This design comes from an exercise in tuning for small area on the open sky130 flow, not from production work. Where RTL was checked, it was by simulation tests only, not by an equivalence proof against the original. Not every run is shown, and edits may drop behaviour that the tests do not exercise. No functional check of the RTL was part of runs 1 to 3 and 11.

Figure 1. The worst timing path (run 1).
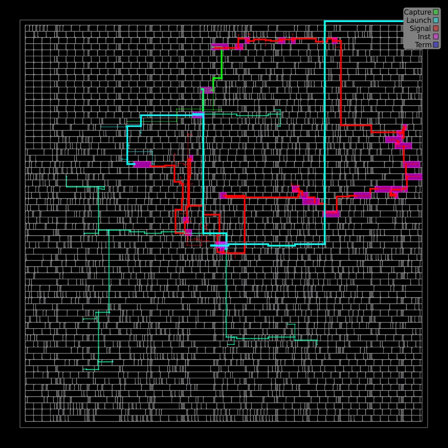
Figure 2. Metal 1 (run 1).
Scale: 4 px per um.
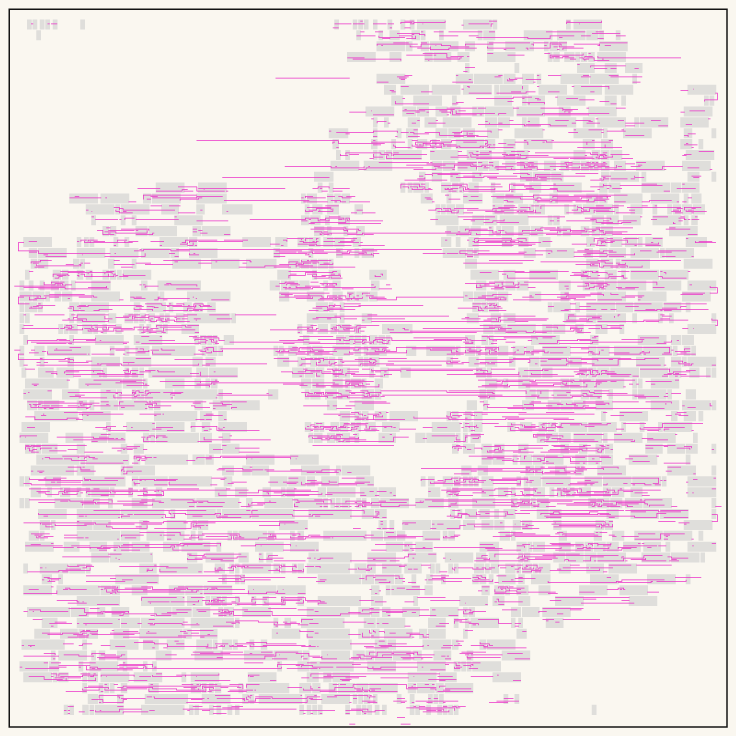
Figure 3. Gate families picked out (run 1).
Scale: 3 px per um.
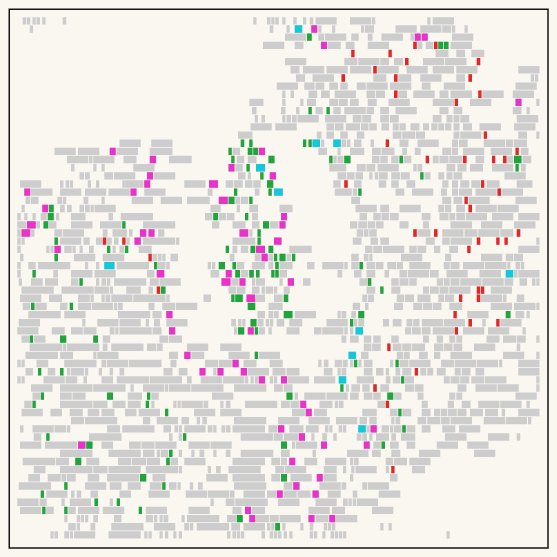
Figure 4. Nets reached from selected ports (run 1).
Scale: 2 px per um.
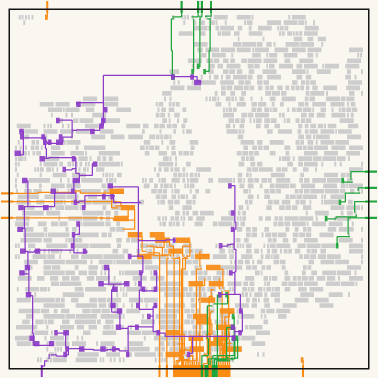
[design/flow/flow/run.sh]
#!/bin/bash
# Own layout flow: the standard synthesis, then the combinational logic
# between the standard synthesis's registers and adder cells is re-mapped for
# area with ABC (registers, full and half adders and tie cells are kept as
# they are), then the standard layout with a minimum-size buffer on every
# port.  Each tool writes its full output to a log file in this folder.
set -euo pipefail
W=$PWD
F=$W/flow
R=$W/orfs/results/${FLOW_PLATFORM}/rp_acq/base
YOSYS=${FLOW_HOME}/../tools/install/yosys/bin/yosys
[ -x "$YOSYS" ] || YOSYS=yosys
LIB=${FLOW_HOME}/platforms/${FLOW_PLATFORM}/lib/sky130_fd_sc_hd__tt_025C_1v80.lib

bash standard.sh synth > $W/log_1_standard_synth.log 2>&1
cp $R/1_2_yosys.v $W/standard_synth.v

python3 $F/reopt.py $W/standard_synth.v $W/reopt_in.v > $W/log_2_reopt_py.log 2>&1
$YOSYS -p "read_liberty -lib $LIB; read_verilog $W/reopt_in.v; hierarchy -top ${FLOW_TOP}; opt -purge; techmap; opt -fast; abc -liberty $LIB -dont_use *probe* -dont_use *lpflow* -script $F/reopt.abc; opt_clean -purge; setundef -zero; hilomap -singleton -hicell sky130_fd_sc_hd__conb_1 HI -locell sky130_fd_sc_hd__conb_1 LO; splitnets; opt_clean -purge; check; stat -liberty $LIB; write_verilog -noattr -nohex -nodec $W/reopt_out.v" > $W/log_3_reopt_yosys.log 2>&1
cp $W/reopt_out.v $R/1_2_yosys.v

CTS="-sink_clustering_enable -repair_clock_nets -dont_use_dummy_load -buf_list sky130_fd_sc_hd__clkbuf_8 -sink_clustering_size 30 -sink_clustering_max_diameter 60"
bash standard.sh BUFFER_PORTS_ARGS="-buffer_cell sky130_fd_sc_hd__buf_1" CTS_ARGS="$CTS" finish > $W/log_4_standard_layout.log 2>&1
[design/flow/flow/libfunc.py]
"""Read combinational cell functions from the sky130hd liberty file and turn
an ABC-mapped gate netlist into Verilog assign statements."""
import re

def lib_functions(path):
    txt = open(path).read()
    funcs = {}
    for m in re.finditer(r'\n\s*cell\s*\(\s*"?(\w+)"?\s*\)\s*\{', txt):
        name = m.group(1)
        start = m.end()
        nxt = txt.find('\n    cell (', start)
        body = txt[start:nxt if nxt > 0 else len(txt)]
        outs = {}
        for pm in re.finditer(r'pin\s*\(\s*"?(\w+)"?\s*\)\s*\{', body):
            pb = body[pm.end():pm.end() + 4000]
            d = re.search(r'direction\s*:\s*"?(\w+)"?', pb)
            f = re.search(r'function\s*:\s*"([^"]*)"', pb)
            if d and d.group(1) == 'output' and f:
                outs[pm.group(1)] = f.group(1)
        if outs:
            funcs[name] = outs
    return funcs

def to_verilog_expr(f, pins):
    # liberty: ! not, & or space and, | or + or, ^ xor
    e = f.replace('!', '~').replace('+', '|')
    e = re.sub(r'\)\s+\(', ')&(', e)
    e = re.sub(r'(\w)\s+(\w)', r'\1&\2', e)
    e = re.sub(r'(\w)\s+\(', r'\1&(', e)
    e = re.sub(r'\)\s+(\w)', r')&\1', e)
    e = re.sub(r'\b([A-Z]\w*)\b', lambda m: '(%s)' % pins[m.group(1)] if m.group(1) in pins else m.group(0), e)
    return e

import subprocess, os, tempfile
ABC = '/OpenROAD-flow-scripts/tools/install/yosys/bin/yosys-abc'
LIB = '/OpenROAD-flow-scripts/flow/platforms/sky130hd/lib/sky130_fd_sc_hd__tt_025C_1v80.lib'
DONT = ['sky130_fd_sc_hd__probe_p_8', 'sky130_fd_sc_hd__probec_p_8']

def abc_map(blif_text, script, prefix):
    """Optimize and map a BLIF with ABC; return (verilog assign lines, area)."""
    d = tempfile.mkdtemp()
    fi = os.path.join(d, 'in.blif'); fo = os.path.join(d, 'out.blif')
    open(fi, 'w').write(blif_text)
    cmd = 'read_lib -w %s; read %s; %s; print_stats; write_blif %s' % (LIB, fi, script, fo)
    r = subprocess.run([ABC, '-c', cmd], capture_output=True, text=True)
    area = re.findall(r'area\s*=\s*([0-9.]+)', r.stdout)
    funcs = lib_functions(LIB)
    lines = []
    txt = open(fo).read().replace('\\\n', ' ')
    n = 0
    for ln in txt.split('\n'):
        ln = ln.strip()
        if ln.startswith('.gate'):
            parts = ln.split()[1:]
            cell = parts[0]
            pins = dict(p.split('=') for p in parts[1:])
            outs = funcs[cell]
            for op, f in outs.items():
                if op in pins:
                    lines.append('    assign %s = %s;' % (pins[op], to_verilog_expr(f, pins)))
        elif ln.startswith('.names'):
            parts = ln.split()[1:]
            lines.append(('NAMES', parts))
    # handle .names (constants / buffers) simply
    out = []
    tl = txt.split('\n')
    i = 0
    while i < len(tl):
        ln = tl[i].strip()
        if ln.startswith('.names'):
            parts = ln.split()[1:]
            rows = []
            i += 1
            while i < len(tl) and tl[i].strip() and not tl[i].strip().startswith('.'):
                rows.append(tl[i].strip()); i += 1
            if len(parts) == 1:
                out.append("    assign %s = 1'b%d;" % (parts[0], 1 if rows and rows[0] == '1' else 0))
            elif len(parts) == 2 and rows in (['1 1'],):
                out.append('    assign %s = %s;' % (parts[1], parts[0]))
            elif len(parts) == 2 and rows in (['0 1'],):
                out.append('    assign %s = ~%s;' % (parts[1], parts[0]))
            else:
                raise Exception('names %s %s' % (parts, rows))
            continue
        i += 1
    return [l for l in lines if not isinstance(l, tuple)] + out, float(area[-1]) if area else None
[design/flow/flow/reopt.abc]
strash
&get -n
&dch
&nf -a
&put
[design/flow/flow/reopt.py]
#!/usr/bin/env python3
"""Prepare a mapped sky130 netlist (flat, one module) for re-mapping its
combinational logic: single-output combinational cells become assign
statements; flip-flops, full/half adders and tie cells stay as instances.
Full adders with two or three inverted inputs are flipped
(FA(~a,~b,~c) = ~FA(a,b,c)), so the inverters can cancel; half adders with
an unused output become a plain gate.
usage: reopt.py in.v out.v"""
import re, sys
sys.path.insert(0, __file__.rsplit('/', 1)[0])
import libfunc

KEEP = re.compile(r'sky130_fd_sc_hd__(fa|ha|dfxtp|edfxtp|dfrtp|conb|dfstp|sdf|edf)')
INV = re.compile(r'sky130_fd_sc_hd__(inv|clkinv)_\d+$')

def esc(n):
    return n + ' ' if n.startswith('\\') else n

def main(fi, fo):
    net = open(fi).read()
    funcs = libfunc.lib_functions(libfunc.LIB)
    m = re.search(r'module\s+(\w+)\s*\((.*?)\);(.*)endmodule', net, re.S)
    top, ports, body = m.group(1), m.group(2), m.group(3)
    stmts = [s.strip() for s in body.split(';') if s.strip()]
    cells = []   # [type, name, pins dict] or None for plain statements
    other = []
    for s in stmts:
        mi = re.match(r'(sky130_fd_sc_hd__\w+)\s+(\S+)\s*\((.*)\)$', s, re.S)
        if mi:
            pins = dict((a, b.strip()) for a, b in re.findall(r'\.(\w+)\(([^()]*)\)', mi.group(3)))
            cells.append([mi.group(1), mi.group(2), pins])
        else:
            other.append(s)
    outpins = ('X', 'Y', 'Q', 'Q_N', 'SUM', 'COUT', 'HI', 'LO')
    use = {}
    for t, n, p in cells:
        for k, v in p.items():
            if k not in outpins and v:
                use[v] = use.get(v, 0) + 1
    for s in other:
        if s.startswith('assign'):
            rhs = s.split('=', 1)[1]
            for v in re.findall(r'(\\\S+|[A-Za-z_][\w$]*(?:\s*\[\d+\])?)', rhs):
                v = v.strip()
                use[v] = use.get(v, 0) + 1
    inv_of = {}
    for t, n, p in cells:
        if INV.match(t):
            inv_of[p['Y']] = p['A']
    extra = []
    wires = []
    cnt = [0]
    def newnet():
        cnt[0] += 1
        w = 'reopt_n%d' % cnt[0]
        wires.append(w)
        return w
    # Choose a polarity for every full adder (flipped: it gets complemented
    # inputs and gives complemented outputs) to need as few inverters as
    # possible.  A net's value is traced back through inverters to a base
    # net; a base driven by other logic is taken to be free in either
    # polarity, one driven by a flip-flop or half adder is true only.
    drv = {}
    for i, (t, n, p) in enumerate(cells):
        for k, v in p.items():
            if k in outpins and v:
                drv[v] = i
    def base(v):
        r = 0
        while v in inv_of:
            v = inv_of[v]; r ^= 1
        return v, r
    fas = [i for i, c in enumerate(cells) if re.match(r'sky130_fd_sc_hd__fa_\d', c[0])]
    fa_idx = dict((i, j) for j, i in enumerate(fas))
    pol = [0] * len(fas)
    # requirements: base -> list of (kind, fa index or None, parity)
    req = {}
    for i, (t, n, p) in enumerate(cells):
        if INV.match(t):
            continue
        generic = not KEEP.match(t)
        for k, v in p.items():
            if k in outpins or not v:
                continue
            b, r = base(v)
            if i in fa_idx:
                req.setdefault(b, []).append((fa_idx[i], r))
            elif not generic:
                req.setdefault(b, []).append((None, r))
    for s_ in other:
        if s_.startswith('assign'):
            rhs = s_.split('=', 1)[1].strip()
            b, r = base(rhs)
            req.setdefault(b, []).append((None, r))
    def src_pol(b):
        j = drv.get(b)
        if j is None:
            return 0
        if j in fa_idx:
            return ('fa', fa_idx[j])
        if KEEP.match(cells[j][0]):
            return 0
        return None   # generic logic: free
    bases = list(req.keys())
    bsrc = dict((b, src_pol(b)) for b in bases)
    def cost_of(b):
        sp = bsrc[b]
        if sp is None:
            return 0
        have = pol[sp[1]] if isinstance(sp, tuple) else 0
        need = set((r ^ (pol[j] if j is not None else 0)) for j, r in req[b])
        return 1 if any(x != have for x in need) else 0
    touch = {}
    for b in bases:
        sp = bsrc[b]
        if isinstance(sp, tuple):
            touch.setdefault(sp[1], set()).add(b)
        for j, r in req[b]:
            if j is not None:
                touch.setdefault(j, set()).add(b)
    improved = True
    rounds = 0
    while improved and rounds < 50:
        improved = False
        rounds += 1
        for j in range(len(fas)):
            bs = touch.get(j, ())
            before = sum(cost_of(b) for b in bs)
            pol[j] ^= 1
            after = sum(cost_of(b) for b in bs)
            if after < before:
                improved = True
            else:
                pol[j] ^= 1
    flips = 0
    for j, i in enumerate(fas):
        if not pol[j]:
            continue
        flips += 1
        t, n, p = cells[i]
        new = []
        for k in ('A', 'B', 'CIN'):
            w = newnet()
            extra.append('assign %s = ~%s;' % (w, esc(p[k])))
            p[k] = w
        for k in ('SUM', 'COUT'):
            o = p.get(k, '')
            if o:
                w = newnet()
                extra.append('assign %s = ~%s;' % (esc(o), w))
                p[k] = w
    out = ['module %s(%s);' % (top, ports)]
    for s in other:
        out.append('  ' + s + ' ;')
    for w in wires:
        out.append('  wire %s;' % w)
    ha_fixed = 0
    for t, n, p in cells:
        if re.match(r'sky130_fd_sc_hd__ha_\d', t):
            s_, c_ = p.get('SUM', ''), p.get('COUT', '')
            if not s_ or use.get(s_, 0) == 0:
                out.append('  assign %s = %s & %s;' % (esc(c_), esc(p['A']), esc(p['B'])))
                ha_fixed += 1
                continue
            if not c_ or use.get(c_, 0) == 0:
                out.append('  assign %s = %s ^ %s;' % (esc(s_), esc(p['A']), esc(p['B'])))
                ha_fixed += 1
                continue
        if KEEP.match(t):
            out.append('  %s %s (%s);' % (t, n, ', '.join('.%s(%s)' % (k, esc(v)) for k, v in p.items())))
            continue
        pe = dict((k, esc(v)) for k, v in p.items())
        for op, f in funcs[t].items():
            if op in p and p[op]:
                out.append('  assign %s = %s;' % (pe[op], libfunc.to_verilog_expr(f, pe)))
    for s in extra:
        out.append('  ' + s)
    out.append('endmodule')
    open(fo, 'w').write('\n'.join(out) + '\n')
    print('full adders flipped: %d, half adders made plain gates: %d' % (flips, ha_fixed))

if __name__ == '__main__':
    main(sys.argv[1], sys.argv[2])
[design/flow/standard.sh]
#!/bin/bash
# synth_recipe.tcl (not shown) runs the flow's synth.tcl, then flattens the netlist and writes it again
# the make line also repeats each setting of config.mk as NAME=value (left out here)
make -C /OpenROAD-flow-scripts/flow DESIGN_CONFIG=/design/flow/config.mk WORK_HOME=/design/flow/orfs CLKGATE_MAP_FILE= SYNTH_SCRIPT=/design/flow/synth_recipe.tcl "${@:-finish}"
[design/flow/config.mk]
export PLATFORM = sky130hd
export DESIGN_NAME = rp_acq
export DESIGN_NICKNAME = rp_acq
export VERILOG_FILES = /design/flow/design.v
export SDC_FILE = /design/flow/constraint.sdc
export NUM_CORES = 8
export LEC_CHECK = 0
export ABC_AREA = 1
export CAP_MARGIN = 20
export CORE_MARGIN = 2
export CORE_UTILIZATION = 40
export SLEW_MARGIN = 20
[design/flow/constraint.sdc]
create_clock -name core_clock -period 8.0 [get_ports {clk}]
set_input_delay 1.6000 -clock core_clock [delete_from_list [all_inputs] [get_ports {clk}]]
set_output_delay 1.6000 -clock core_clock [all_outputs]
set_load 0.01 [all_outputs]
[design/flow/design.v]
`timescale 1ns / 1ps
module rp_acq (
    input clk,
    input rst_n,
    input [31:0] gpio_data,
    input [13:0] adc_dat_a_in,
    input ext_trig,
    output [7:0] led_o,
    output [31:0] BRAM_write_address,
    output [31:0] BRAM_write_data,
    output [3:0] BRAM_wren
);
    reg c_st;             
    reg c_prev;           
    reg c_start;          
    reg [23:0] samples;
    reg [23:0] repsn;     
    reg [5:0] hops;       
    always @(posedge clk) begin
        c_prev <= rst_n & gpio_data[31];
        if (!rst_n) begin
            c_st <= 1'b0;
            c_start <= 1'b0;
            samples <= 24'd0;
            repsn <= 24'hffffff;
            hops <= 6'd0;
        end else begin
            c_st <= ~c_st & (gpio_data[31] ^ c_prev);
            c_start <= c_st & (gpio_data[30:24] == 7'b0000001);
            if (c_st && gpio_data[30:25] == 6'b111110) samples <= gpio_data[23:0];
            if (c_st && gpio_data[30:25] == 6'b111111) repsn <= ~gpio_data[23:0];
            if (c_st && gpio_data[30:25] == 6'b111101) hops <= gpio_data[5:0];
        end
    end
    reg [1:0] st;
    reg last_trig;
    reg [2:0] pc;         
    reg [23:0] slat;      
    reg [23:0] rcn;       
    reg [13:0] xr;        
    reg [24:0] widx;      
    wire run = st[1] & st[0];
    wire [25:0] wc;
    wire [24:0] winc;
    assign wc[0] = 1'b1;
    genvar gi;
    generate for (gi = 0; gi < 25; gi = gi + 1) begin : g_winc
        assign winc[gi] = widx[gi] ^ wc[gi];
        assign wc[gi + 1] = widx[gi] & wc[gi];
    end endgenerate
    wire last = (winc[23:0] == slat);
    wire [24:0] rb;
    wire [23:0] rdec;
    assign rb[0] = 1'b1;
    generate for (gi = 0; gi < 24; gi = gi + 1) begin : g_rdec
        assign rdec[gi] = rcn[gi] ^ rb[gi];
        assign rb[gi + 1] = rcn[gi] & rb[gi];
    end endgenerate
    wire pc_last = pc[2] & ~pc[1];
    always @(posedge clk) begin
        last_trig <= ext_trig;
        if (!rst_n) begin
            st <= 2'd0;
            xr <= 14'd0;
        end else begin
            case (st)
                2'd0: begin
                    rcn <= repsn;
                    if (c_start) st <= 2'd1;
                end
                2'd1: begin
                    pc <= 3'd0;
                    if (&rcn) st <= 2'd0;
                    else if (ext_trig & ~last_trig) st <= 2'd2;
                end
                2'd2: begin
                    pc <= {pc[1:0], ~pc[2]};
                    if (pc_last) begin
                        st <= 2'd3;
                        slat <= samples;
                        xr <= adc_dat_a_in;
                    end
                end
                2'd3: begin
                    xr <= adc_dat_a_in;
                    if (last) begin
                        st <= 2'd1;
                        rcn <= rdec;
                    end
                end
            endcase
        end
    end
    always @(posedge clk) begin
        if (rst_n & run) widx <= winc;
        else widx <= {25{1'b1}};
    end
    reg [5:0] ph;         
    reg [5:0] ph1;        
    wire [13:0] x = {xr[13], ~xr[12:0]};    
    wire [6:0] pcy;
    wire [5:0] pnext;
    assign pcy[0] = 1'b0;
    generate for (gi = 0; gi < 6; gi = gi + 1) begin : g_ph
        assign pnext[gi] = ph[gi] ^ hops[gi] ^ pcy[gi];
        assign pcy[gi + 1] = (ph[gi] & hops[gi]) | (ph[gi] & pcy[gi]) | (hops[gi] & pcy[gi]);
    end endgenerate
    always @(posedge clk) begin
        if (!rst_n) ph <= 6'd0;
        else ph <= pnext;
        ph1 <= ph;
    end
    wire [31:0] pdec;
    genvar gp;
    generate for (gp = 0; gp < 32; gp = gp + 1) begin : g_pdec
        assign pdec[gp] = (ph1[4:0] == gp);
    end endgenerate
    wire [14:0] mag;
    assign mag[0] = |(pdec & 32'hf194b5e4);
    assign mag[1] = |(pdec & 32'ha1f2feec);
    assign mag[2] = |(pdec & 32'ha50a9036);
    assign mag[3] = |(pdec & 32'h2a262db8);
    assign mag[4] = |(pdec & 32'h35d4c484);
    assign mag[5] = |(pdec & 32'h50be33fe);
    assign mag[6] = |(pdec & 32'h42d0851a);
    assign mag[7] = |(pdec & 32'hc7d6b53c);
    assign mag[8] = |(pdec & 32'h3a0afd80);
    assign mag[9] = |(pdec & 32'h5616d22a);
    assign mag[10] = |(pdec & 32'h9b4ee566);
    assign mag[11] = |(pdec & 32'h493ef9b4);
    assign mag[12] = |(pdec & 32'h38fefe38);
    assign mag[13] = |(pdec & 32'h07feffc0);
    assign mag[14] = |(pdec & 32'h00010000);
    wire s = ph1[5];
    wire [14:0] xb = {x, 1'b0};
    wire one0 = xb[1] ^ xb[0];
    wire two0 = (xb[2] & ~xb[1] & ~xb[0]) | (~xb[2] & xb[1] & xb[0]);
    wire neg0 = xb[2] ^ s;
    wire one1 = xb[3] ^ xb[2];
    wire two1 = (xb[4] & ~xb[3] & ~xb[2]) | (~xb[4] & xb[3] & xb[2]);
    wire neg1 = xb[4] ^ s;
    wire one2 = xb[5] ^ xb[4];
    wire two2 = (xb[6] & ~xb[5] & ~xb[4]) | (~xb[6] & xb[5] & xb[4]);
    wire neg2 = xb[6] ^ s;
    wire one3 = xb[7] ^ xb[6];
    wire two3 = (xb[8] & ~xb[7] & ~xb[6]) | (~xb[8] & xb[7] & xb[6]);
    wire neg3 = xb[8] ^ s;
    wire one4 = xb[9] ^ xb[8];
    wire two4 = (xb[10] & ~xb[9] & ~xb[8]) | (~xb[10] & xb[9] & xb[8]);
    wire neg4 = xb[10] ^ s;
    wire one5 = xb[11] ^ xb[10];
    wire two5 = (xb[12] & ~xb[11] & ~xb[10]) | (~xb[12] & xb[11] & xb[10]);
    wire neg5 = xb[12] ^ s;
    wire one6 = xb[13] ^ xb[12];
    wire two6 = (xb[14] & ~xb[13] & ~xb[12]) | (~xb[14] & xb[13] & xb[12]);
    wire neg6 = xb[14] ^ s;
    wire w0 = ((one0 & mag[0]) | (two0 & 1'b0)) ^ neg0;
    wire w1 = ((one0 & mag[1]) | (two0 & mag[0])) ^ neg0;
    wire w2 = ((one0 & mag[2]) | (two0 & mag[1])) ^ neg0;
    wire w3 = ((one0 & mag[3]) | (two0 & mag[2])) ^ neg0;
    wire w4 = ((one0 & mag[4]) | (two0 & mag[3])) ^ neg0;
    wire w5 = ((one0 & mag[5]) | (two0 & mag[4])) ^ neg0;
    wire w6 = ((one0 & mag[6]) | (two0 & mag[5])) ^ neg0;
    wire w7 = ((one0 & mag[7]) | (two0 & mag[6])) ^ neg0;
    wire w8 = ((one0 & mag[8]) | (two0 & mag[7])) ^ neg0;
    wire w9 = ((one0 & mag[9]) | (two0 & mag[8])) ^ neg0;
    wire w10 = ((one0 & mag[10]) | (two0 & mag[9])) ^ neg0;
    wire w11 = ((one0 & mag[11]) | (two0 & mag[10])) ^ neg0;
    wire w12 = ((one0 & mag[12]) | (two0 & mag[11])) ^ neg0;
    wire w13 = ((one0 & mag[13]) | (two0 & mag[12])) ^ neg0;
    wire w14 = ((one0 & mag[14]) | (two0 & mag[13])) ^ neg0;
    wire w15 = ((one0 & 1'b0) | (two0 & mag[14])) ^ neg0;
    wire w16 = ~neg0;
    wire w17 = ((one1 & mag[0]) | (two1 & 1'b0)) ^ neg1;
    wire w18 = ((one1 & mag[1]) | (two1 & mag[0])) ^ neg1;
    wire w19 = ((one1 & mag[2]) | (two1 & mag[1])) ^ neg1;
    wire w20 = ((one1 & mag[3]) | (two1 & mag[2])) ^ neg1;
    wire w21 = ((one1 & mag[4]) | (two1 & mag[3])) ^ neg1;
    wire w22 = ((one1 & mag[5]) | (two1 & mag[4])) ^ neg1;
    wire w23 = ((one1 & mag[6]) | (two1 & mag[5])) ^ neg1;
    wire w24 = ((one1 & mag[7]) | (two1 & mag[6])) ^ neg1;
    wire w25 = ((one1 & mag[8]) | (two1 & mag[7])) ^ neg1;
    wire w26 = ((one1 & mag[9]) | (two1 & mag[8])) ^ neg1;
    wire w27 = ((one1 & mag[10]) | (two1 & mag[9])) ^ neg1;
    wire w28 = ((one1 & mag[11]) | (two1 & mag[10])) ^ neg1;
    wire w29 = ((one1 & mag[12]) | (two1 & mag[11])) ^ neg1;
    wire w30 = ((one1 & mag[13]) | (two1 & mag[12])) ^ neg1;
    wire w31 = ((one1 & mag[14]) | (two1 & mag[13])) ^ neg1;
    wire w32 = ((one1 & 1'b0) | (two1 & mag[14])) ^ neg1;
    wire w33 = ~neg1;
    wire w34 = ((one2 & mag[0]) | (two2 & 1'b0)) ^ neg2;
    wire w35 = ((one2 & mag[1]) | (two2 & mag[0])) ^ neg2;
    wire w36 = ((one2 & mag[2]) | (two2 & mag[1])) ^ neg2;
    wire w37 = ((one2 & mag[3]) | (two2 & mag[2])) ^ neg2;
    wire w38 = ((one2 & mag[4]) | (two2 & mag[3])) ^ neg2;
    wire w39 = ((one2 & mag[5]) | (two2 & mag[4])) ^ neg2;
    wire w40 = ((one2 & mag[6]) | (two2 & mag[5])) ^ neg2;
    wire w41 = ((one2 & mag[7]) | (two2 & mag[6])) ^ neg2;
    wire w42 = ((one2 & mag[8]) | (two2 & mag[7])) ^ neg2;
    wire w43 = ((one2 & mag[9]) | (two2 & mag[8])) ^ neg2;
    wire w44 = ((one2 & mag[10]) | (two2 & mag[9])) ^ neg2;
    wire w45 = ((one2 & mag[11]) | (two2 & mag[10])) ^ neg2;
    wire w46 = ((one2 & mag[12]) | (two2 & mag[11])) ^ neg2;
    wire w47 = ((one2 & mag[13]) | (two2 & mag[12])) ^ neg2;
    wire w48 = ((one2 & mag[14]) | (two2 & mag[13])) ^ neg2;
    wire w49 = ((one2 & 1'b0) | (two2 & mag[14])) ^ neg2;
    wire w50 = ~neg2;
    wire w51 = ((one3 & mag[0]) | (two3 & 1'b0)) ^ neg3;
    wire w52 = ((one3 & mag[1]) | (two3 & mag[0])) ^ neg3;
    wire w53 = ((one3 & mag[2]) | (two3 & mag[1])) ^ neg3;
    wire w54 = ((one3 & mag[3]) | (two3 & mag[2])) ^ neg3;
    wire w55 = ((one3 & mag[4]) | (two3 & mag[3])) ^ neg3;
    wire w56 = ((one3 & mag[5]) | (two3 & mag[4])) ^ neg3;
    wire w57 = ((one3 & mag[6]) | (two3 & mag[5])) ^ neg3;
    wire w58 = ((one3 & mag[7]) | (two3 & mag[6])) ^ neg3;
    wire w59 = ((one3 & mag[8]) | (two3 & mag[7])) ^ neg3;
    wire w60 = ((one3 & mag[9]) | (two3 & mag[8])) ^ neg3;
    wire w61 = ((one3 & mag[10]) | (two3 & mag[9])) ^ neg3;
    wire w62 = ((one3 & mag[11]) | (two3 & mag[10])) ^ neg3;
    wire w63 = ((one3 & mag[12]) | (two3 & mag[11])) ^ neg3;
    wire w64 = ((one3 & mag[13]) | (two3 & mag[12])) ^ neg3;
    wire w65 = ((one3 & mag[14]) | (two3 & mag[13])) ^ neg3;
    wire w66 = ((one3 & 1'b0) | (two3 & mag[14])) ^ neg3;
    wire w67 = ~neg3;
    wire w68 = ((one4 & mag[0]) | (two4 & 1'b0)) ^ neg4;
    wire w69 = ((one4 & mag[1]) | (two4 & mag[0])) ^ neg4;
    wire w70 = ((one4 & mag[2]) | (two4 & mag[1])) ^ neg4;
    wire w71 = ((one4 & mag[3]) | (two4 & mag[2])) ^ neg4;
    wire w72 = ((one4 & mag[4]) | (two4 & mag[3])) ^ neg4;
    wire w73 = ((one4 & mag[5]) | (two4 & mag[4])) ^ neg4;
    wire w74 = ((one4 & mag[6]) | (two4 & mag[5])) ^ neg4;
    wire w75 = ((one4 & mag[7]) | (two4 & mag[6])) ^ neg4;
    wire w76 = ((one4 & mag[8]) | (two4 & mag[7])) ^ neg4;
    wire w77 = ((one4 & mag[9]) | (two4 & mag[8])) ^ neg4;
    wire w78 = ((one4 & mag[10]) | (two4 & mag[9])) ^ neg4;
    wire w79 = ((one4 & mag[11]) | (two4 & mag[10])) ^ neg4;
    wire w80 = ((one4 & mag[12]) | (two4 & mag[11])) ^ neg4;
    wire w81 = ((one4 & mag[13]) | (two4 & mag[12])) ^ neg4;
    wire w82 = ((one4 & mag[14]) | (two4 & mag[13])) ^ neg4;
    wire w83 = ((one4 & 1'b0) | (two4 & mag[14])) ^ neg4;
    wire w84 = ~neg4;
    wire w85 = ((one5 & mag[0]) | (two5 & 1'b0)) ^ neg5;
    wire w86 = ((one5 & mag[1]) | (two5 & mag[0])) ^ neg5;
    wire w87 = ((one5 & mag[2]) | (two5 & mag[1])) ^ neg5;
    wire w88 = ((one5 & mag[3]) | (two5 & mag[2])) ^ neg5;
    wire w89 = ((one5 & mag[4]) | (two5 & mag[3])) ^ neg5;
    wire w90 = ((one5 & mag[5]) | (two5 & mag[4])) ^ neg5;
    wire w91 = ((one5 & mag[6]) | (two5 & mag[5])) ^ neg5;
    wire w92 = ((one5 & mag[7]) | (two5 & mag[6])) ^ neg5;
    wire w93 = ((one5 & mag[8]) | (two5 & mag[7])) ^ neg5;
    wire w94 = ((one5 & mag[9]) | (two5 & mag[8])) ^ neg5;
    wire w95 = ((one5 & mag[10]) | (two5 & mag[9])) ^ neg5;
    wire w96 = ((one5 & mag[11]) | (two5 & mag[10])) ^ neg5;
    wire w97 = ((one5 & mag[12]) | (two5 & mag[11])) ^ neg5;
    wire w98 = ((one5 & mag[13]) | (two5 & mag[12])) ^ neg5;
    wire w99 = ((one5 & mag[14]) | (two5 & mag[13])) ^ neg5;
    wire w100 = ((one5 & 1'b0) | (two5 & mag[14])) ^ neg5;
    wire w101 = ~neg5;
    wire w102 = ((one6 & mag[0]) | (two6 & 1'b0)) ^ neg6;
    wire w103 = ((one6 & mag[1]) | (two6 & mag[0])) ^ neg6;
    wire w104 = ((one6 & mag[2]) | (two6 & mag[1])) ^ neg6;
    wire w105 = ((one6 & mag[3]) | (two6 & mag[2])) ^ neg6;
    wire w106 = ((one6 & mag[4]) | (two6 & mag[3])) ^ neg6;
    wire w107 = ((one6 & mag[5]) | (two6 & mag[4])) ^ neg6;
    wire w108 = ((one6 & mag[6]) | (two6 & mag[5])) ^ neg6;
    wire w109 = ((one6 & mag[7]) | (two6 & mag[6])) ^ neg6;
    wire w110 = ((one6 & mag[8]) | (two6 & mag[7])) ^ neg6;
    wire w111 = ((one6 & mag[9]) | (two6 & mag[8])) ^ neg6;
    wire w112 = ((one6 & mag[10]) | (two6 & mag[9])) ^ neg6;
    wire w113 = ((one6 & mag[11]) | (two6 & mag[10])) ^ neg6;
    wire w114 = ((one6 & mag[12]) | (two6 & mag[11])) ^ neg6;
    wire w115 = ((one6 & mag[13]) | (two6 & mag[12])) ^ neg6;
    wire w116 = ((one6 & mag[14]) | (two6 & mag[13])) ^ neg6;
    wire w117 = ((one6 & 1'b0) | (two6 & mag[14])) ^ neg6;
    wire w118 = ~neg6;
    wire w119 = neg5 ^ w10;
    wire w120 = neg5 & w10;
    wire w121 = w11 ^ w26;
    wire w122 = w11 & w26;
    wire w123 = neg6 ^ w12 ^ w27;
    wire w124 = (neg6 & w12) | (neg6 & w27) | (w12 & w27);
    wire w125 = w42 ^ w57;
    wire w126 = w42 & w57;
    wire w127 = w13 ^ w28 ^ w43;
    wire w128 = (w13 & w28) | (w13 & w43) | (w28 & w43);
    wire w129 = w58 ^ w73;
    wire w130 = w58 & w73;
    wire w131 = w14 ^ w29 ^ w44;
    wire w132 = (w14 & w29) | (w14 & w44) | (w29 & w44);
    wire w133 = w59 ^ w74;
    wire w134 = w59 & w74;
    wire w135 = w15 ^ w30 ^ w45;
    wire w136 = (w15 & w30) | (w15 & w45) | (w30 & w45);
    wire w137 = w60 ^ w75;
    wire w138 = w60 & w75;
    wire w139 = neg0 ^ w31 ^ w46;
    wire w140 = (neg0 & w31) | (neg0 & w46) | (w31 & w46);
    wire w141 = w61 ^ w76;
    wire w142 = w61 & w76;
    wire w143 = neg0 ^ w32 ^ w47;
    wire w144 = (neg0 & w32) | (neg0 & w47) | (w32 & w47);
    wire w145 = w62 ^ w77;
    wire w146 = w62 & w77;
    wire w147 = w16 ^ w33 ^ w48;
    wire w148 = (w16 & w33) | (w16 & w48) | (w33 & w48);
    wire w149 = w63 ^ w78;
    wire w150 = w63 & w78;
    wire w151 = 1'b1 ^ w49 ^ w64;
    wire w152 = (1'b1 & w49) | (1'b1 & w64) | (w49 & w64);
    wire w153 = neg3 ^ w6;
    wire w154 = neg3 & w6;
    wire w155 = w7 ^ w22;
    wire w156 = w7 & w22;
    wire w157 = neg4 ^ w8 ^ w23;
    wire w158 = (neg4 & w8) | (neg4 & w23) | (w8 & w23);
    wire w159 = w38 ^ w53;
    wire w160 = w38 & w53;
    wire w161 = w9 ^ w24 ^ w39;
    wire w162 = (w9 & w24) | (w9 & w39) | (w24 & w39);
    wire w163 = w54 ^ w69;
    wire w164 = w54 & w69;
    wire w165 = w25 ^ w40 ^ w55;
    wire w166 = (w25 & w40) | (w25 & w55) | (w40 & w55);
    wire w167 = w70 ^ w85 ^ w119;
    wire w168 = (w70 & w85) | (w70 & w119) | (w85 & w119);
    wire w169 = w41 ^ w56 ^ w71;
    wire w170 = (w41 & w56) | (w41 & w71) | (w56 & w71);
    wire w171 = w86 ^ w120 ^ w121;
    wire w172 = (w86 & w120) | (w86 & w121) | (w120 & w121);
    wire w173 = w72 ^ w87 ^ w102;
    wire w174 = (w72 & w87) | (w72 & w102) | (w87 & w102);
    wire w175 = w122 ^ w125 ^ w123;
    wire w176 = (w122 & w125) | (w122 & w123) | (w125 & w123);
    wire w177 = w88 ^ w103 ^ w126;
    wire w178 = (w88 & w103) | (w88 & w126) | (w103 & w126);
    wire w179 = w129 ^ w124 ^ w127;
    wire w180 = (w129 & w124) | (w129 & w127) | (w124 & w127);
    wire w181 = w89 ^ w104 ^ w130;
    wire w182 = (w89 & w104) | (w89 & w130) | (w104 & w130);
    wire w183 = w133 ^ w128 ^ w131;
    wire w184 = (w133 & w128) | (w133 & w131) | (w128 & w131);
    wire w185 = w90 ^ w105 ^ w134;
    wire w186 = (w90 & w105) | (w90 & w134) | (w105 & w134);
    wire w187 = w137 ^ w132 ^ w135;
    wire w188 = (w137 & w132) | (w137 & w135) | (w132 & w135);
    wire w189 = w91 ^ w106 ^ w138;
    wire w190 = (w91 & w106) | (w91 & w138) | (w106 & w138);
    wire w191 = w141 ^ w136 ^ w139;
    wire w192 = (w141 & w136) | (w141 & w139) | (w136 & w139);
    wire w193 = w92 ^ w107 ^ w142;
    wire w194 = (w92 & w107) | (w92 & w142) | (w107 & w142);
    wire w195 = w145 ^ w140 ^ w143;
    wire w196 = (w145 & w140) | (w145 & w143) | (w140 & w143);
    wire w197 = w93 ^ w108 ^ w146;
    wire w198 = (w93 & w108) | (w93 & w146) | (w108 & w146);
    wire w199 = w149 ^ w144 ^ w147;
    wire w200 = (w149 & w144) | (w149 & w147) | (w144 & w147);
    wire w201 = w79 ^ w94 ^ w109;
    wire w202 = (w79 & w94) | (w79 & w109) | (w94 & w109);
    wire w203 = w150 ^ w148 ^ w151;
    wire w204 = (w150 & w148) | (w150 & w151) | (w148 & w151);
    wire w205 = w50 ^ w65 ^ w80;
    wire w206 = (w50 & w65) | (w50 & w80) | (w65 & w80);
    wire w207 = w95 ^ w110 ^ w152;
    wire w208 = (w95 & w110) | (w95 & w152) | (w110 & w152);
    wire w209 = 1'b1 ^ w66 ^ w81;
    wire w210 = (1'b1 & w66) | (1'b1 & w81) | (w66 & w81);
    wire w211 = w96 ^ w111;
    wire w212 = w96 & w111;
    wire w213 = w67 ^ w82 ^ w97;
    wire w214 = (w67 & w82) | (w67 & w97) | (w82 & w97);
    wire w215 = 1'b1 ^ w83;
    wire w216 = 1'b1 & w83;
    wire w217 = neg2 ^ w4;
    wire w218 = neg2 & w4;
    wire w219 = w5 ^ w20;
    wire w220 = w5 & w20;
    wire w221 = w21 ^ w36 ^ w51;
    wire w222 = (w21 & w36) | (w21 & w51) | (w36 & w51);
    wire w223 = w37 ^ w52 ^ w154;
    wire w224 = (w37 & w52) | (w37 & w154) | (w52 & w154);
    wire w225 = w68 ^ w156 ^ w159;
    wire w226 = (w68 & w156) | (w68 & w159) | (w156 & w159);
    wire w227 = w160 ^ w163 ^ w158;
    wire w228 = (w160 & w163) | (w160 & w158) | (w163 & w158);
    wire w229 = w164 ^ w162 ^ w165;
    wire w230 = (w164 & w162) | (w164 & w165) | (w162 & w165);
    wire w231 = w166 ^ w169 ^ w168;
    wire w232 = (w166 & w169) | (w166 & w168) | (w169 & w168);
    wire w233 = w170 ^ w173 ^ w172;
    wire w234 = (w170 & w173) | (w170 & w172) | (w173 & w172);
    wire w235 = w174 ^ w177 ^ w176;
    wire w236 = (w174 & w177) | (w174 & w176) | (w177 & w176);
    wire w237 = w178 ^ w181 ^ w180;
    wire w238 = (w178 & w181) | (w178 & w180) | (w181 & w180);
    wire w239 = w182 ^ w185 ^ w184;
    wire w240 = (w182 & w185) | (w182 & w184) | (w185 & w184);
    wire w241 = w186 ^ w189 ^ w188;
    wire w242 = (w186 & w189) | (w186 & w188) | (w189 & w188);
    wire w243 = w190 ^ w193 ^ w192;
    wire w244 = (w190 & w193) | (w190 & w192) | (w193 & w192);
    wire w245 = w194 ^ w197 ^ w196;
    wire w246 = (w194 & w197) | (w194 & w196) | (w197 & w196);
    wire w247 = w201 ^ w198 ^ w200;
    wire w248 = (w201 & w198) | (w201 & w200) | (w198 & w200);
    wire w249 = w202 ^ w205 ^ w204;
    wire w250 = (w202 & w205) | (w202 & w204) | (w205 & w204);
    wire w251 = w211 ^ w206 ^ w209;
    wire w252 = (w211 & w206) | (w211 & w209) | (w206 & w209);
    wire w253 = w112 ^ w212 ^ w210;
    wire w254 = (w112 & w212) | (w112 & w210) | (w212 & w210);
    wire w255 = w98 ^ w113 ^ w215;
    wire w256 = (w98 & w113) | (w98 & w215) | (w113 & w215);
    wire w257 = w84 ^ w99 ^ w114;
    wire w258 = (w84 & w99) | (w84 & w114) | (w99 & w114);
    wire w259 = 1'b1 ^ w100;
    wire w260 = 1'b1 & w100;
    wire w261 = neg1 ^ w2;
    wire w262 = neg1 & w2;
    wire w263 = w3 ^ w18;
    wire w264 = w3 & w18;
    wire w265 = w19 ^ w34 ^ w217;
    wire w266 = (w19 & w34) | (w19 & w217) | (w34 & w217);
    wire w267 = w35 ^ w218 ^ w219;
    wire w268 = (w35 & w218) | (w35 & w219) | (w218 & w219);
    wire w269 = w220 ^ w153 ^ w221;
    wire w270 = (w220 & w153) | (w220 & w221) | (w153 & w221);
    wire w271 = w155 ^ w222 ^ w223;
    wire w272 = (w155 & w222) | (w155 & w223) | (w222 & w223);
    wire w273 = w157 ^ w224 ^ w225;
    wire w274 = (w157 & w224) | (w157 & w225) | (w224 & w225);
    wire w275 = w161 ^ w226 ^ w227;
    wire w276 = (w161 & w226) | (w161 & w227) | (w226 & w227);
    wire w277 = w167 ^ w228 ^ w229;
    wire w278 = (w167 & w228) | (w167 & w229) | (w228 & w229);
    wire w279 = w171 ^ w230 ^ w231;
    wire w280 = (w171 & w230) | (w171 & w231) | (w230 & w231);
    wire w281 = w175 ^ w232 ^ w233;
    wire w282 = (w175 & w232) | (w175 & w233) | (w232 & w233);
    wire w283 = w179 ^ w234 ^ w235;
    wire w284 = (w179 & w234) | (w179 & w235) | (w234 & w235);
    wire w285 = w183 ^ w236 ^ w237;
    wire w286 = (w183 & w236) | (w183 & w237) | (w236 & w237);
    wire w287 = w187 ^ w238 ^ w239;
    wire w288 = (w187 & w238) | (w187 & w239) | (w238 & w239);
    wire w289 = w191 ^ w240 ^ w241;
    wire w290 = (w191 & w240) | (w191 & w241) | (w240 & w241);
    wire w291 = w195 ^ w242 ^ w243;
    wire w292 = (w195 & w242) | (w195 & w243) | (w242 & w243);
    wire w293 = w199 ^ w244 ^ w245;
    wire w294 = (w199 & w244) | (w199 & w245) | (w244 & w245);
    wire w295 = w203 ^ w246 ^ w247;
    wire w296 = (w203 & w246) | (w203 & w247) | (w246 & w247);
    wire w297 = w207 ^ w248 ^ w249;
    wire w298 = (w207 & w248) | (w207 & w249) | (w248 & w249);
    wire w299 = w208 ^ w251 ^ w250;
    wire w300 = (w208 & w251) | (w208 & w250) | (w251 & w250);
    wire w301 = w213 ^ w252 ^ w253;
    wire w302 = (w213 & w252) | (w213 & w253) | (w252 & w253);
    wire w303 = w214 ^ w255 ^ w254;
    wire w304 = (w214 & w255) | (w214 & w254) | (w255 & w254);
    wire w305 = w216 ^ w257 ^ w256;
    wire w306 = (w216 & w257) | (w216 & w256) | (w257 & w256);
    wire w307 = w115 ^ w259 ^ w258;
    wire w308 = (w115 & w259) | (w115 & w258) | (w259 & w258);
    wire w309 = w101 ^ w116 ^ w260;
    wire w310 = (w101 & w116) | (w101 & w260) | (w116 & w260);
    wire w311 = 1'b1 ^ w117;
    wire w312 = 1'b1 & w117;
    wire w313 = neg0 ^ w0;
    wire w314 = neg0 & w0;
    wire w315 = w1 ^ w314;
    wire w316 = w1 & w314;
    wire w317 = w17 ^ w261 ^ w316;
    wire w318 = (w17 & w261) | (w17 & w316) | (w261 & w316);
    wire w319 = w262 ^ w263 ^ w318;
    wire w320 = (w262 & w263) | (w262 & w318) | (w263 & w318);
    wire w321 = w264 ^ w265 ^ w320;
    wire w322 = (w264 & w265) | (w264 & w320) | (w265 & w320);
    wire w323 = w266 ^ w267 ^ w322;
    wire w324 = (w266 & w267) | (w266 & w322) | (w267 & w322);
    wire w325 = w268 ^ w269 ^ w324;
    wire w326 = (w268 & w269) | (w268 & w324) | (w269 & w324);
    wire w327 = w270 ^ w271 ^ w326;
    wire w328 = (w270 & w271) | (w270 & w326) | (w271 & w326);
    wire w329 = w272 ^ w273 ^ w328;
    wire w330 = (w272 & w273) | (w272 & w328) | (w273 & w328);
    wire w331 = w274 ^ w275;
    wire w332 = w274 & w275;
    wire w333 = w276 ^ w277 ^ w332;
    wire w334 = (w276 & w277) | (w276 & w332) | (w277 & w332);
    wire w335 = w278 ^ w279 ^ w334;
    wire w336 = (w278 & w279) | (w278 & w334) | (w279 & w334);
    wire w337 = w280 ^ w281 ^ w336;
    wire w338 = (w280 & w281) | (w280 & w336) | (w281 & w336);
    wire w339 = w282 ^ w283 ^ w338;
    wire w340 = (w282 & w283) | (w282 & w338) | (w283 & w338);
    wire w341 = w331 ^ w330;
    wire w342 = w330 & w331;
    wire w343 = w333 ^ w342;
    wire w344 = w331 & w333;
    wire w345 = w330 & w344;
    wire w346 = w335 ^ w345;
    wire w347 = w344 & w335;
    wire w348 = w330 & w347;
    wire w349 = w337 ^ w348;
    wire w350 = w347 & w337;
    wire w351 = w330 & w350;
    wire w352 = w339 ^ w351;
    wire w353 = w350 & w339;
    wire w354 = w330 & w353;
    wire w355 = w340 | w354;
    wire w356 = w284 ^ w285;
    wire w357 = w284 & w285;
    wire w358 = w286 ^ w287 ^ w357;
    wire w359 = (w286 & w287) | (w286 & w357) | (w287 & w357);
    wire w360 = w288 ^ w289 ^ w359;
    wire w361 = (w288 & w289) | (w288 & w359) | (w289 & w359);
    wire w362 = w290 ^ w291 ^ w361;
    wire w363 = (w290 & w291) | (w290 & w361) | (w291 & w361);
    wire w364 = w292 ^ w293 ^ w363;
    wire w365 = (w292 & w293) | (w292 & w363) | (w293 & w363);
    wire w366 = w356 ^ w355;
    wire w367 = w355 & w356;
    wire w368 = w358 ^ w367;
    wire w369 = w356 & w358;
    wire w370 = w355 & w369;
    wire w371 = w360 ^ w370;
    wire w372 = w369 & w360;
    wire w373 = w355 & w372;
    wire w374 = w362 ^ w373;
    wire w375 = w372 & w362;
    wire w376 = w355 & w375;
    wire w377 = w364 ^ w376;
    wire w378 = w375 & w364;
    wire w379 = w355 & w378;
    wire w380 = w365 | w379;
    wire w381 = w294 ^ w295;
    wire w382 = w294 & w295;
    wire w383 = w296 ^ w297 ^ w382;
    wire w384 = (w296 & w297) | (w296 & w382) | (w297 & w382);
    wire w385 = w298 ^ w299 ^ w384;
    wire w386 = (w298 & w299) | (w298 & w384) | (w299 & w384);
    wire w387 = w301 ^ w300 ^ w386;
    wire w388 = (w301 & w300) | (w301 & w386) | (w300 & w386);
    wire w389 = w302 ^ w303 ^ w388;
    wire w390 = (w302 & w303) | (w302 & w388) | (w303 & w388);
    wire w391 = w381 ^ w380;
    wire w392 = w380 & w381;
    wire w393 = w383 ^ w392;
    wire w394 = w381 & w383;
    wire w395 = w380 & w394;
    wire w396 = w385 ^ w395;
    wire w397 = w394 & w385;
    wire w398 = w380 & w397;
    wire w399 = w387 ^ w398;
    wire w400 = w397 & w387;
    wire w401 = w380 & w400;
    wire w402 = w389 ^ w401;
    wire w403 = w400 & w389;
    wire w404 = w380 & w403;
    wire w405 = w390 | w404;
    wire w406 = w305 ^ w304;
    wire w407 = w305 & w304;
    wire w408 = w307 ^ w306 ^ w407;
    wire w409 = (w307 & w306) | (w307 & w407) | (w306 & w407);
    wire w410 = w309 ^ w308 ^ w409;
    wire w411 = (w309 & w308) | (w309 & w409) | (w308 & w409);
    wire w412 = w311 ^ w310 ^ w411;
    wire w413 = (w311 & w310) | (w311 & w411) | (w310 & w411);
    wire w414 = w118 ^ w312 ^ w413;
    wire w415 = (w118 & w312) | (w118 & w413) | (w312 & w413);
    wire w416 = w406 ^ w405;
    wire w417 = w405 & w406;
    wire w418 = w408 ^ w417;
    wire w419 = w406 & w408;
    wire w420 = w405 & w419;
    wire w421 = w410 ^ w420;
    wire w422 = w419 & w410;
    wire w423 = w405 & w422;
    wire w424 = w412 ^ w423;
    wire w425 = w422 & w412;
    wire w426 = w405 & w425;
    wire w427 = w414 ^ w426;
    wire w428 = w425 & w414;
    wire [28:0] pm = {w427, w424, w421, w418, w416, w402, w399, w396, w393, w391, w377, w374, w371, w368, w366, w352, w349, w346, w343, w341, w329, w327, w325, w323, w321, w319, w317, w315, w313};
    reg [28:0] prod;
    always @(posedge clk) prod <= pm;
    assign led_o = {6'd0, st};
    assign BRAM_wren = {4{run}};
    assign BRAM_write_address = {{5{widx[24]}}, widx, 2'b00};
    assign BRAM_write_data = {{3{prod[28]}}, prod};
endmodule
==> metrics.md, run 1 <==
| Metric | Value |
|---|---|
| Tightest Hold Check Type | flip-flop to flip-flop |
| Minimum clock period | 7.659 ns |
| Status | finished clean |
| Clock Skew | 0.04026 ns |
| Most common cell after layout, fill and taps aside | dfxtp_1 |
| Final ANT Viol Nets | 0 |
| Non-clk invs | 49 |
| Final Hold Fails | 0 |
| Endpoint, Worst Hold | ph1[0] |
| CTS Buf Count | 17 |
| Synthesis warning total | 1 |
| Worst path depth | 25 |
| Clock buffer count | 17 |
| Crit share post-route | 95.73% |
| Register area | 0.004338 mm^2 |
| Multi-input gates | 945 |
| Fin area | 0.01409 mm^2 |
| Post-CTS Resized | 0 |
| CP max-delay cell | or4_1 |
| Global-route wire length before repair | 51.24 mm |
| Reg-to-Reg Start | ph1[3] |
| WHS Path Cells | 0 |
| Most Crowded Layer GR | met2 |
| Initial antenna violation count | 0 |
| Diode count | 0 |
| Biggest cell delay along the critical path | 0.64 ns |
| Die width | 179.1 um |
| Die area | 0.03206 mm^2 |
| CP Capture Type | flip-flop |
| CTS tree | yes |
| Via count | 9490 |
| Placed inst area | 0.01383 mm^2 |
| CTS Sinks | 191 |
| Setup repair bufs after CTS | 0 |
| Vias in the first global route | 9475 |
| Final setup TNS | 0 ns |
| Global routing met3 resource utilization | 3.584% |
| WP data arrival | 7.99 ns |
| Critical Path Start Type | flip-flop |
| Gpl congestion | 0.9234 |
| DPL Wire Length | 25.46 mm |
| Via density | 5.320 |
| Post-synthesis instance total | 1178 |
| Placed insts | 1767 |
| Layout cell share with drive strength beyond 1 | 7.637% |
| Non-clock buffers | 186 |
| Reg2reg end | prod[28] |
| Pin count of the biggest net entering global routing | 49 |
| Pre-CTS setup slack | 0.1245 ns |
| Num tapcells | 396 |
| Total track usage | 20.92% |
| Unrepaired setup endpoints after global routing | no |
| Headroom to the max-slew limit | 33.27% |
| CP top delay family | adder cells |
| H-tree Lvls | 4 |
| Synthesized area | 0.01226 mm^2 |
| WL met2 | 15.88 mm |
| Max-Cap Viols | 0 |
| Fill cells | 2906 |
| Area occupied by multi-input gates | 0.007866 mm^2 |
| Longest Clk Path Bufs | 2 |
| CP Buf/Inv Count | 5 |
| Clock latency on the worst-skew pair | 0.48 ns |
| Largest regs | prod (29), widx (25) |
| Max reg flops | 29 |
| Setup CP Type | flip-flop to flip-flop |
| Pins Over Slew Limit | 0 |
| Number of nets in the layout | 1614 |
| Met1 usage | 25.91% |
| Initial DRT Pass Iterations | 5 |
| Met2 Use GR | 35.91% |
| Final WS setup | 0.3413 ns |
| Num ports | 125 |
| DR top layer | met4 |
| Biggest register | prod |
| Port Buffers | 116 |
| Layout area overhead | 14.98% |
| Multi-input gate share of total cell area | 55.82% |
| Hold_buf cts | 0 |
| Min-delay src | ph[0] |
| Initial Util | 40.39% |
| WL/cell | 18.07 um |
| Setup crit end | prod[28] |
| # rows | 64 |
| Final setup vio count | 0 |
| Avg Cell Area, Syn | 10.40 um^2 |
| Met1 WL | 13.91 mm |
| Most numerous cell on the critical path | fa_1 |
## Picture notes: Figure 1
Final Non-Filler Cells: 1784
final core utilization: 46.43%

## Picture notes: Figure 2
share of all routed wire = 43%
main direction = horizontal

## Picture notes: Figure 3
inverters -> red  # cells 49, most used clkinv_1
AND-OR and OR-AND gates -> cyan  # cells 11
AND and OR gates -> magenta  # cells 62, most used or2_0
NAND gates -> green  # cells 115, most used nand2_1

## Picture notes: Figure 4
`adc_dat_a_in` -> green  # direction input, end cells 14, buffers 14, wire 437 um
`BRAM_write_address` -> orange  # direction output, end cells 27, buffers 30, wire 1200 um
`rst_n` -> purple  # direction input, end cells 85, buffers 3, wire 944 um

Figure 5. Signal wires on met3 (run 1).
Scale: 3 px per um.
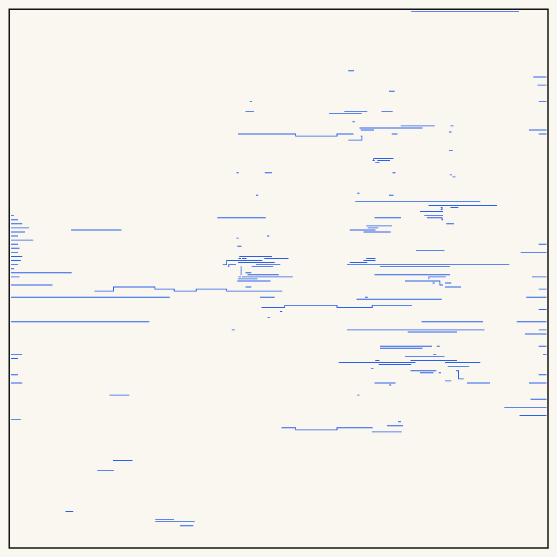

==> inputs of run 2 (changes only) <==
--- a/design/flow/config.mk
+++ b/design/flow/config.mk
@@ -6,7 +6,8 @@
 export NUM_CORES = 8
 export LEC_CHECK = 0
 export ABC_AREA = 1
-export CAP_MARGIN = 20
+export CAP_MARGIN = 0
 export CORE_MARGIN = 2
 export CORE_UTILIZATION = 40
-export SLEW_MARGIN = 20
+export GPL_TIMING_DRIVEN = 0
+export SLEW_MARGIN = 0
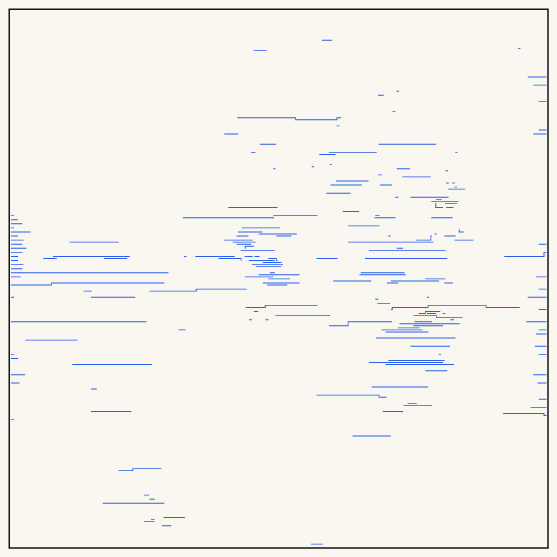
Figure 6: run 2, signal wires on met3.
Scale: 3 px per um.
main direction = horizontal
share of all routed wire = 5.1%
nets with wire on the layer = 130

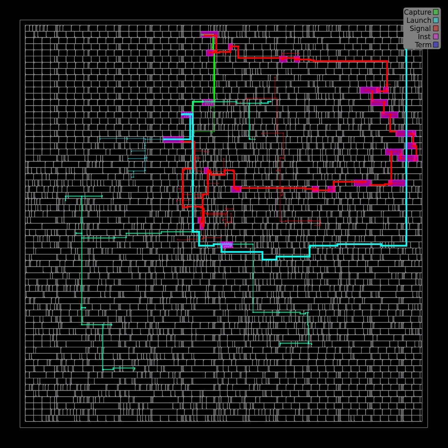
Figure 7: run 2, the worst timing path.
final setup TNS: 0 ns
Final WS setup: 0.4268 ns
minimum clock period: 7.573 ns

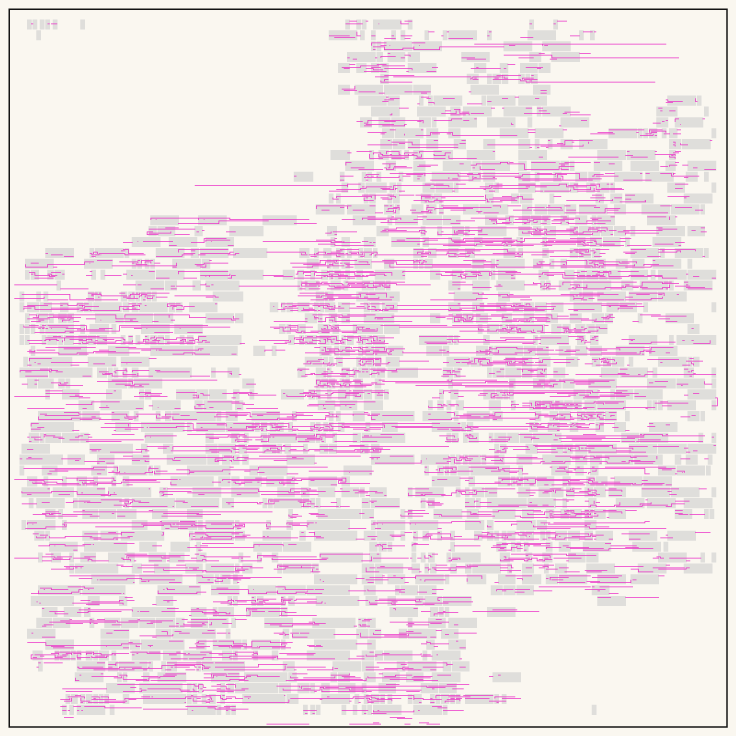
Figure 8: run 2, metal 1.
Scale: 4 px per um.
nets with wire on the layer = 1405
longest straight run = 51.5 um
share of all routed wire = 45%

==> metrics.md, run 2 <==
| Metric | Value |
|---|---|
| Placed inst area | 0.01351 mm^2 (was 0.01383 mm^2) |
| Number of nets in the layout | 1567 (was 1614) |
| CP max-delay cell | or4_4 (was or4_1) |
| Final core utilization | 45.98% (was 46.43%) |
| Setup CP Type | flip-flop to flip-flop (unchanged) |
| Synthesis warning total | 1 (unchanged) |
| Headroom to the max-slew limit | 18.87% (was 33.27%) |
| Endpoint, Worst Hold | ph1[5] (was ph1[0]) |
| Met2 Use GR | 32.58% (was 35.91%) |
| Biggest register | prod (unchanged) |
| Crit Path Max Fanout | 20 (was 11) |
| Biggest cell delay along the critical path | 0.73 ns (was 0.64 ns) |
| Biggest Area Class | multi-input gates (unchanged) |
| Hold_buf cts | 0 (unchanged) |
| Setup crit end | prod[28] (unchanged) |
| Fill cells | 2925 (was 2906) |
| Most Crowded Layer GR | met2 (unchanged) |
| DR top layer | met4 (unchanged) |
| Worst path depth | 23 (was 25) |
| Pin count of the biggest net entering global routing | 46 (was 49) |
| Die width | 179.1 um (unchanged) |
| Initial Util | 40.39% (unchanged) |
| Met1 usage | 26.04% (was 25.91%) |
| Most frequent cells in the layout | 134 x dfxtp_1, 133 x nor2_1, 128 x xnor2_1 (was 137 x dfxtp_1, 134 x nor2_1, 130 x xnor2_1) |
| Die area | 0.03206 mm^2 (unchanged) |
| CP Capture Type | flip-flop (unchanged) |
| Pins Over Slew Limit | 0 (unchanged) |
| Max-Cap Viols | 0 (unchanged) |
| Critical Path Start Type | flip-flop (unchanged) |
| CP Buf/Inv Count | 3 (was 5) |
| Most common cell after layout, fill and taps aside | dfxtp_1 (unchanged) |
| Global-route wire length before repair | 49.02 mm (was 51.24 mm) |
| H-tree Lvls | 4 (unchanged) |
| Core Region | 0.03035 mm^2 (unchanged) |
| Longest Clk Path Bufs | 2 (unchanged) |
| WP data arrival | 7.90 ns (was 7.99 ns) |
| Clock latency on the worst-skew pair | 0.50 ns (was 0.48 ns) |
| Setup repair bufs after CTS | 3 (was 0) |
| # rows | 64 (unchanged) |
| Crit share post-route | 94.66% (was 95.73%) |
| Final Non-Filler Cells | 1738 (was 1784) |
| Initial DRT Pass Iterations | 5 (unchanged) |
| Initial antenna violation count | 0 (unchanged) |
| CTS tree | yes (unchanged) |
| Port Buffers | 116 (unchanged) |
| Avg Cell Area, Syn | 10.40 um^2 (unchanged) |
| Fin area | 0.01395 mm^2 (was 0.01409 mm^2) |
| WHS Path Cells | 0 (unchanged) |
| Clock Skew | 0.05305 ns (was 0.04026 ns) |
| Root Buffer Master | clkbuf_8 (unchanged) |
| Reg-to-Reg Start | ph1[0] (was ph1[3]) |
| Multi-input gate share of total cell area | 57.33% (was 55.82%) |
| CTS Sinks | 191 (unchanged) |
| Num tapcells | 396 (unchanged) |
| Placed insts | 1714 (was 1767) |
| Met1 WL | 13.45 mm (was 13.91 mm) |
| Gpl congestion | 0.8951 (was 0.9234) |
| Via count | 9350 (was 9490) |
| Largest regs | prod (29), widx (25) (unchanged) |
| Reg2reg end | prod[28] (unchanged) |
| Post-CTS Resized | 17 (was 0) |
| Total track usage | 19.81% (was 20.92%) |
| DPL Wire Length | 23.10 mm (was 25.46 mm) |
| Final Hold Fails | 0 (unchanged) |
| Min-delay src | ph[5] (was ph[0]) |
| Via density | 5.380 (was 5.320) |
| Clock buffer count | 17 (unchanged) |
| Max reg flops | 29 (unchanged) |
| Layout area overhead | 13.85% (was 14.98%) |
| Status | finished clean (unchanged) |
| Register area | 0.004354 mm^2 (was 0.004338 mm^2) |
| Vias in the first global route | 9233 (was 9475) |
| Pre-CTS setup slack | -1.134 ns (was 0.1245 ns) |
| Num ports | 125 (unchanged) |
| Multi-input gates | 945 (unchanged) |
| Final setup vio count | 0 (unchanged) |
| CP top delay family | adder cells (unchanged) |
| Area occupied by multi-input gates | 0.008000 mm^2 (was 0.007866 mm^2) |
| Layout cell share with drive strength beyond 1 | 5.518% (was 7.637%) |
| Non-clk invs | 49 (unchanged) |
| CTS Buf Count | 17 (unchanged) |
| Post-synthesis instance total | 1178 (unchanged) |
| Final WL | 30.21 mm (was 32.23 mm) |
| Final ANT Viol Nets | 0 (unchanged) |
| WL/cell | 17.38 um (was 18.07 um) |
| WL met2 | 14.36 mm (was 15.88 mm) |
| Synthesized area | 0.01226 mm^2 (unchanged) |
| Final hold slack | 0.3660 ns (was 0.3533 ns) |
| Tightest Hold Check Type | flip-flop to flip-flop (unchanged) |
| Global routing met3 resource utilization | 3.265% (was 3.584%) |
| Non-clock buffers | 139 (was 186) |
| Unrepaired setup endpoints after global routing | no (unchanged) |
| Diode count | 1 (was 0) |
| Most numerous cell on the critical path | fa_1 (unchanged) |
==> inputs of run 3 (changes only) <==
--- a/design/flow/flow/run.sh
+++ b/design/flow/flow/run.sh
@@ -19,5 +19,5 @@
 $YOSYS -p "read_liberty -lib $LIB; read_verilog $W/reopt_in.v; hierarchy -top ${FLOW_TOP}; opt -purge; techmap; opt -fast; abc -liberty $LIB -dont_use *probe* -dont_use *lpflow* -script $F/reopt.abc; opt_clean -purge; setundef -zero; hilomap -singleton -hicell sky130_fd_sc_hd__conb_1 HI -locell sky130_fd_sc_hd__conb_1 LO; splitnets; opt_clean -purge; check; stat -liberty $LIB; write_verilog -noattr -nohex -nodec $W/reopt_out.v" > $W/log_3_reopt_yosys.log 2>&1
 cp $W/reopt_out.v $R/1_2_yosys.v
 
-CTS="-sink_clustering_enable -repair_clock_nets -dont_use_dummy_load -buf_list sky130_fd_sc_hd__clkbuf_8 -sink_clustering_size 30 -sink_clustering_max_diameter 60"
+CTS="-sink_clustering_enable -repair_clock_nets -dont_use_dummy_load -buf_list sky130_fd_sc_hd__clkbuf_8 -sink_clustering_size 20 -sink_clustering_max_diameter 40"
 bash standard.sh BUFFER_PORTS_ARGS="-buffer_cell sky130_fd_sc_hd__buf_1" CTS_ARGS="$CTS" finish > $W/log_4_standard_layout.log 2>&1
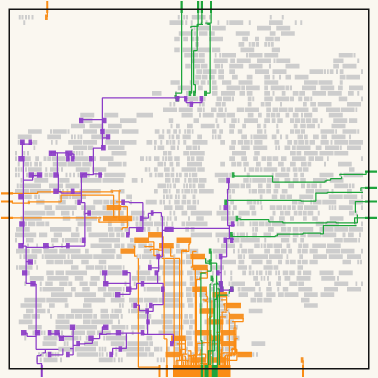
Figure 9: run 3, nets reached from selected ports.
Scale: 2 px per um.
`adc_dat_a_in` -> green  # direction input, end cells 14, buffers 14, wire 802 um
`BRAM_write_address` -> orange  # direction output, end cells 27, buffers 30, wire 1190 um
`rst_n` -> purple  # direction input, end cells 85, buffers 2, wire 842 um

==> metrics.md, run 3 <==
| Metric | Value |
|---|---|
| Multi-input gates | 945 (unchanged) |
| CP Cell Sequence | nor2_1, nand2_1, o21ai_0, or4_4, a22oi_1, xnor2_1, fa_1, fa_1, fa_1, fa_1, clkinv_1, ha_1, clkinv_1, fa_1, fa_1, fa_1, fa_1, clkinv_1, a31oi_1, or3_1, o21ai_2, nand3_1, xnor2_1 (unchanged) |
| Reg2reg end | prod[28] (unchanged) |
| Pre-CTS setup slack | -1.134 ns (unchanged) |
| Avg Cell Area, Syn | 10.40 um^2 (unchanged) |
| Critical Path Start Type | flip-flop (unchanged) |
| Unrepaired setup endpoints after global routing | no (unchanged) |
| Die area | 0.03206 mm^2 (unchanged) |
| Num ports | 125 (unchanged) |
| Final setup vio count | 0 (unchanged) |
| Worst-Margin Slew | 1.204 ns (unchanged) |
| Reg-to-Reg Start | ph1[0] (unchanged) |
| Placed insts | 1714 (unchanged) |
| Global-route wire length before repair | 49.02 mm (unchanged) |
| Worst-path clk slew | 0.08 ns (about the same) |
| Setup repair bufs after CTS | 3 (unchanged) |
| Register area | 0.004354 mm^2 (unchanged) |
| Initial Util | 40.39% (unchanged) |
| Fmax | 132.0 MHz (unchanged) |
| Most common cell after layout, fill and taps aside | dfxtp_1 (unchanged) |
| Origin of the worst setup path | ph1[0] (unchanged) |
| Non-clk invs | 49 (unchanged) |
| Headroom to the max-slew limit | 18.87% (unchanged) |
| Initial antenna violation count | 0 (unchanged) |
| CTS tree | yes (unchanged) |
| Root Buffer Master | clkbuf_8 (unchanged) |
| Seq cells | 191 (unchanged) |
| Worst Reg2Reg Path Length in Cells | 23 (unchanged) |
| Minimum clock period | 7.573 ns (unchanged) |
| Non-clock buffers | 139 (unchanged) |
| Pins Over Slew Limit | 0 (unchanged) |
| Die width | 179.1 um (unchanged) |
| Tightest Hold Check Type | flip-flop to flip-flop (unchanged) |
| CP required | 8.33 ns (about the same) |
| Met1 WL | 13.45 mm (unchanged) |
| Grt total ovfl | 0 (unchanged) |
| Gpl congestion | 0.8951 (unchanged) |
| Max reg flops | 29 (unchanged) |
| Via count | 9350 (unchanged) |
| Die Ht | 179.1 um (unchanged) |
| WP data arrival | 7.90 ns (about the same) |
| Clock latency on the worst-skew pair | 0.50 ns (about the same) |
| H-tree Lvls | 4 (unchanged) |
| Min-delay src | ph[5] (unchanged) |
| Final WL | 30.21 mm (unchanged) |
| Fill cells | 2925 (unchanged) |
| Worst path depth | 23 (unchanged) |
| Max-Cap Viols | 0 (unchanged) |
| Biggest register | prod (unchanged) |
| Biggest cell delay along the critical path | 0.73 ns (about the same) |
| DR iter-0 viols | 780 (unchanged) |
| Sequential share of cell area | 31.20% (unchanged) |
| Placed inst area | 0.01351 mm^2 (unchanged) |
| Num tapcells | 396 (unchanged) |
| Most numerous cell on the critical path | fa_1 (unchanged) |
| Final ANT Viol Nets | 0 (unchanged) |
| WL/cell | 17.38 um (unchanged) |
| Biggest Area Class | multi-input gates (unchanged) |
| Post-synthesis instance total | 1178 (unchanged) |
| Core Region | 0.03035 mm^2 (unchanged) |
| Met1 usage | 26.04% (unchanged) |
| Final Hold Fails | 0 (unchanged) |
| Hold_buf cts | 0 (unchanged) |
| Crit Path Max Fanout | 20 (unchanged) |
| Port Buffers | 116 (unchanged) |
| Clock Skew | 0.05305 ns (unchanged) |
| Final Non-Filler Cells | 1738 (unchanged) |
| CTS Sinks | 191 (unchanged) |
| Most frequent cells in the layout | 134 x dfxtp_1, 133 x nor2_1, 128 x xnor2_1 (unchanged) |
| Synthesis warning total | 1 (unchanged) |
| CP top delay family | adder cells (unchanged) |
| Crit share post-route | 94.66% (unchanged) |
| Setup crit end | prod[28] (unchanged) |
| Synthesized area | 0.01226 mm^2 (unchanged) |
| CTS Buf Count | 17 (unchanged) |
| CP max-delay cell | or4_4 (unchanged) |
| Diode count | 1 (unchanged) |
| Final setup TNS | 0 ns (unchanged) |
| Area occupied by multi-input gates | 0.008000 mm^2 (unchanged) |
| Multi-input gate share of total cell area | 57.33% (unchanged) |
| Longest Clk Path Bufs | 2 (unchanged) |
| Total track usage | 19.81% (unchanged) |
| Status | finished clean (unchanged) |
| Pin count of the biggest net entering global routing | 46 (unchanged) |
| Layout cell share with drive strength beyond 1 | 5.518% (unchanged) |
| Layout area overhead | 13.85% (unchanged) |
| Final WS setup | 0.4268 ns (unchanged) |
| Number of nets in the layout | 1567 (unchanged) |
| Met2 Use GR | 32.58% (unchanged) |
| Most Crowded Layer GR | met2 (unchanged) |
| DRC Markers | 0 (unchanged) |
| CP Capture Type | flip-flop (unchanged) |
| Clock buffer count | 17 (unchanged) |
| Layout clock area frac | 1.677% (unchanged) |
| Fin area | 0.01395 mm^2 (unchanged) |
| WL met2 | 14.36 mm (unchanged) |
| Initial DRT Pass Iterations | 5 (unchanged) |
| Largest regs | prod (29), widx (25) (unchanged) |
| Endpoint, Worst Hold | ph1[5] (unchanged) |
| Via density | 5.380 (unchanged) |
| Setup CP Type | flip-flop to flip-flop (unchanged) |
| Post-CTS Resized | 17 (unchanged) |
| Global routing met3 resource utilization | 3.265% (unchanged) |
| WHS Path Cells | 0 (unchanged) |
| DPL Wire Length | 23.10 mm (unchanged) |
| # rows | 64 (unchanged) |
| CP Buf/Inv Count | 3 (unchanged) |
| Final core utilization | 45.98% (unchanged) |
| Final hold slack | 0.3660 ns (unchanged) |
| DR top layer | met4 (unchanged) |
| Vias in the first global route | 9233 (unchanged) |
| NonClk Buf Share | 4.896% (unchanged) |
| Met3 WL | 1.554 mm (unchanged) |
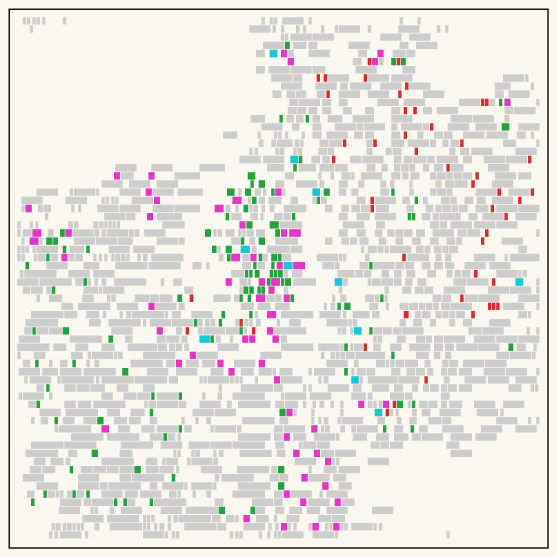
Figure 10: run 3, gate families picked out.
Scale: 3 px per um.
AND-OR and OR-AND gates -> cyan  # cells 11, where middle
AND and OR gates -> magenta  # cells 62, most used or2_0
inverters -> red  # cells 49, most used clkinv_1
NAND gates -> green  # cells 115, most used nand2_1

==> inputs of run 4 (changes only) <==
--- a/design/flow/design.v
+++ b/design/flow/design.v
@@ -49,15 +49,20 @@
         assign wc[gi + 1] = widx[gi] & wc[gi];
     end endgenerate
     wire last = (winc[23:0] == slat);
+    wire rdc = run & last;
     wire [24:0] rb;
-    wire [23:0] rdec;
+    wire [23:0] rnext;
     assign rb[0] = 1'b1;
     generate for (gi = 0; gi < 24; gi = gi + 1) begin : g_rdec
-        assign rdec[gi] = rcn[gi] ^ rb[gi];
+        assign rnext[gi] = rcn[gi] ^ (rb[gi] & rdc);
         assign rb[gi + 1] = rcn[gi] & rb[gi];
     end endgenerate
     wire pc_last = pc[2] & ~pc[1];
     always @(posedge clk) begin
+        if (st == 2'd0) rcn <= repsn;
+        else rcn <= rnext;
+    end
+    always @(posedge clk) begin
         last_trig <= ext_trig;
         if (!rst_n) begin
             st <= 2'd0;
@@ -65,7 +70,6 @@
         end else begin
             case (st)
                 2'd0: begin
-                    rcn <= repsn;
                     if (c_start) st <= 2'd1;
                 end
                 2'd1: begin
@@ -85,7 +89,6 @@
                     xr <= adc_dat_a_in;
                     if (last) begin
                         st <= 2'd1;
-                        rcn <= rdec;
                     end
                 end
             endcase
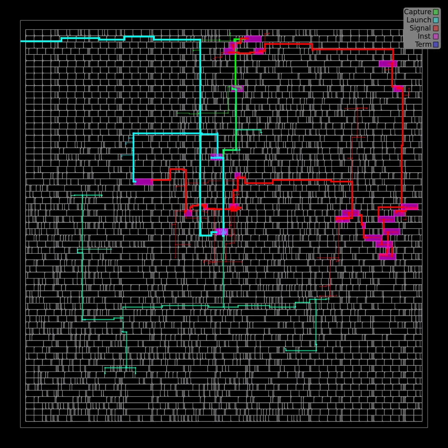
Figure 11: run 4, the worst timing path.
Final WS setup: 0.4042 ns
final core utilization: 45.93%
Final Non-Filler Cells: 1776
minimum clock period: 7.596 ns

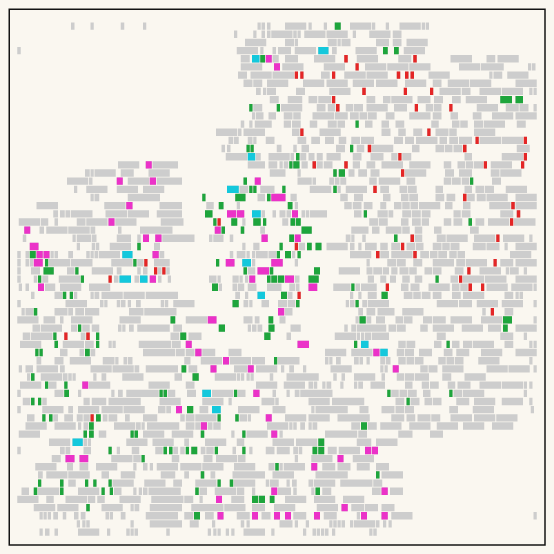
Figure 12: run 4, gate families picked out.
Scale: 3 px per um.
AND-OR and OR-AND gates -> cyan  # cells 15, most used o21a_1
inverters -> red  # cells 56, most used clkinv_1
NAND gates -> green  # cells 155, most used nand2_1
AND and OR gates -> magenta  # cells 64, most used or2_0

==> metrics.md, run 4 <==
| Metric | Value |
|---|---|
| Status | finished clean (unchanged) |
| Final hold slack | 0.3607 ns (was 0.3660 ns) |
| Multi-input gates | 989 (was 945) |
| CP max-delay cell | fa_1 (was or4_4) |
| Most common cell after layout, fill and taps aside | dfxtp_1 (unchanged) |
| CTS tree | yes (unchanged) |
| Met1 WL | 14.07 mm (was 13.45 mm) |
| Register area | 0.004108 mm^2 (was 0.004354 mm^2) |
| Pin count of the biggest net entering global routing | 51 (was 46) |
| CP Cell Sequence | or3b_1, nor2_1, nor2_1, nand4_1, or3_1, a22oi_1, xor2_1, fa_1, clkinv_1, fa_1, fa_1, fa_1, clkinv_1, fa_1, fa_1, fa_1, o31ai_2, nand4bb_1, o31ai_4, a21bo_1, ha_1, xor2_1 (was nor2_1, nand2_1, o21ai_0, or4_4, a22oi_1, xnor2_1, fa_1, fa_1, fa_1, fa_1, clkinv_1, ha_1, clkinv_1, fa_1, fa_1, fa_1, fa_1, clkinv_1, a31oi_1, or3_1, o21ai_2, nand3_1, xnor2_1) |
| Critical Path Start Type | flip-flop (unchanged) |
| Reg2reg end | prod[25] (was prod[28]) |
| CP required | 8.39 ns (was 8.33 ns) |
| Clock latency on the worst-skew pair | 0.50 ns (about the same) |
| Most Crowded Layer GR | met2 (unchanged) |
| Biggest cell delay along the critical path | 0.57 ns (was 0.73 ns) |
| Met3 WL | 1.371 mm (was 1.554 mm) |
| Worst Reg2Reg Path Length in Cells | 22 (was 23) |
| Worst-Margin Slew | 1.251 ns (was 1.204 ns) |
| Layout cell share with drive strength beyond 1 | 4.401% (was 5.518%) |
| Setup repair bufs after CTS | 0 (was 3) |
| Port Buffers | 116 (unchanged) |
| CTS Sinks | 191 (unchanged) |
| Avg Cell Area, Syn | 9.865 um^2 (was 10.40 um^2) |
| Endpoint, Worst Hold | ph1[0] (was ph1[5]) |
| Die width | 178.1 um (was 179.1 um) |
| Post-synthesis instance total | 1229 (was 1178) |
| Post-CTS Resized | 10 (was 17) |
| Gpl congestion | 0.9263 (was 0.8951) |
| Pins Over Slew Limit | 0 (unchanged) |
| Root Buffer Master | clkbuf_8 (unchanged) |
| Worst path depth | 22 (was 23) |
| DR iter-0 viols | 711 (was 780) |
| Fill cells | 2895 (was 2925) |
| Tightest Hold Check Type | flip-flop to flip-flop (unchanged) |
| Layout clock area frac | 1.714% (was 1.677%) |
| Pre-CTS setup slack | -0.5874 ns (was -1.134 ns) |
| Sequential share of cell area | 30.09% (was 31.20%) |
| Biggest Area Class | multi-input gates (unchanged) |
| Fin area | 0.01365 mm^2 (was 0.01395 mm^2) |
| Core Region | 0.02972 mm^2 (was 0.03035 mm^2) |
| Fmax | 131.7 MHz (was 132.0 MHz) |
| WP data arrival | 7.98 ns (was 7.90 ns) |
| CTS Buf Count | 17 (unchanged) |
| Die Ht | 178.1 um (was 179.1 um) |
| Final ANT Viol Nets | 0 (unchanged) |
| Headroom to the max-slew limit | 16.33% (was 18.87%) |
| Setup crit end | prod[25] (was prod[28]) |
| Placed inst area | 0.01327 mm^2 (was 0.01351 mm^2) |
| Via density | 5.334 (was 5.380) |
| Longest Clk Path Bufs | 2 (unchanged) |
| Number of nets in the layout | 1591 (was 1567) |
| Grt total ovfl | 0 (unchanged) |
| Diode count | 0 (was 1) |
| Most numerous cell on the critical path | fa_1 (unchanged) |
| WL met2 | 14.55 mm (was 14.36 mm) |
| Reg-to-Reg Start | ph1[2] (was ph1[0]) |
| CP Buf/Inv Count | 2 (was 3) |
| Met2 Use GR | 33.24% (was 32.58%) |
| Synthesized area | 0.01212 mm^2 (was 0.01226 mm^2) |
| Total track usage | 20.26% (was 19.81%) |
| Die area | 0.03172 mm^2 (was 0.03206 mm^2) |
| Max reg flops | 29 (unchanged) |
| Min-delay src | ph[0] (was ph[5]) |
| H-tree Lvls | 4 (unchanged) |
| WHS Path Cells | 0 (unchanged) |
| Area occupied by multi-input gates | 0.007988 mm^2 (was 0.008000 mm^2) |
| Worst-path clk slew | 0.07 ns (was 0.08 ns) |
| Origin of the worst setup path | ph1[2] (was ph1[0]) |
| CP top delay family | adder cells (unchanged) |
| Seq cells | 191 (unchanged) |
| WL/cell | 17.20 um (was 17.38 um) |
| Initial antenna violation count | 0 (unchanged) |
| Setup CP Type | flip-flop to flip-flop (unchanged) |
| Largest regs | prod (29), widx (25) (unchanged) |
| Layout area overhead | 12.59% (was 13.85%) |
| Met1 usage | 27.19% (was 26.04%) |
| DRC Markers | 0 (unchanged) |
| Non-clock buffers | 133 (was 139) |
| Num ports | 125 (unchanged) |
| NonClk Buf Share | 4.565% (was 4.896%) |
| Global routing met3 resource utilization | 3.218% (was 3.265%) |
| DR top layer | met4 (unchanged) |
| Initial Util | 40.80% (was 40.39%) |
| Crit share post-route | 94.95% (was 94.66%) |
| Max-Cap Viols | 0 (unchanged) |
| Non-clk invs | 56 (was 49) |
| Hold_buf cts | 0 (unchanged) |
| Vias in the first global route | 9309 (was 9233) |
| Placed insts | 1753 (was 1714) |
| Clock Skew | 0.04235 ns (was 0.05305 ns) |
| Clock buffer count | 17 (unchanged) |
| Final WL | 30.56 mm (was 30.21 mm) |
| Final Hold Fails | 0 (unchanged) |
| Initial DRT Pass Iterations | 5 (unchanged) |
| Final setup vio count | 0 (unchanged) |
| Synthesis warning total | 1 (unchanged) |
| Via count | 9473 (was 9350) |
| Unrepaired setup endpoints after global routing | no (unchanged) |
| Most frequent cells in the layout | 159 x dfxtp_1, 149 x xnor2_1, 135 x nor2_1 (was 134 x dfxtp_1, 133 x nor2_1, 128 x xnor2_1) |
| Multi-input gate share of total cell area | 58.52% (was 57.33%) |
| Num tapcells | 390 (was 396) |
| Crit Path Max Fanout | 19 (was 20) |
| Final setup TNS | 0 ns (unchanged) |
| # rows | 63 (was 64) |
| DPL Wire Length | 23.56 mm (was 23.10 mm) |
| CP Capture Type | flip-flop (unchanged) |
| Biggest register | prod (unchanged) |
| Global-route wire length before repair | 50.03 mm (was 49.02 mm) |
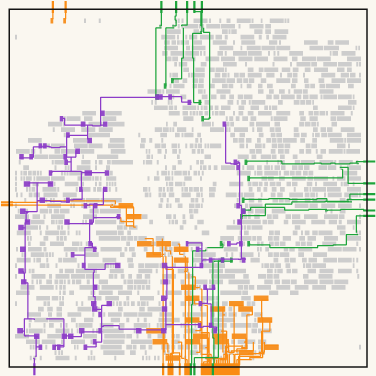
Figure 13: run 4, nets reached from selected ports.
Scale: 2 px per um.
`rst_n` -> purple  # direction input, end cells 84, buffers 2, wire 869 um
`BRAM_write_address` -> orange  # direction output, end cells 27, buffers 30, wire 1040 um
`adc_dat_a_in` -> green  # direction input, end cells 14, buffers 14, wire 872 um

Figure 14. Metal 1 (run 4).
Scale: 4 px per um.
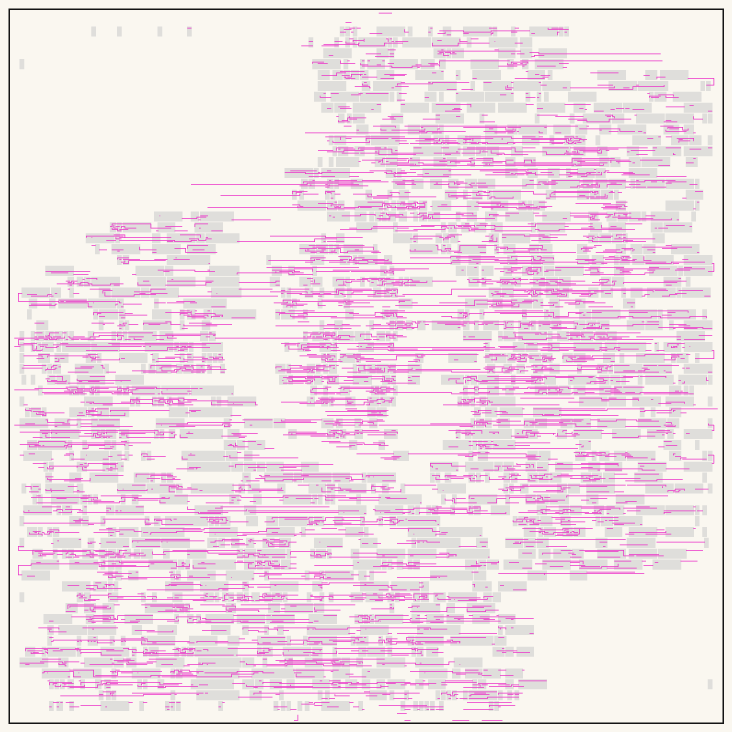

==> inputs of run 5 (changes only) <==
--- a/design/flow/flow/run.sh
+++ b/design/flow/flow/run.sh
@@ -19,5 +19,5 @@
 $YOSYS -p "read_liberty -lib $LIB; read_verilog $W/reopt_in.v; hierarchy -top ${FLOW_TOP}; opt -purge; techmap; opt -fast; abc -liberty $LIB -dont_use *probe* -dont_use *lpflow* -script $F/reopt.abc; opt_clean -purge; setundef -zero; hilomap -singleton -hicell sky130_fd_sc_hd__conb_1 HI -locell sky130_fd_sc_hd__conb_1 LO; splitnets; opt_clean -purge; check; stat -liberty $LIB; write_verilog -noattr -nohex -nodec $W/reopt_out.v" > $W/log_3_reopt_yosys.log 2>&1
 cp $W/reopt_out.v $R/1_2_yosys.v
 
-CTS="-sink_clustering_enable -repair_clock_nets -dont_use_dummy_load -buf_list sky130_fd_sc_hd__clkbuf_8 -sink_clustering_size 20 -sink_clustering_max_diameter 40"
+CTS="-sink_clustering_enable -repair_clock_nets -dont_use_dummy_load -buf_list sky130_fd_sc_hd__clkbuf_16"
 bash standard.sh BUFFER_PORTS_ARGS="-buffer_cell sky130_fd_sc_hd__buf_1" CTS_ARGS="$CTS" finish > $W/log_4_standard_layout.log 2>&1
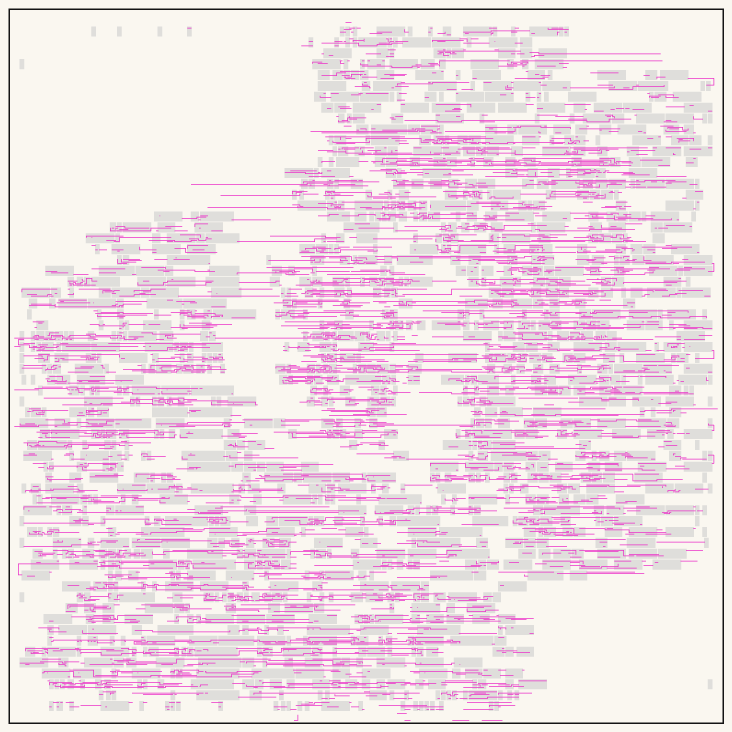
Figure 15: run 5, metal 1.
Scale: 4 px per um.
longest straight run = 44.2 um
nets with wire on the layer = 1432
main direction = horizontal
share of all routed wire = 46%
wire length on this layer = 14100 um

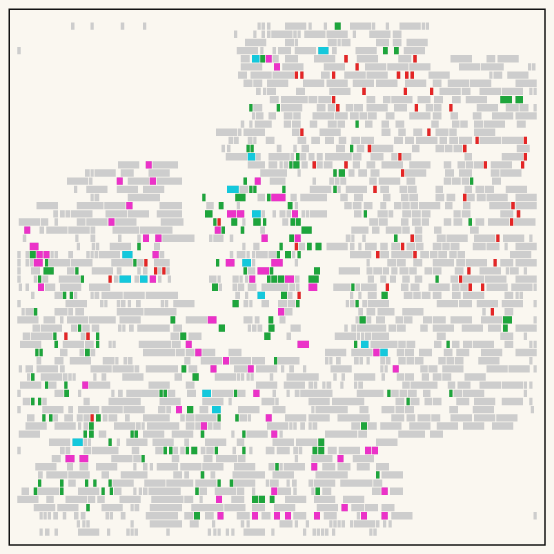
Figure 16: run 5, gate families picked out.
Scale: 3 px per um.
AND-OR and OR-AND gates -> cyan  # cells 15, most used o21a_1
AND and OR gates -> magenta  # cells 64, most used or2_0
inverters -> red  # cells 56, most used clkinv_1
NAND gates -> green  # cells 155, most used nand2_1

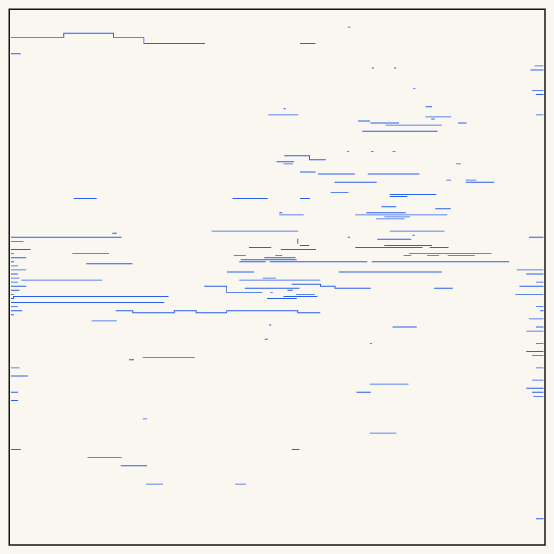
Figure 17: run 5, signal wires on met3.
Scale: 3 px per um.
main direction = horizontal
longest straight run = 51.5 um
nets with wire on the layer = 118
share of all routed wire = 4.4%
wire length on this layer = 1350 um

==> metrics.md, run 5 <==
| Metric | Value |
|---|---|
| H-tree Lvls | 4 (unchanged) |
| Total track usage | 20.35% (was 20.26%) |
| Multi-input gates | 989 (unchanged) |
| Diode count | 0 (unchanged) |
| Unrepaired setup endpoints after global routing | no (unchanged) |
| DR iter-0 viols | 672 (was 711) |
| Die area | 0.03172 mm^2 (unchanged) |
| Final WL | 30.51 mm (was 30.56 mm) |
| Final WS setup | 0.4241 ns (was 0.4042 ns) |
| Non-clk invs | 56 (unchanged) |
| Synthesized area | 0.01212 mm^2 (unchanged) |
| Global-route wire length before repair | 50.20 mm (was 50.03 mm) |
| Most Crowded Layer GR | met2 (unchanged) |
| Clock buffer count | 17 (unchanged) |
| Gpl congestion | 0.9263 (unchanged) |
| Minimum clock period | 7.576 ns (was 7.596 ns) |
| Layout area overhead | 14.17% (was 12.59%) |
| Most numerous cell on the critical path | fa_1 (unchanged) |
| Setup repair bufs after CTS | 0 (unchanged) |
| Grt total ovfl | 0 (unchanged) |
| Pre-CTS setup slack | -0.5874 ns (unchanged) |
| Placed insts | 1753 (unchanged) |
| Avg Cell Area, Syn | 9.865 um^2 (unchanged) |
| Clock latency on the worst-skew pair | 0.46 ns (was 0.50 ns) |
| CTS tree | yes (unchanged) |
| Critical Path Start Type | flip-flop (unchanged) |
| Fill cells | 2873 (was 2895) |
| WP data arrival | 7.93 ns (was 7.98 ns) |
| Met1 WL | 14.06 mm (was 14.07 mm) |
| Register area | 0.004108 mm^2 (unchanged) |
| DPL Wire Length | 23.56 mm (unchanged) |
| CTS Buf Count | 17 (unchanged) |
| Crit share post-route | 94.70% (was 94.95%) |
| Die Ht | 178.1 um (unchanged) |
| Longest Clk Path Bufs | 2 (unchanged) |
| Largest regs | prod (29), widx (25) (unchanged) |
| Headroom to the max-slew limit | 13.60% (was 16.33%) |
| NonClk Buf Share | 4.502% (was 4.565%) |
| Setup crit end | prod[25] (unchanged) |
| CP Capture Type | flip-flop (unchanged) |
| Num ports | 125 (unchanged) |
| Origin of the worst setup path | ph1[2] (unchanged) |
| Clock Skew | 0.02612 ns (was 0.04235 ns) |
| Biggest register | prod (unchanged) |
| Worst-Margin Slew | 1.292 ns (was 1.251 ns) |
| Sequential share of cell area | 29.68% (was 30.09%) |
| Die width | 178.1 um (unchanged) |
| Final core utilization | 46.58% (was 45.93%) |
| Num tapcells | 390 (unchanged) |
| Endpoint, Worst Hold | ph1[0] (unchanged) |
| Most frequent cells in the layout | 159 x dfxtp_1, 149 x xnor2_1, 135 x nor2_1 (unchanged) |
| Final hold slack | 0.3559 ns (was 0.3607 ns) |
| Fin area | 0.01384 mm^2 (was 0.01365 mm^2) |
| Met1 usage | 27.21% (was 27.19%) |
| Tightest Hold Check Type | flip-flop to flip-flop (unchanged) |
| CP max-delay cell | fa_1 (unchanged) |
| Min-delay src | ph[0] (unchanged) |
| WHS Path Cells | 0 (unchanged) |
| WL met2 | 14.50 mm (was 14.55 mm) |
| Via count | 9477 (was 9473) |
| Non-clock buffers | 133 (unchanged) |
| Reg-to-Reg Start | ph1[2] (unchanged) |
| Fmax | 132.0 MHz (was 131.7 MHz) |
| Biggest Area Class | multi-input gates (unchanged) |
| Biggest cell delay along the critical path | 0.57 ns (about the same) |
| DR top layer | met4 (unchanged) |
| Worst-path clk slew | 0.05 ns (was 0.07 ns) |
| Hold_buf cts | 0 (unchanged) |
| CP top delay family | adder cells (unchanged) |
| Max reg flops | 29 (unchanged) |
| Number of nets in the layout | 1591 (unchanged) |
| Initial antenna violation count | 0 (unchanged) |
| Multi-input gate share of total cell area | 57.71% (was 58.52%) |
| Layout clock area frac | 3.073% (was 1.714%) |
| Area occupied by multi-input gates | 0.007988 mm^2 (unchanged) |
| CTS Sinks | 191 (unchanged) |
| Pin count of the biggest net entering global routing | 51 (unchanged) |
| Synthesis warning total | 1 (unchanged) |
| Post-CTS Resized | 8 (was 10) |
| CP Cell Sequence | or3b_1, nor2_1, nor2_1, nand4_1, or3_1, a22oi_1, xor2_1, fa_1, clkinv_1, fa_1, fa_1, fa_1, clkinv_1, fa_1, fa_1, fa_1, o31ai_2, nand4bb_1, o31ai_4, a21bo_1, ha_1, xor2_1 (unchanged) |
| Final Hold Fails | 0 (unchanged) |
| Crit Path Max Fanout | 19 (unchanged) |
| Met2 Use GR | 33.20% (was 33.24%) |
| Post-synthesis instance total | 1229 (unchanged) |
| CP Buf/Inv Count | 2 (unchanged) |
| Met3 WL | 1.350 mm (was 1.371 mm) |
| Pins Over Slew Limit | 0 (unchanged) |
| Final setup TNS | 0 ns (unchanged) |
| Via density | 5.336 (was 5.334) |
| Final Non-Filler Cells | 1776 (unchanged) |
| Placed inst area | 0.01327 mm^2 (unchanged) |
| Global routing met3 resource utilization | 3.474% (was 3.218%) |
| WL/cell | 17.18 um (was 17.20 um) |
| CP required | 8.36 ns (was 8.39 ns) |
| Vias in the first global route | 9308 (was 9309) |
| Layout cell share with drive strength beyond 1 | 4.401% (unchanged) |
| Worst Reg2Reg Path Length in Cells | 22 (unchanged) |
| Initial DRT Pass Iterations | 6 (was 5) |
| Port Buffers | 116 (unchanged) |
| Root Buffer Master | clkbuf_16 (was clkbuf_8) |
| # rows | 63 (unchanged) |
| Reg2reg end | prod[25] (unchanged) |
| Core Region | 0.02972 mm^2 (unchanged) |
| Final ANT Viol Nets | 0 (unchanged) |
| Setup CP Type | flip-flop to flip-flop (unchanged) |
| DRC Markers | 0 (unchanged) |
| Final setup vio count | 0 (unchanged) |
| Status | finished clean (unchanged) |
| Most common cell after layout, fill and taps aside | dfxtp_1 (unchanged) |
| Seq cells | 191 (unchanged) |
| Initial Util | 40.80% (unchanged) |
| Worst path depth | 22 (unchanged) |
| Max-Cap Viols | 0 (unchanged) |
==> inputs of run 6 (changes only) <==
--- a/design/flow/flow/run.sh
+++ b/design/flow/flow/run.sh
@@ -19,5 +19,5 @@
 $YOSYS -p "read_liberty -lib $LIB; read_verilog $W/reopt_in.v; hierarchy -top ${FLOW_TOP}; opt -purge; techmap; opt -fast; abc -liberty $LIB -dont_use *probe* -dont_use *lpflow* -script $F/reopt.abc; opt_clean -purge; setundef -zero; hilomap -singleton -hicell sky130_fd_sc_hd__conb_1 HI -locell sky130_fd_sc_hd__conb_1 LO; splitnets; opt_clean -purge; check; stat -liberty $LIB; write_verilog -noattr -nohex -nodec $W/reopt_out.v" > $W/log_3_reopt_yosys.log 2>&1
 cp $W/reopt_out.v $R/1_2_yosys.v
 
-CTS="-sink_clustering_enable -repair_clock_nets -dont_use_dummy_load -buf_list sky130_fd_sc_hd__clkbuf_16"
+CTS="-sink_clustering_enable -repair_clock_nets -dont_use_dummy_load -buf_list sky130_fd_sc_hd__clkbuf_8 -sink_clustering_size 10 -sink_clustering_max_diameter 30 -sink_clustering_levels 2"
 bash standard.sh BUFFER_PORTS_ARGS="-buffer_cell sky130_fd_sc_hd__buf_1" CTS_ARGS="$CTS" finish > $W/log_4_standard_layout.log 2>&1
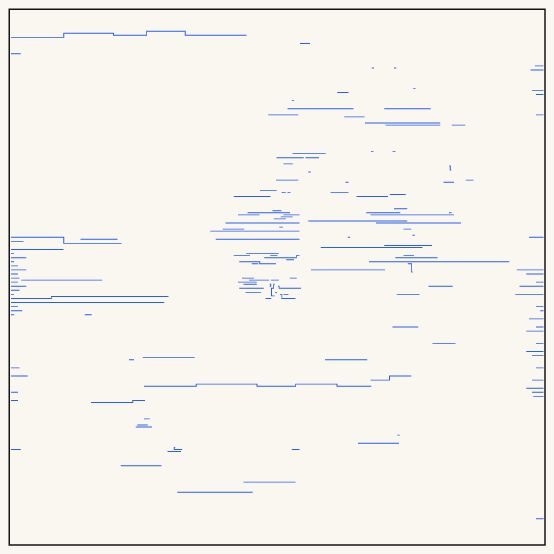
Figure 18: run 6, signal wires on met3.
Scale: 3 px per um.
longest straight run = 50.8 um
nets with wire on the layer = 125

==> metrics.md, run 6 <==
| Metric | Value |
|---|---|
| Met2 Use GR | 33.24% (was 33.20%) |
| Num tapcells | 390 (unchanged) |
| NonClk Buf Share | 4.565% (was 4.502%) |
| Initial Util | 40.80% (unchanged) |
| Num ports | 125 (unchanged) |
| Layout area overhead | 12.59% (was 14.17%) |
| Crit Path Max Fanout | 19 (unchanged) |
| Global routing met3 resource utilization | 3.218% (was 3.474%) |
| Gpl congestion | 0.9263 (unchanged) |
| Worst path depth | 22 (unchanged) |
| Largest regs | prod (29), widx (25) (unchanged) |
| Die area | 0.03172 mm^2 (unchanged) |
| Non-clock buffers | 133 (unchanged) |
| Final setup TNS | 0 ns (unchanged) |
| Via count | 9473 (was 9477) |
| Fmax | 131.7 MHz (was 132.0 MHz) |
| Origin of the worst setup path | ph1[2] (unchanged) |
| Pins Over Slew Limit | 0 (unchanged) |
| Layout clock area frac | 1.714% (was 3.073%) |
| Root Buffer Master | clkbuf_8 (was clkbuf_16) |
| Pre-CTS setup slack | -0.5874 ns (unchanged) |
| Final Non-Filler Cells | 1776 (unchanged) |
| Seq cells | 191 (unchanged) |
| Final ANT Viol Nets | 0 (unchanged) |
| Grt total ovfl | 0 (unchanged) |
| Minimum clock period | 7.596 ns (was 7.576 ns) |
| CP Buf/Inv Count | 2 (unchanged) |
| Endpoint, Worst Hold | ph1[0] (unchanged) |
| Clock latency on the worst-skew pair | 0.50 ns (was 0.46 ns) |
| Post-CTS Resized | 10 (was 8) |
| WL/cell | 17.20 um (was 17.18 um) |
| Hold_buf cts | 0 (unchanged) |
| Biggest register | prod (unchanged) |
| WL met2 | 14.55 mm (was 14.50 mm) |
| Avg Cell Area, Syn | 9.865 um^2 (unchanged) |
| Setup CP Type | flip-flop to flip-flop (unchanged) |
| Number of nets in the layout | 1591 (unchanged) |
| CTS Sinks | 191 (unchanged) |
| Reg-to-Reg Start | ph1[2] (unchanged) |
| CP Capture Type | flip-flop (unchanged) |
| WP data arrival | 7.98 ns (was 7.93 ns) |
| Post-synthesis instance total | 1229 (unchanged) |
| Most Crowded Layer GR | met2 (unchanged) |
| Crit share post-route | 94.95% (was 94.70%) |
| Met3 WL | 1.371 mm (was 1.350 mm) |
| Core Region | 0.02972 mm^2 (unchanged) |
| CP required | 8.39 ns (was 8.36 ns) |
| Max reg flops | 29 (unchanged) |
| Layout cell share with drive strength beyond 1 | 4.401% (unchanged) |
| H-tree Lvls | 4 (unchanged) |
| Final WS setup | 0.4042 ns (was 0.4241 ns) |
| Status | finished clean (unchanged) |
| Final core utilization | 45.93% (was 46.58%) |
| Vias in the first global route | 9309 (was 9308) |
| Area occupied by multi-input gates | 0.007988 mm^2 (unchanged) |
| CTS Buf Count | 17 (unchanged) |
| CP max-delay cell | fa_1 (unchanged) |
| Clock buffer count | 17 (unchanged) |
| # rows | 63 (unchanged) |
| Worst-Margin Slew | 1.251 ns (was 1.292 ns) |
| Initial antenna violation count | 0 (unchanged) |
| Fin area | 0.01365 mm^2 (was 0.01384 mm^2) |
| Min-delay src | ph[0] (unchanged) |
| WHS Path Cells | 0 (unchanged) |
| Reg2reg end | prod[25] (unchanged) |
| CTS tree | yes (unchanged) |
| Total track usage | 20.26% (was 20.35%) |
| CP Cell Sequence | or3b_1, nor2_1, nor2_1, nand4_1, or3_1, a22oi_1, xor2_1, fa_1, clkinv_1, fa_1, fa_1, fa_1, clkinv_1, fa_1, fa_1, fa_1, o31ai_2, nand4bb_1, o31ai_4, a21bo_1, ha_1, xor2_1 (unchanged) |
| Final hold slack | 0.3607 ns (was 0.3559 ns) |
| Non-clk invs | 56 (unchanged) |
| Multi-input gates | 989 (unchanged) |
| Met1 usage | 27.19% (was 27.21%) |
| Most common cell after layout, fill and taps aside | dfxtp_1 (unchanged) |
| CP top delay family | adder cells (unchanged) |
| Fill cells | 2895 (was 2873) |
| DR top layer | met4 (unchanged) |
| Synthesized area | 0.01212 mm^2 (unchanged) |
| Worst-path clk slew | 0.07 ns (was 0.05 ns) |
| Unrepaired setup endpoints after global routing | no (unchanged) |
| Final Hold Fails | 0 (unchanged) |
| Port Buffers | 116 (unchanged) |
| Sequential share of cell area | 30.09% (was 29.68%) |
| Biggest Area Class | multi-input gates (unchanged) |
| Multi-input gate share of total cell area | 58.52% (was 57.71%) |
| Setup crit end | prod[25] (unchanged) |
| Placed inst area | 0.01327 mm^2 (unchanged) |
| DRC Markers | 0 (unchanged) |
| Die width | 178.1 um (unchanged) |
| Clock Skew | 0.04235 ns (was 0.02612 ns) |
| Final setup vio count | 0 (unchanged) |
| Critical Path Start Type | flip-flop (unchanged) |
| Met1 WL | 14.07 mm (was 14.06 mm) |
| Global-route wire length before repair | 50.03 mm (was 50.20 mm) |
| Die Ht | 178.1 um (unchanged) |
| Longest Clk Path Bufs | 2 (unchanged) |
| Most numerous cell on the critical path | fa_1 (unchanged) |
| Synthesis warning total | 1 (unchanged) |
| Tightest Hold Check Type | flip-flop to flip-flop (unchanged) |
| Diode count | 0 (unchanged) |
| Pin count of the biggest net entering global routing | 51 (unchanged) |
| Headroom to the max-slew limit | 16.33% (was 13.60%) |
| Max-Cap Viols | 0 (unchanged) |
| Initial DRT Pass Iterations | 5 (was 6) |
| Register area | 0.004108 mm^2 (unchanged) |
| DPL Wire Length | 23.56 mm (unchanged) |
| Biggest cell delay along the critical path | 0.57 ns (about the same) |
| Final WL | 30.56 mm (was 30.51 mm) |
| Placed insts | 1753 (unchanged) |
| DR iter-0 viols | 711 (was 672) |
| Worst Reg2Reg Path Length in Cells | 22 (unchanged) |
| Via density | 5.334 (was 5.336) |
| Setup repair bufs after CTS | 0 (unchanged) |
| Most frequent cells in the layout | 159 x dfxtp_1, 149 x xnor2_1, 135 x nor2_1 (unchanged) |
==> inputs of run 7 (changes only) <==
--- a/design/flow/flow/run.sh
+++ b/design/flow/flow/run.sh
@@ -19,5 +19,5 @@
 $YOSYS -p "read_liberty -lib $LIB; read_verilog $W/reopt_in.v; hierarchy -top ${FLOW_TOP}; opt -purge; techmap; opt -fast; abc -liberty $LIB -dont_use *probe* -dont_use *lpflow* -script $F/reopt.abc; opt_clean -purge; setundef -zero; hilomap -singleton -hicell sky130_fd_sc_hd__conb_1 HI -locell sky130_fd_sc_hd__conb_1 LO; splitnets; opt_clean -purge; check; stat -liberty $LIB; write_verilog -noattr -nohex -nodec $W/reopt_out.v" > $W/log_3_reopt_yosys.log 2>&1
 cp $W/reopt_out.v $R/1_2_yosys.v
 
-CTS="-sink_clustering_enable -repair_clock_nets -dont_use_dummy_load -buf_list sky130_fd_sc_hd__clkbuf_8 -sink_clustering_size 10 -sink_clustering_max_diameter 30 -sink_clustering_levels 2"
+CTS="-sink_clustering_enable -repair_clock_nets -dont_use_dummy_load -buf_list \"sky130_fd_sc_hd__clkbuf_4 sky130_fd_sc_hd__clkbuf_8 sky130_fd_sc_hd__clkbuf_16\""
 bash standard.sh BUFFER_PORTS_ARGS="-buffer_cell sky130_fd_sc_hd__buf_1" CTS_ARGS="$CTS" finish > $W/log_4_standard_layout.log 2>&1
==> metrics.md, run 7 <==
| Metric | Value |
|---|---|
| Die Ht | 178.1 um (unchanged) |
| DPL Wire Length | 23.56 mm (unchanged) |
| # rows | 63 (unchanged) |
| Port Buffers | 116 (unchanged) |
| Status | stopped before the end (was finished clean) |
| Avg Cell Area, Syn | 9.865 um^2 (unchanged) |
| Pre-CTS setup slack | -0.5874 ns (unchanged) |
| Post-synthesis instance total | 1229 (unchanged) |
| Placed insts | 1753 (unchanged) |
| Num ports | 125 (unchanged) |
| Stop Error | [ERROR STA-0564] clock_tree_synthesis positional arguments not supported. |
| Gpl congestion | 0.9263 (unchanged) |
| Failed at | 4_1_cts |
| Placed inst area | 0.01327 mm^2 (unchanged) |
| Initial Util | 40.80% (unchanged) |
| Synthesis warning total | 1 (unchanged) |
| Die width | 178.1 um (unchanged) |
| Synthesized area | 0.01212 mm^2 (unchanged) |
==> inputs of run 8 (changes only) <==
--- a/design/flow/flow/run.sh
+++ b/design/flow/flow/run.sh
@@ -19,5 +19,5 @@
 $YOSYS -p "read_liberty -lib $LIB; read_verilog $W/reopt_in.v; hierarchy -top ${FLOW_TOP}; opt -purge; techmap; opt -fast; abc -liberty $LIB -dont_use *probe* -dont_use *lpflow* -script $F/reopt.abc; opt_clean -purge; setundef -zero; hilomap -singleton -hicell sky130_fd_sc_hd__conb_1 HI -locell sky130_fd_sc_hd__conb_1 LO; splitnets; opt_clean -purge; check; stat -liberty $LIB; write_verilog -noattr -nohex -nodec $W/reopt_out.v" > $W/log_3_reopt_yosys.log 2>&1
 cp $W/reopt_out.v $R/1_2_yosys.v
 
-CTS="-sink_clustering_enable -repair_clock_nets -dont_use_dummy_load -buf_list \"sky130_fd_sc_hd__clkbuf_4 sky130_fd_sc_hd__clkbuf_8 sky130_fd_sc_hd__clkbuf_16\""
+CTS="-sink_clustering_enable -repair_clock_nets -dont_use_dummy_load -buf_list \"sky130_fd_sc_hd__clkbuf_8 sky130_fd_sc_hd__clkbuf_16\""
 bash standard.sh BUFFER_PORTS_ARGS="-buffer_cell sky130_fd_sc_hd__buf_1" CTS_ARGS="$CTS" finish > $W/log_4_standard_layout.log 2>&1
==> metrics.md, run 8 <==
| Metric | Value |
|---|---|
| Failed at | 4_1_cts (unchanged) |
| Status | stopped before the end (unchanged) |
| Synthesized area | 0.01212 mm^2 (unchanged) |
| # rows | 63 (unchanged) |
| Pre-CTS setup slack | -0.5874 ns (unchanged) |
| Die width | 178.1 um (unchanged) |
| Placed insts | 1753 (unchanged) |
| Placed inst area | 0.01327 mm^2 (unchanged) |
| Gpl congestion | 0.9263 (unchanged) |
| Synthesis warning total | 1 (unchanged) |
| Post-synthesis instance total | 1229 (unchanged) |
| DPL Wire Length | 23.56 mm (unchanged) |
| Avg Cell Area, Syn | 9.865 um^2 (unchanged) |
| Num ports | 125 (unchanged) |
| Port Buffers | 116 (unchanged) |
| Die Ht | 178.1 um (unchanged) |
| Stop Error | [ERROR STA-0564] clock_tree_synthesis positional arguments not supported. (unchanged) |
| Initial Util | 40.80% (unchanged) |
==> inputs of run 9 (changes only) <==
--- a/design/flow/flow/run.sh
+++ b/design/flow/flow/run.sh
@@ -19,5 +19,5 @@
 $YOSYS -p "read_liberty -lib $LIB; read_verilog $W/reopt_in.v; hierarchy -top ${FLOW_TOP}; opt -purge; techmap; opt -fast; abc -liberty $LIB -dont_use *probe* -dont_use *lpflow* -script $F/reopt.abc; opt_clean -purge; setundef -zero; hilomap -singleton -hicell sky130_fd_sc_hd__conb_1 HI -locell sky130_fd_sc_hd__conb_1 LO; splitnets; opt_clean -purge; check; stat -liberty $LIB; write_verilog -noattr -nohex -nodec $W/reopt_out.v" > $W/log_3_reopt_yosys.log 2>&1
 cp $W/reopt_out.v $R/1_2_yosys.v
 
-CTS="-sink_clustering_enable -repair_clock_nets -dont_use_dummy_load -buf_list \"sky130_fd_sc_hd__clkbuf_8 sky130_fd_sc_hd__clkbuf_16\""
+CTS="-sink_clustering_enable -repair_clock_nets -dont_use_dummy_load -buf_list {sky130_fd_sc_hd__clkbuf_4 sky130_fd_sc_hd__clkbuf_8 sky130_fd_sc_hd__clkbuf_16}"
 bash standard.sh BUFFER_PORTS_ARGS="-buffer_cell sky130_fd_sc_hd__buf_1" CTS_ARGS="$CTS" finish > $W/log_4_standard_layout.log 2>&1
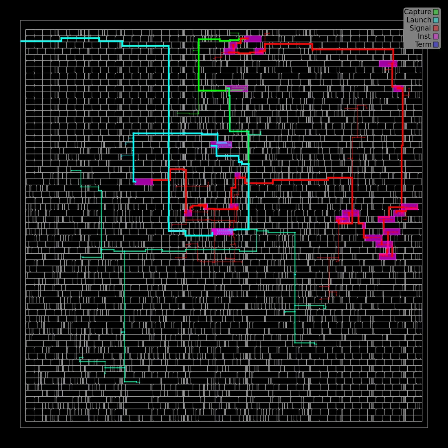
Figure 19: run 9, the worst timing path.
Final WS setup: 0.4241 ns
final core utilization: 46.58%
minimum clock period: 7.576 ns

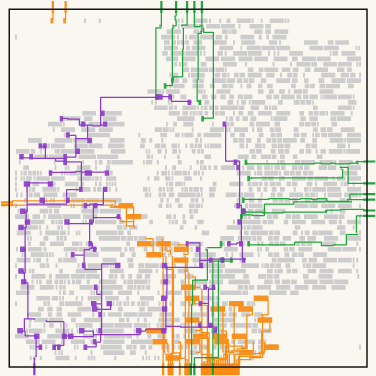
Figure 20: run 9, nets reached from selected ports.
Scale: 2 px per um.
`adc_dat_a_in` -> green  # direction input, end cells 14, buffers 14, wire 869 um
`BRAM_write_address` -> orange  # direction output, end cells 27, buffers 30, wire 1040 um
`rst_n` -> purple  # direction input, end cells 84, buffers 2, wire 884 um

==> metrics.md, run 9 <==
| Metric | Value |
|---|---|
| Status | finished clean (was stopped before the end) |
| Biggest cell delay along the critical path | 0.57 ns |
| H-tree Lvls | 4 |
| Multi-input gates | 989 |
| Met1 usage | 27.21% |
| Pin count of the biggest net entering global routing | 51 |
| Fin area | 0.01384 mm^2 |
| Synthesis warning total | 1 (unchanged) |
| Largest regs | prod (29), widx (25) |
| CP Cell Sequence | or3b_1, nor2_1, nor2_1, nand4_1, or3_1, a22oi_1, xor2_1, fa_1, clkinv_1, fa_1, fa_1, fa_1, clkinv_1, fa_1, fa_1, fa_1, o31ai_2, nand4bb_1, o31ai_4, a21bo_1, ha_1, xor2_1 |
| Sequential share of cell area | 29.68% |
| Gpl congestion | 0.9263 (unchanged) |
| Synthesized area | 0.01212 mm^2 (unchanged) |
| CP max-delay cell | fa_1 |
| DR iter-0 viols | 672 |
| Via density | 5.336 |
| Die Ht | 178.1 um (unchanged) |
| Final hold slack | 0.3559 ns |
| Biggest register | prod |
| Crit share post-route | 94.70% |
| Layout clock area frac | 3.073% |
| Die area | 0.03172 mm^2 |
| Most common cell after layout, fill and taps aside | dfxtp_1 |
| Post-synthesis instance total | 1229 (unchanged) |
| Placed inst area | 0.01327 mm^2 (unchanged) |
| Fill cells | 2873 |
| Initial antenna violation count | 0 |
| Global-route wire length before repair | 50.20 mm |
| Pre-CTS setup slack | -0.5874 ns (unchanged) |
| Critical Path Start Type | flip-flop |
| Pins Over Slew Limit | 0 |
| Final Hold Fails | 0 |
| Most numerous cell on the critical path | fa_1 |
| Final ANT Viol Nets | 0 |
| CP Buf/Inv Count | 2 |
| Number of nets in the layout | 1591 |
| WP data arrival | 7.93 ns |
| Worst path depth | 22 |
| Register area | 0.004108 mm^2 |
| Reg-to-Reg Start | ph1[2] |
| CP top delay family | adder cells |
| CTS Buf Count | 17 |
| Origin of the worst setup path | ph1[2] |
| CP required | 8.36 ns |
| NonClk Buf Share | 4.502% |
| Diode count | 0 |
| Non-clk invs | 56 |
| Avg Cell Area, Syn | 9.865 um^2 (unchanged) |
| Worst-path clk slew | 0.05 ns |
| Area occupied by multi-input gates | 0.007988 mm^2 |
| Initial Util | 40.80% (unchanged) |
| Placed insts | 1753 (unchanged) |
| Clock latency on the worst-skew pair | 0.46 ns |
| Most frequent cells in the layout | 159 x dfxtp_1, 149 x xnor2_1, 135 x nor2_1 |
| Grt total ovfl | 0 |
| Final setup vio count | 0 |
| Via count | 9477 |
| Non-clock buffers | 133 |
| Most Crowded Layer GR | met2 |
| Setup CP Type | flip-flop to flip-flop |
| Crit Path Max Fanout | 19 |
| CP Capture Type | flip-flop |
| WL/cell | 17.18 um |
| # rows | 63 (unchanged) |
| Num tapcells | 390 |
| Layout area overhead | 14.17% |
| Setup repair bufs after CTS | 0 |
| Biggest Area Class | multi-input gates |
| Core Region | 0.02972 mm^2 |
| WHS Path Cells | 0 |
| DPL Wire Length | 23.56 mm (unchanged) |
| Total track usage | 20.35% |
| Min-delay src | ph[0] |
| Worst-Margin Slew | 1.292 ns |
| Max-Cap Viols | 0 |
| Root Buffer Master | clkbuf_16 |
==> inputs of run 10 (changes only) <==
--- a/design/flow/flow/run.sh
+++ b/design/flow/flow/run.sh
@@ -19,5 +19,5 @@
 $YOSYS -p "read_liberty -lib $LIB; read_verilog $W/reopt_in.v; hierarchy -top ${FLOW_TOP}; opt -purge; techmap; opt -fast; abc -liberty $LIB -dont_use *probe* -dont_use *lpflow* -script $F/reopt.abc; opt_clean -purge; setundef -zero; hilomap -singleton -hicell sky130_fd_sc_hd__conb_1 HI -locell sky130_fd_sc_hd__conb_1 LO; splitnets; opt_clean -purge; check; stat -liberty $LIB; write_verilog -noattr -nohex -nodec $W/reopt_out.v" > $W/log_3_reopt_yosys.log 2>&1
 cp $W/reopt_out.v $R/1_2_yosys.v
 
-CTS="-sink_clustering_enable -repair_clock_nets -dont_use_dummy_load -buf_list {sky130_fd_sc_hd__clkbuf_4 sky130_fd_sc_hd__clkbuf_8 sky130_fd_sc_hd__clkbuf_16}"
+CTS="-sink_clustering_enable -repair_clock_nets -dont_use_dummy_load -buf_list {sky130_fd_sc_hd__clkbuf_8 sky130_fd_sc_hd__clkbuf_16}"
 bash standard.sh BUFFER_PORTS_ARGS="-buffer_cell sky130_fd_sc_hd__buf_1" CTS_ARGS="$CTS" finish > $W/log_4_standard_layout.log 2>&1
==> metrics.md, run 10 <==
| Metric | Value |
|---|---|
| Final core utilization | 46.58% (unchanged) |
| Die Ht | 178.1 um (unchanged) |
| Synthesized area | 0.01212 mm^2 (unchanged) |
| Final Non-Filler Cells | 1776 (unchanged) |
| Most numerous cell on the critical path | fa_1 (unchanged) |
| H-tree Lvls | 4 (unchanged) |
| CP Buf/Inv Count | 2 (unchanged) |
| Sequential share of cell area | 29.68% (unchanged) |
| Max-Cap Viols | 0 (unchanged) |
| CP Capture Type | flip-flop (unchanged) |
| Origin of the worst setup path | ph1[2] (unchanged) |
| CTS Sinks | 191 (unchanged) |
| Setup repair bufs after CTS | 0 (unchanged) |
| Longest Clk Path Bufs | 2 (unchanged) |
| Post-synthesis instance total | 1229 (unchanged) |
| Final WL | 30.51 mm (unchanged) |
| Final Hold Fails | 0 (unchanged) |
| Most frequent cells in the layout | 159 x dfxtp_1, 149 x xnor2_1, 135 x nor2_1 (unchanged) |
| CTS tree | yes (unchanged) |
| Biggest cell delay along the critical path | 0.57 ns (about the same) |
| DR iter-0 viols | 672 (unchanged) |
| Total track usage | 20.35% (unchanged) |
| Global-route wire length before repair | 50.20 mm (unchanged) |
| Fill cells | 2873 (unchanged) |
| Clock Skew | 0.02612 ns (unchanged) |
| Initial DRT Pass Iterations | 6 (unchanged) |
| Hold_buf cts | 0 (unchanged) |
| Seq cells | 191 (unchanged) |
| Final ANT Viol Nets | 0 (unchanged) |
| Setup crit end | prod[25] (unchanged) |
| Pre-CTS setup slack | -0.5874 ns (unchanged) |
| CP max-delay cell | fa_1 (unchanged) |
| CTS Buf Count | 17 (unchanged) |
| Unrepaired setup endpoints after global routing | no (unchanged) |
| Reg2reg end | prod[25] (unchanged) |
| Post-CTS Resized | 8 (unchanged) |
| Core Region | 0.02972 mm^2 (unchanged) |
| Root Buffer Master | clkbuf_16 (unchanged) |
| Initial Util | 40.80% (unchanged) |
| Tightest Hold Check Type | flip-flop to flip-flop (unchanged) |
| Number of nets in the layout | 1591 (unchanged) |
| Fin area | 0.01384 mm^2 (unchanged) |
| Die width | 178.1 um (unchanged) |
| DRC Markers | 0 (unchanged) |
| Biggest register | prod (unchanged) |
| Avg Cell Area, Syn | 9.865 um^2 (unchanged) |
| Layout cell share with drive strength beyond 1 | 4.401% (unchanged) |
| Final hold slack | 0.3559 ns (unchanged) |
| CP top delay family | adder cells (unchanged) |
| Status | finished clean (unchanged) |
| Clock buffer count | 17 (unchanged) |
| Placed insts | 1753 (unchanged) |
| Endpoint, Worst Hold | ph1[0] (unchanged) |
| Pin count of the biggest net entering global routing | 51 (unchanged) |
| Layout clock area frac | 3.073% (unchanged) |
| Critical Path Start Type | flip-flop (unchanged) |
| Worst-path clk slew | 0.05 ns (about the same) |
| Grt total ovfl | 0 (unchanged) |
| Non-clk invs | 56 (unchanged) |
| Most common cell after layout, fill and taps aside | dfxtp_1 (unchanged) |
| Multi-input gates | 989 (unchanged) |
| Final WS setup | 0.4241 ns (unchanged) |
| Reg-to-Reg Start | ph1[2] (unchanged) |
| Num ports | 125 (unchanged) |
| Met3 WL | 1.350 mm (unchanged) |
| CP required | 8.36 ns (about the same) |
| Worst Reg2Reg Path Length in Cells | 22 (unchanged) |
| Biggest Area Class | multi-input gates (unchanged) |
| Initial antenna violation count | 0 (unchanged) |
| Diode count | 0 (unchanged) |
| Placed inst area | 0.01327 mm^2 (unchanged) |
==> inputs of run 11 (changes only) <==
--- a/design/flow/design.v
+++ b/design/flow/design.v
@@ -52,9 +52,9 @@
     wire rdc = run & last;
     wire [24:0] rb;
     wire [23:0] rnext;
-    assign rb[0] = 1'b1;
+    assign rb[0] = rdc;
     generate for (gi = 0; gi < 24; gi = gi + 1) begin : g_rdec
-        assign rnext[gi] = rcn[gi] ^ (rb[gi] & rdc);
+        assign rnext[gi] = rcn[gi] ^ rb[gi];
         assign rb[gi + 1] = rcn[gi] & rb[gi];
     end endgenerate
     wire pc_last = pc[2] & ~pc[1];
--- a/design/flow/flow/run.sh
+++ b/design/flow/flow/run.sh
@@ -19,5 +19,5 @@
 $YOSYS -p "read_liberty -lib $LIB; read_verilog $W/reopt_in.v; hierarchy -top ${FLOW_TOP}; opt -purge; techmap; opt -fast; abc -liberty $LIB -dont_use *probe* -dont_use *lpflow* -script $F/reopt.abc; opt_clean -purge; setundef -zero; hilomap -singleton -hicell sky130_fd_sc_hd__conb_1 HI -locell sky130_fd_sc_hd__conb_1 LO; splitnets; opt_clean -purge; check; stat -liberty $LIB; write_verilog -noattr -nohex -nodec $W/reopt_out.v" > $W/log_3_reopt_yosys.log 2>&1
 cp $W/reopt_out.v $R/1_2_yosys.v
 
-CTS="-sink_clustering_enable -repair_clock_nets -dont_use_dummy_load -buf_list {sky130_fd_sc_hd__clkbuf_8 sky130_fd_sc_hd__clkbuf_16}"
+CTS="-sink_clustering_enable -repair_clock_nets -dont_use_dummy_load -buf_list sky130_fd_sc_hd__clkbuf_8 -sink_clustering_size 24 -sink_clustering_max_diameter 50"
 bash standard.sh BUFFER_PORTS_ARGS="-buffer_cell sky130_fd_sc_hd__buf_1" CTS_ARGS="$CTS" finish > $W/log_4_standard_layout.log 2>&1
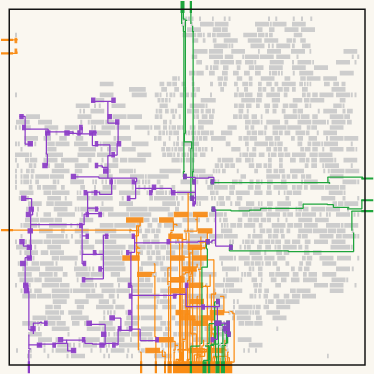
Figure 21: run 11, nets reached from selected ports.
Scale: 2 px per um.
`BRAM_write_address` -> orange  # direction output, end cells 27, buffers 32, wire 1300 um
`rst_n` -> purple  # direction input, end cells 88, buffers 2, wire 891 um
`adc_dat_a_in` -> green  # direction input, end cells 14, buffers 14, wire 752 um

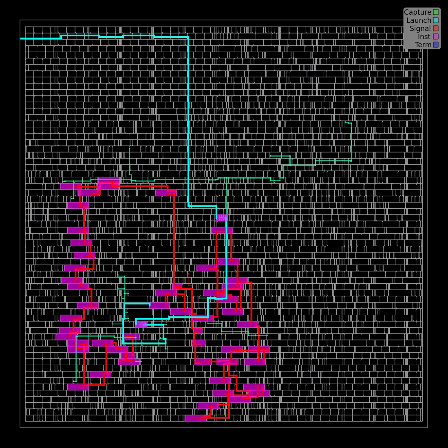
Figure 22: run 11, the worst timing path.
Final WS setup: -0.5445 ns
minimum clock period: 8.544 ns
final setup TNS: -1.800 ns

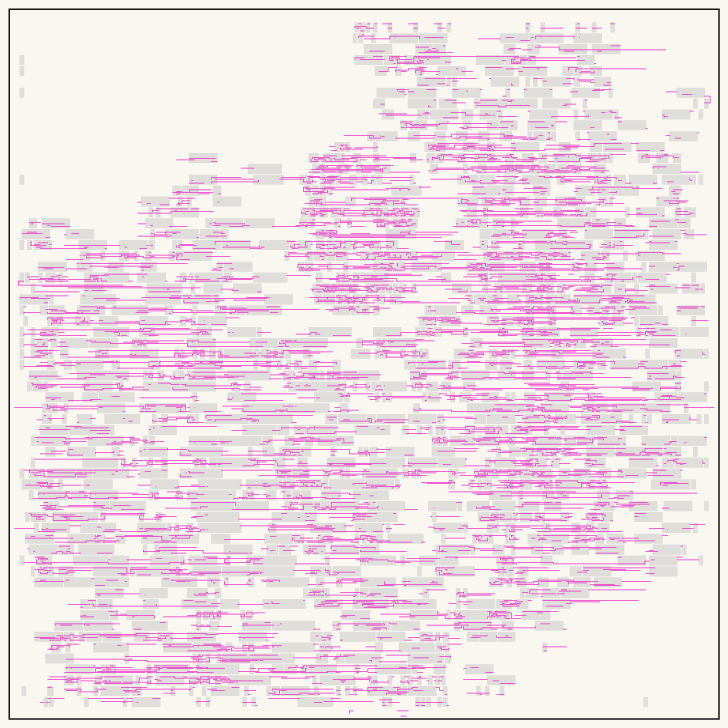
Figure 23: run 11, metal 1.
Scale: 4 px per um.
share of all routed wire = 44%
main direction = horizontal
wire length on this layer = 13100 um
longest straight run = 36.8 um
nets with wire on the layer = 1393

==> metrics.md, run 11 <==
| Metric | Value |
|---|---|
| Status | failed layout checks (was finished clean) |
| Fail Reasons | setup timing |
| Most Crowded Layer GR | met2 (unchanged) |
| Die area | 0.03135 mm^2 (was 0.03172 mm^2) |
| Headroom to the max-slew limit | 17.40% (was 13.60%) |
| Global-route wire length before repair | 48.62 mm (was 50.20 mm) |
| Met1 WL | 13.12 mm (was 14.06 mm) |
| Placed insts | 1712 (was 1753) |
| CP required | 8.37 ns (was 8.36 ns) |
| Max reg flops | 29 (unchanged) |
| H-tree Lvls | 4 (unchanged) |
| Final WS setup | -0.5445 ns (was 0.4241 ns) |
| CP max-delay cell | dfxtp_4 (was fa_1) |
| Clock Skew | 0.02677 ns (was 0.02612 ns) |
| CP top delay family | adder cells (unchanged) |
| Die Ht | 177.1 um (was 178.1 um) |
| Setup crit end | rcn[22] (was prod[25]) |
| Layout area overhead | 18.68% (was 14.17%) |
| # rows | 63 (unchanged) |
| Layout clock area frac | 1.645% (was 3.073%) |
| Biggest register | prod (unchanged) |
| Pin count of the biggest net entering global routing | 56 (was 51) |
| Num ports | 125 (unchanged) |
| Largest regs | prod (29), widx (25) (unchanged) |
| Non-clock buffers | 140 (was 133) |
| Fmax | 117.0 MHz (was 132.0 MHz) |
| Setup repair bufs after CTS | 3 (was 0) |
| Post-synthesis instance total | 1181 (was 1229) |
| Tightest Hold Check Type | flip-flop to flip-flop (unchanged) |
| Multi-input gate share of total cell area | 59.61% (was 57.71%) |
| Sequential share of cell area | 28.92% (was 29.68%) |
| Num tapcells | 390 (unchanged) |
| WL/cell | 17.18 um (about the same) |
| Fill cells | 2833 (was 2873) |
| Critical Path Start Type | flip-flop (unchanged) |
| Non-clk invs | 64 (was 56) |
| Final setup vio count | 5 (was 0) |
| Global routing met3 resource utilization | 3.973% (was 3.474%) |
| Gpl congestion | 0.8572 (was 0.9263) |
| Most frequent cells in the layout | 157 x dfxtp_1, 119 x nor2_1, 115 x buf_1 (was 159 x dfxtp_1, 149 x xnor2_1, 135 x nor2_1) |
| Total track usage | 19.80% (was 20.35%) |
| WL met2 | 14.49 mm (was 14.50 mm) |
| Final core utilization | 48.11% (was 46.58%) |
| DRC Markers | 0 (unchanged) |
| Met3 WL | 1.458 mm (was 1.350 mm) |
| Most numerous cell on the critical path | ha_4 (was fa_1) |
| Final WL | 29.81 mm (was 30.51 mm) |
| CTS Sinks | 191 (unchanged) |
| Grt total ovfl | 0 (unchanged) |
| Final Non-Filler Cells | 1735 (was 1776) |
| Final Hold Fails | 0 (unchanged) |
| Clock buffer count | 17 (unchanged) |
| Diode count | 0 (unchanged) |
| Initial Util | 40.53% (was 40.80%) |
| Worst-Margin Slew | 1.239 ns (was 1.292 ns) |
| NonClk Buf Share | 4.699% (was 4.502%) |
| Crit share post-route | 106.8% (was 94.70%) |
| Fin area | 0.01422 mm^2 (was 0.01384 mm^2) |
| CTS tree | yes (unchanged) |
| Final hold slack | 0.3686 ns (was 0.3559 ns) |
| Crit Path Max Fanout | 3 (was 19) |
| Setup CP Type | flip-flop to flip-flop (unchanged) |
| Max-Cap Viols | 0 (unchanged) |
| Final ANT Viol Nets | 0 (unchanged) |
| Met1 usage | 25.45% (was 27.21%) |
| Clock latency on the worst-skew pair | 0.48 ns (was 0.46 ns) |
| Synthesis warning total | 1 (unchanged) |
| Longest Clk Path Bufs | 2 (unchanged) |
| Placed inst area | 0.01379 mm^2 (was 0.01327 mm^2) |
| Die width | 177.1 um (was 178.1 um) |
| Min-delay src | ph[0] (unchanged) |
| Worst Reg2Reg Path Length in Cells | 51 (was 22) |
| Worst-path clk slew | 0.09 ns (was 0.05 ns) |
| Unrepaired setup endpoints after global routing | yes (was no) |
| Reg2reg end | rcn[22] (was prod[25]) |
| Worst path depth | 51 (was 22) |
| WP data arrival | 8.92 ns (was 7.93 ns) |
| DR iter-0 viols | 704 (was 672) |
| Core Region | 0.02956 mm^2 (was 0.02972 mm^2) |
| Root Buffer Master | clkbuf_8 (was clkbuf_16) |
| Via density | 5.334 (was 5.336) |
| Port Buffers | 116 (unchanged) |
| Hold_buf cts | 0 (unchanged) |
| Met2 Use GR | 33.07% (was 33.20%) |
| Endpoint, Worst Hold | ph1[0] (unchanged) |
| Biggest cell delay along the critical path | 0.36 ns (was 0.57 ns) |
| Initial antenna violation count | 0 (unchanged) |
| Pins Over Slew Limit | 0 (unchanged) |
| Most common cell after layout, fill and taps aside | dfxtp_1 (unchanged) |
| Layout cell share with drive strength beyond 1 | 9.071% (was 4.401%) |
| Seq cells | 191 (unchanged) |
| Area occupied by multi-input gates | 0.008477 mm^2 (was 0.007988 mm^2) |
| WHS Path Cells | 0 (unchanged) |
| Pre-CTS setup slack | -0.7803 ns (was -0.5874 ns) |
| Initial DRT Pass Iterations | 5 (was 6) |
| Avg Cell Area, Syn | 10.15 um^2 (was 9.865 um^2) |
| Reg-to-Reg Start | widx[1] (was ph1[2]) |
| Register area | 0.004113 mm^2 (was 0.004108 mm^2) |
| CTS Buf Count | 17 (unchanged) |
| CP Capture Type | flip-flop (unchanged) |
| Biggest Area Class | multi-input gates (unchanged) |
| Post-CTS Resized | 16 (was 8) |

-- separate check: timing with driven ports --
In the flow no input, the clock included, has a driving cell. The finished layouts below were timed again as built, in two steps.
Step 1 assumes that a clkbuf_16 drives the clock port and a buf_2 every other input.
Step 2, shift: input delay + t, output delay - t, t = (earliest + latest rising clock arrival at the registers) / 2. This alone moves slack from input paths to output paths.
Slacks: ideal ports / drivers / drivers and shift; pairs: ideal ports / drivers.
run | shift t [ns] | setup WS [ns] | worst setup path at the end | latest minus earliest clock arrival (ns) | worst data-port slew with drivers (ns)
run 1 | 0.518 | 0.341 / 0.341 / 0.341 | register to register | 0.050 / 0.051 | 0.06
run 2 | 0.523 | 0.427 / 0.427 / 0.427 | register to register | 0.064 / 0.064 | 0.07
run 3 | 0.523 | 0.427 / 0.427 / 0.427 | register to register | 0.064 / 0.064 | 0.07
run 4 | 0.524 | 0.404 / 0.404 / 0.404 | register to register | 0.051 / 0.050 | 0.07
run 5 | 0.487 | 0.424 / 0.424 / 0.424 | register to register | 0.033 / 0.033 | 0.07
run 6 | 0.524 | 0.404 / 0.404 / 0.404 | register to register | 0.051 / 0.050 | 0.07
run 9 | 0.487 | 0.424 / 0.424 / 0.424 | register to register | 0.033 / 0.033 | 0.07
run 10 | 0.487 | 0.424 / 0.424 / 0.424 | register to register | 0.033 / 0.033 | 0.07
run 11 | 0.504 | -0.544 / -0.544 / -0.544 | register to register | 0.034 / 0.034 | 0.04
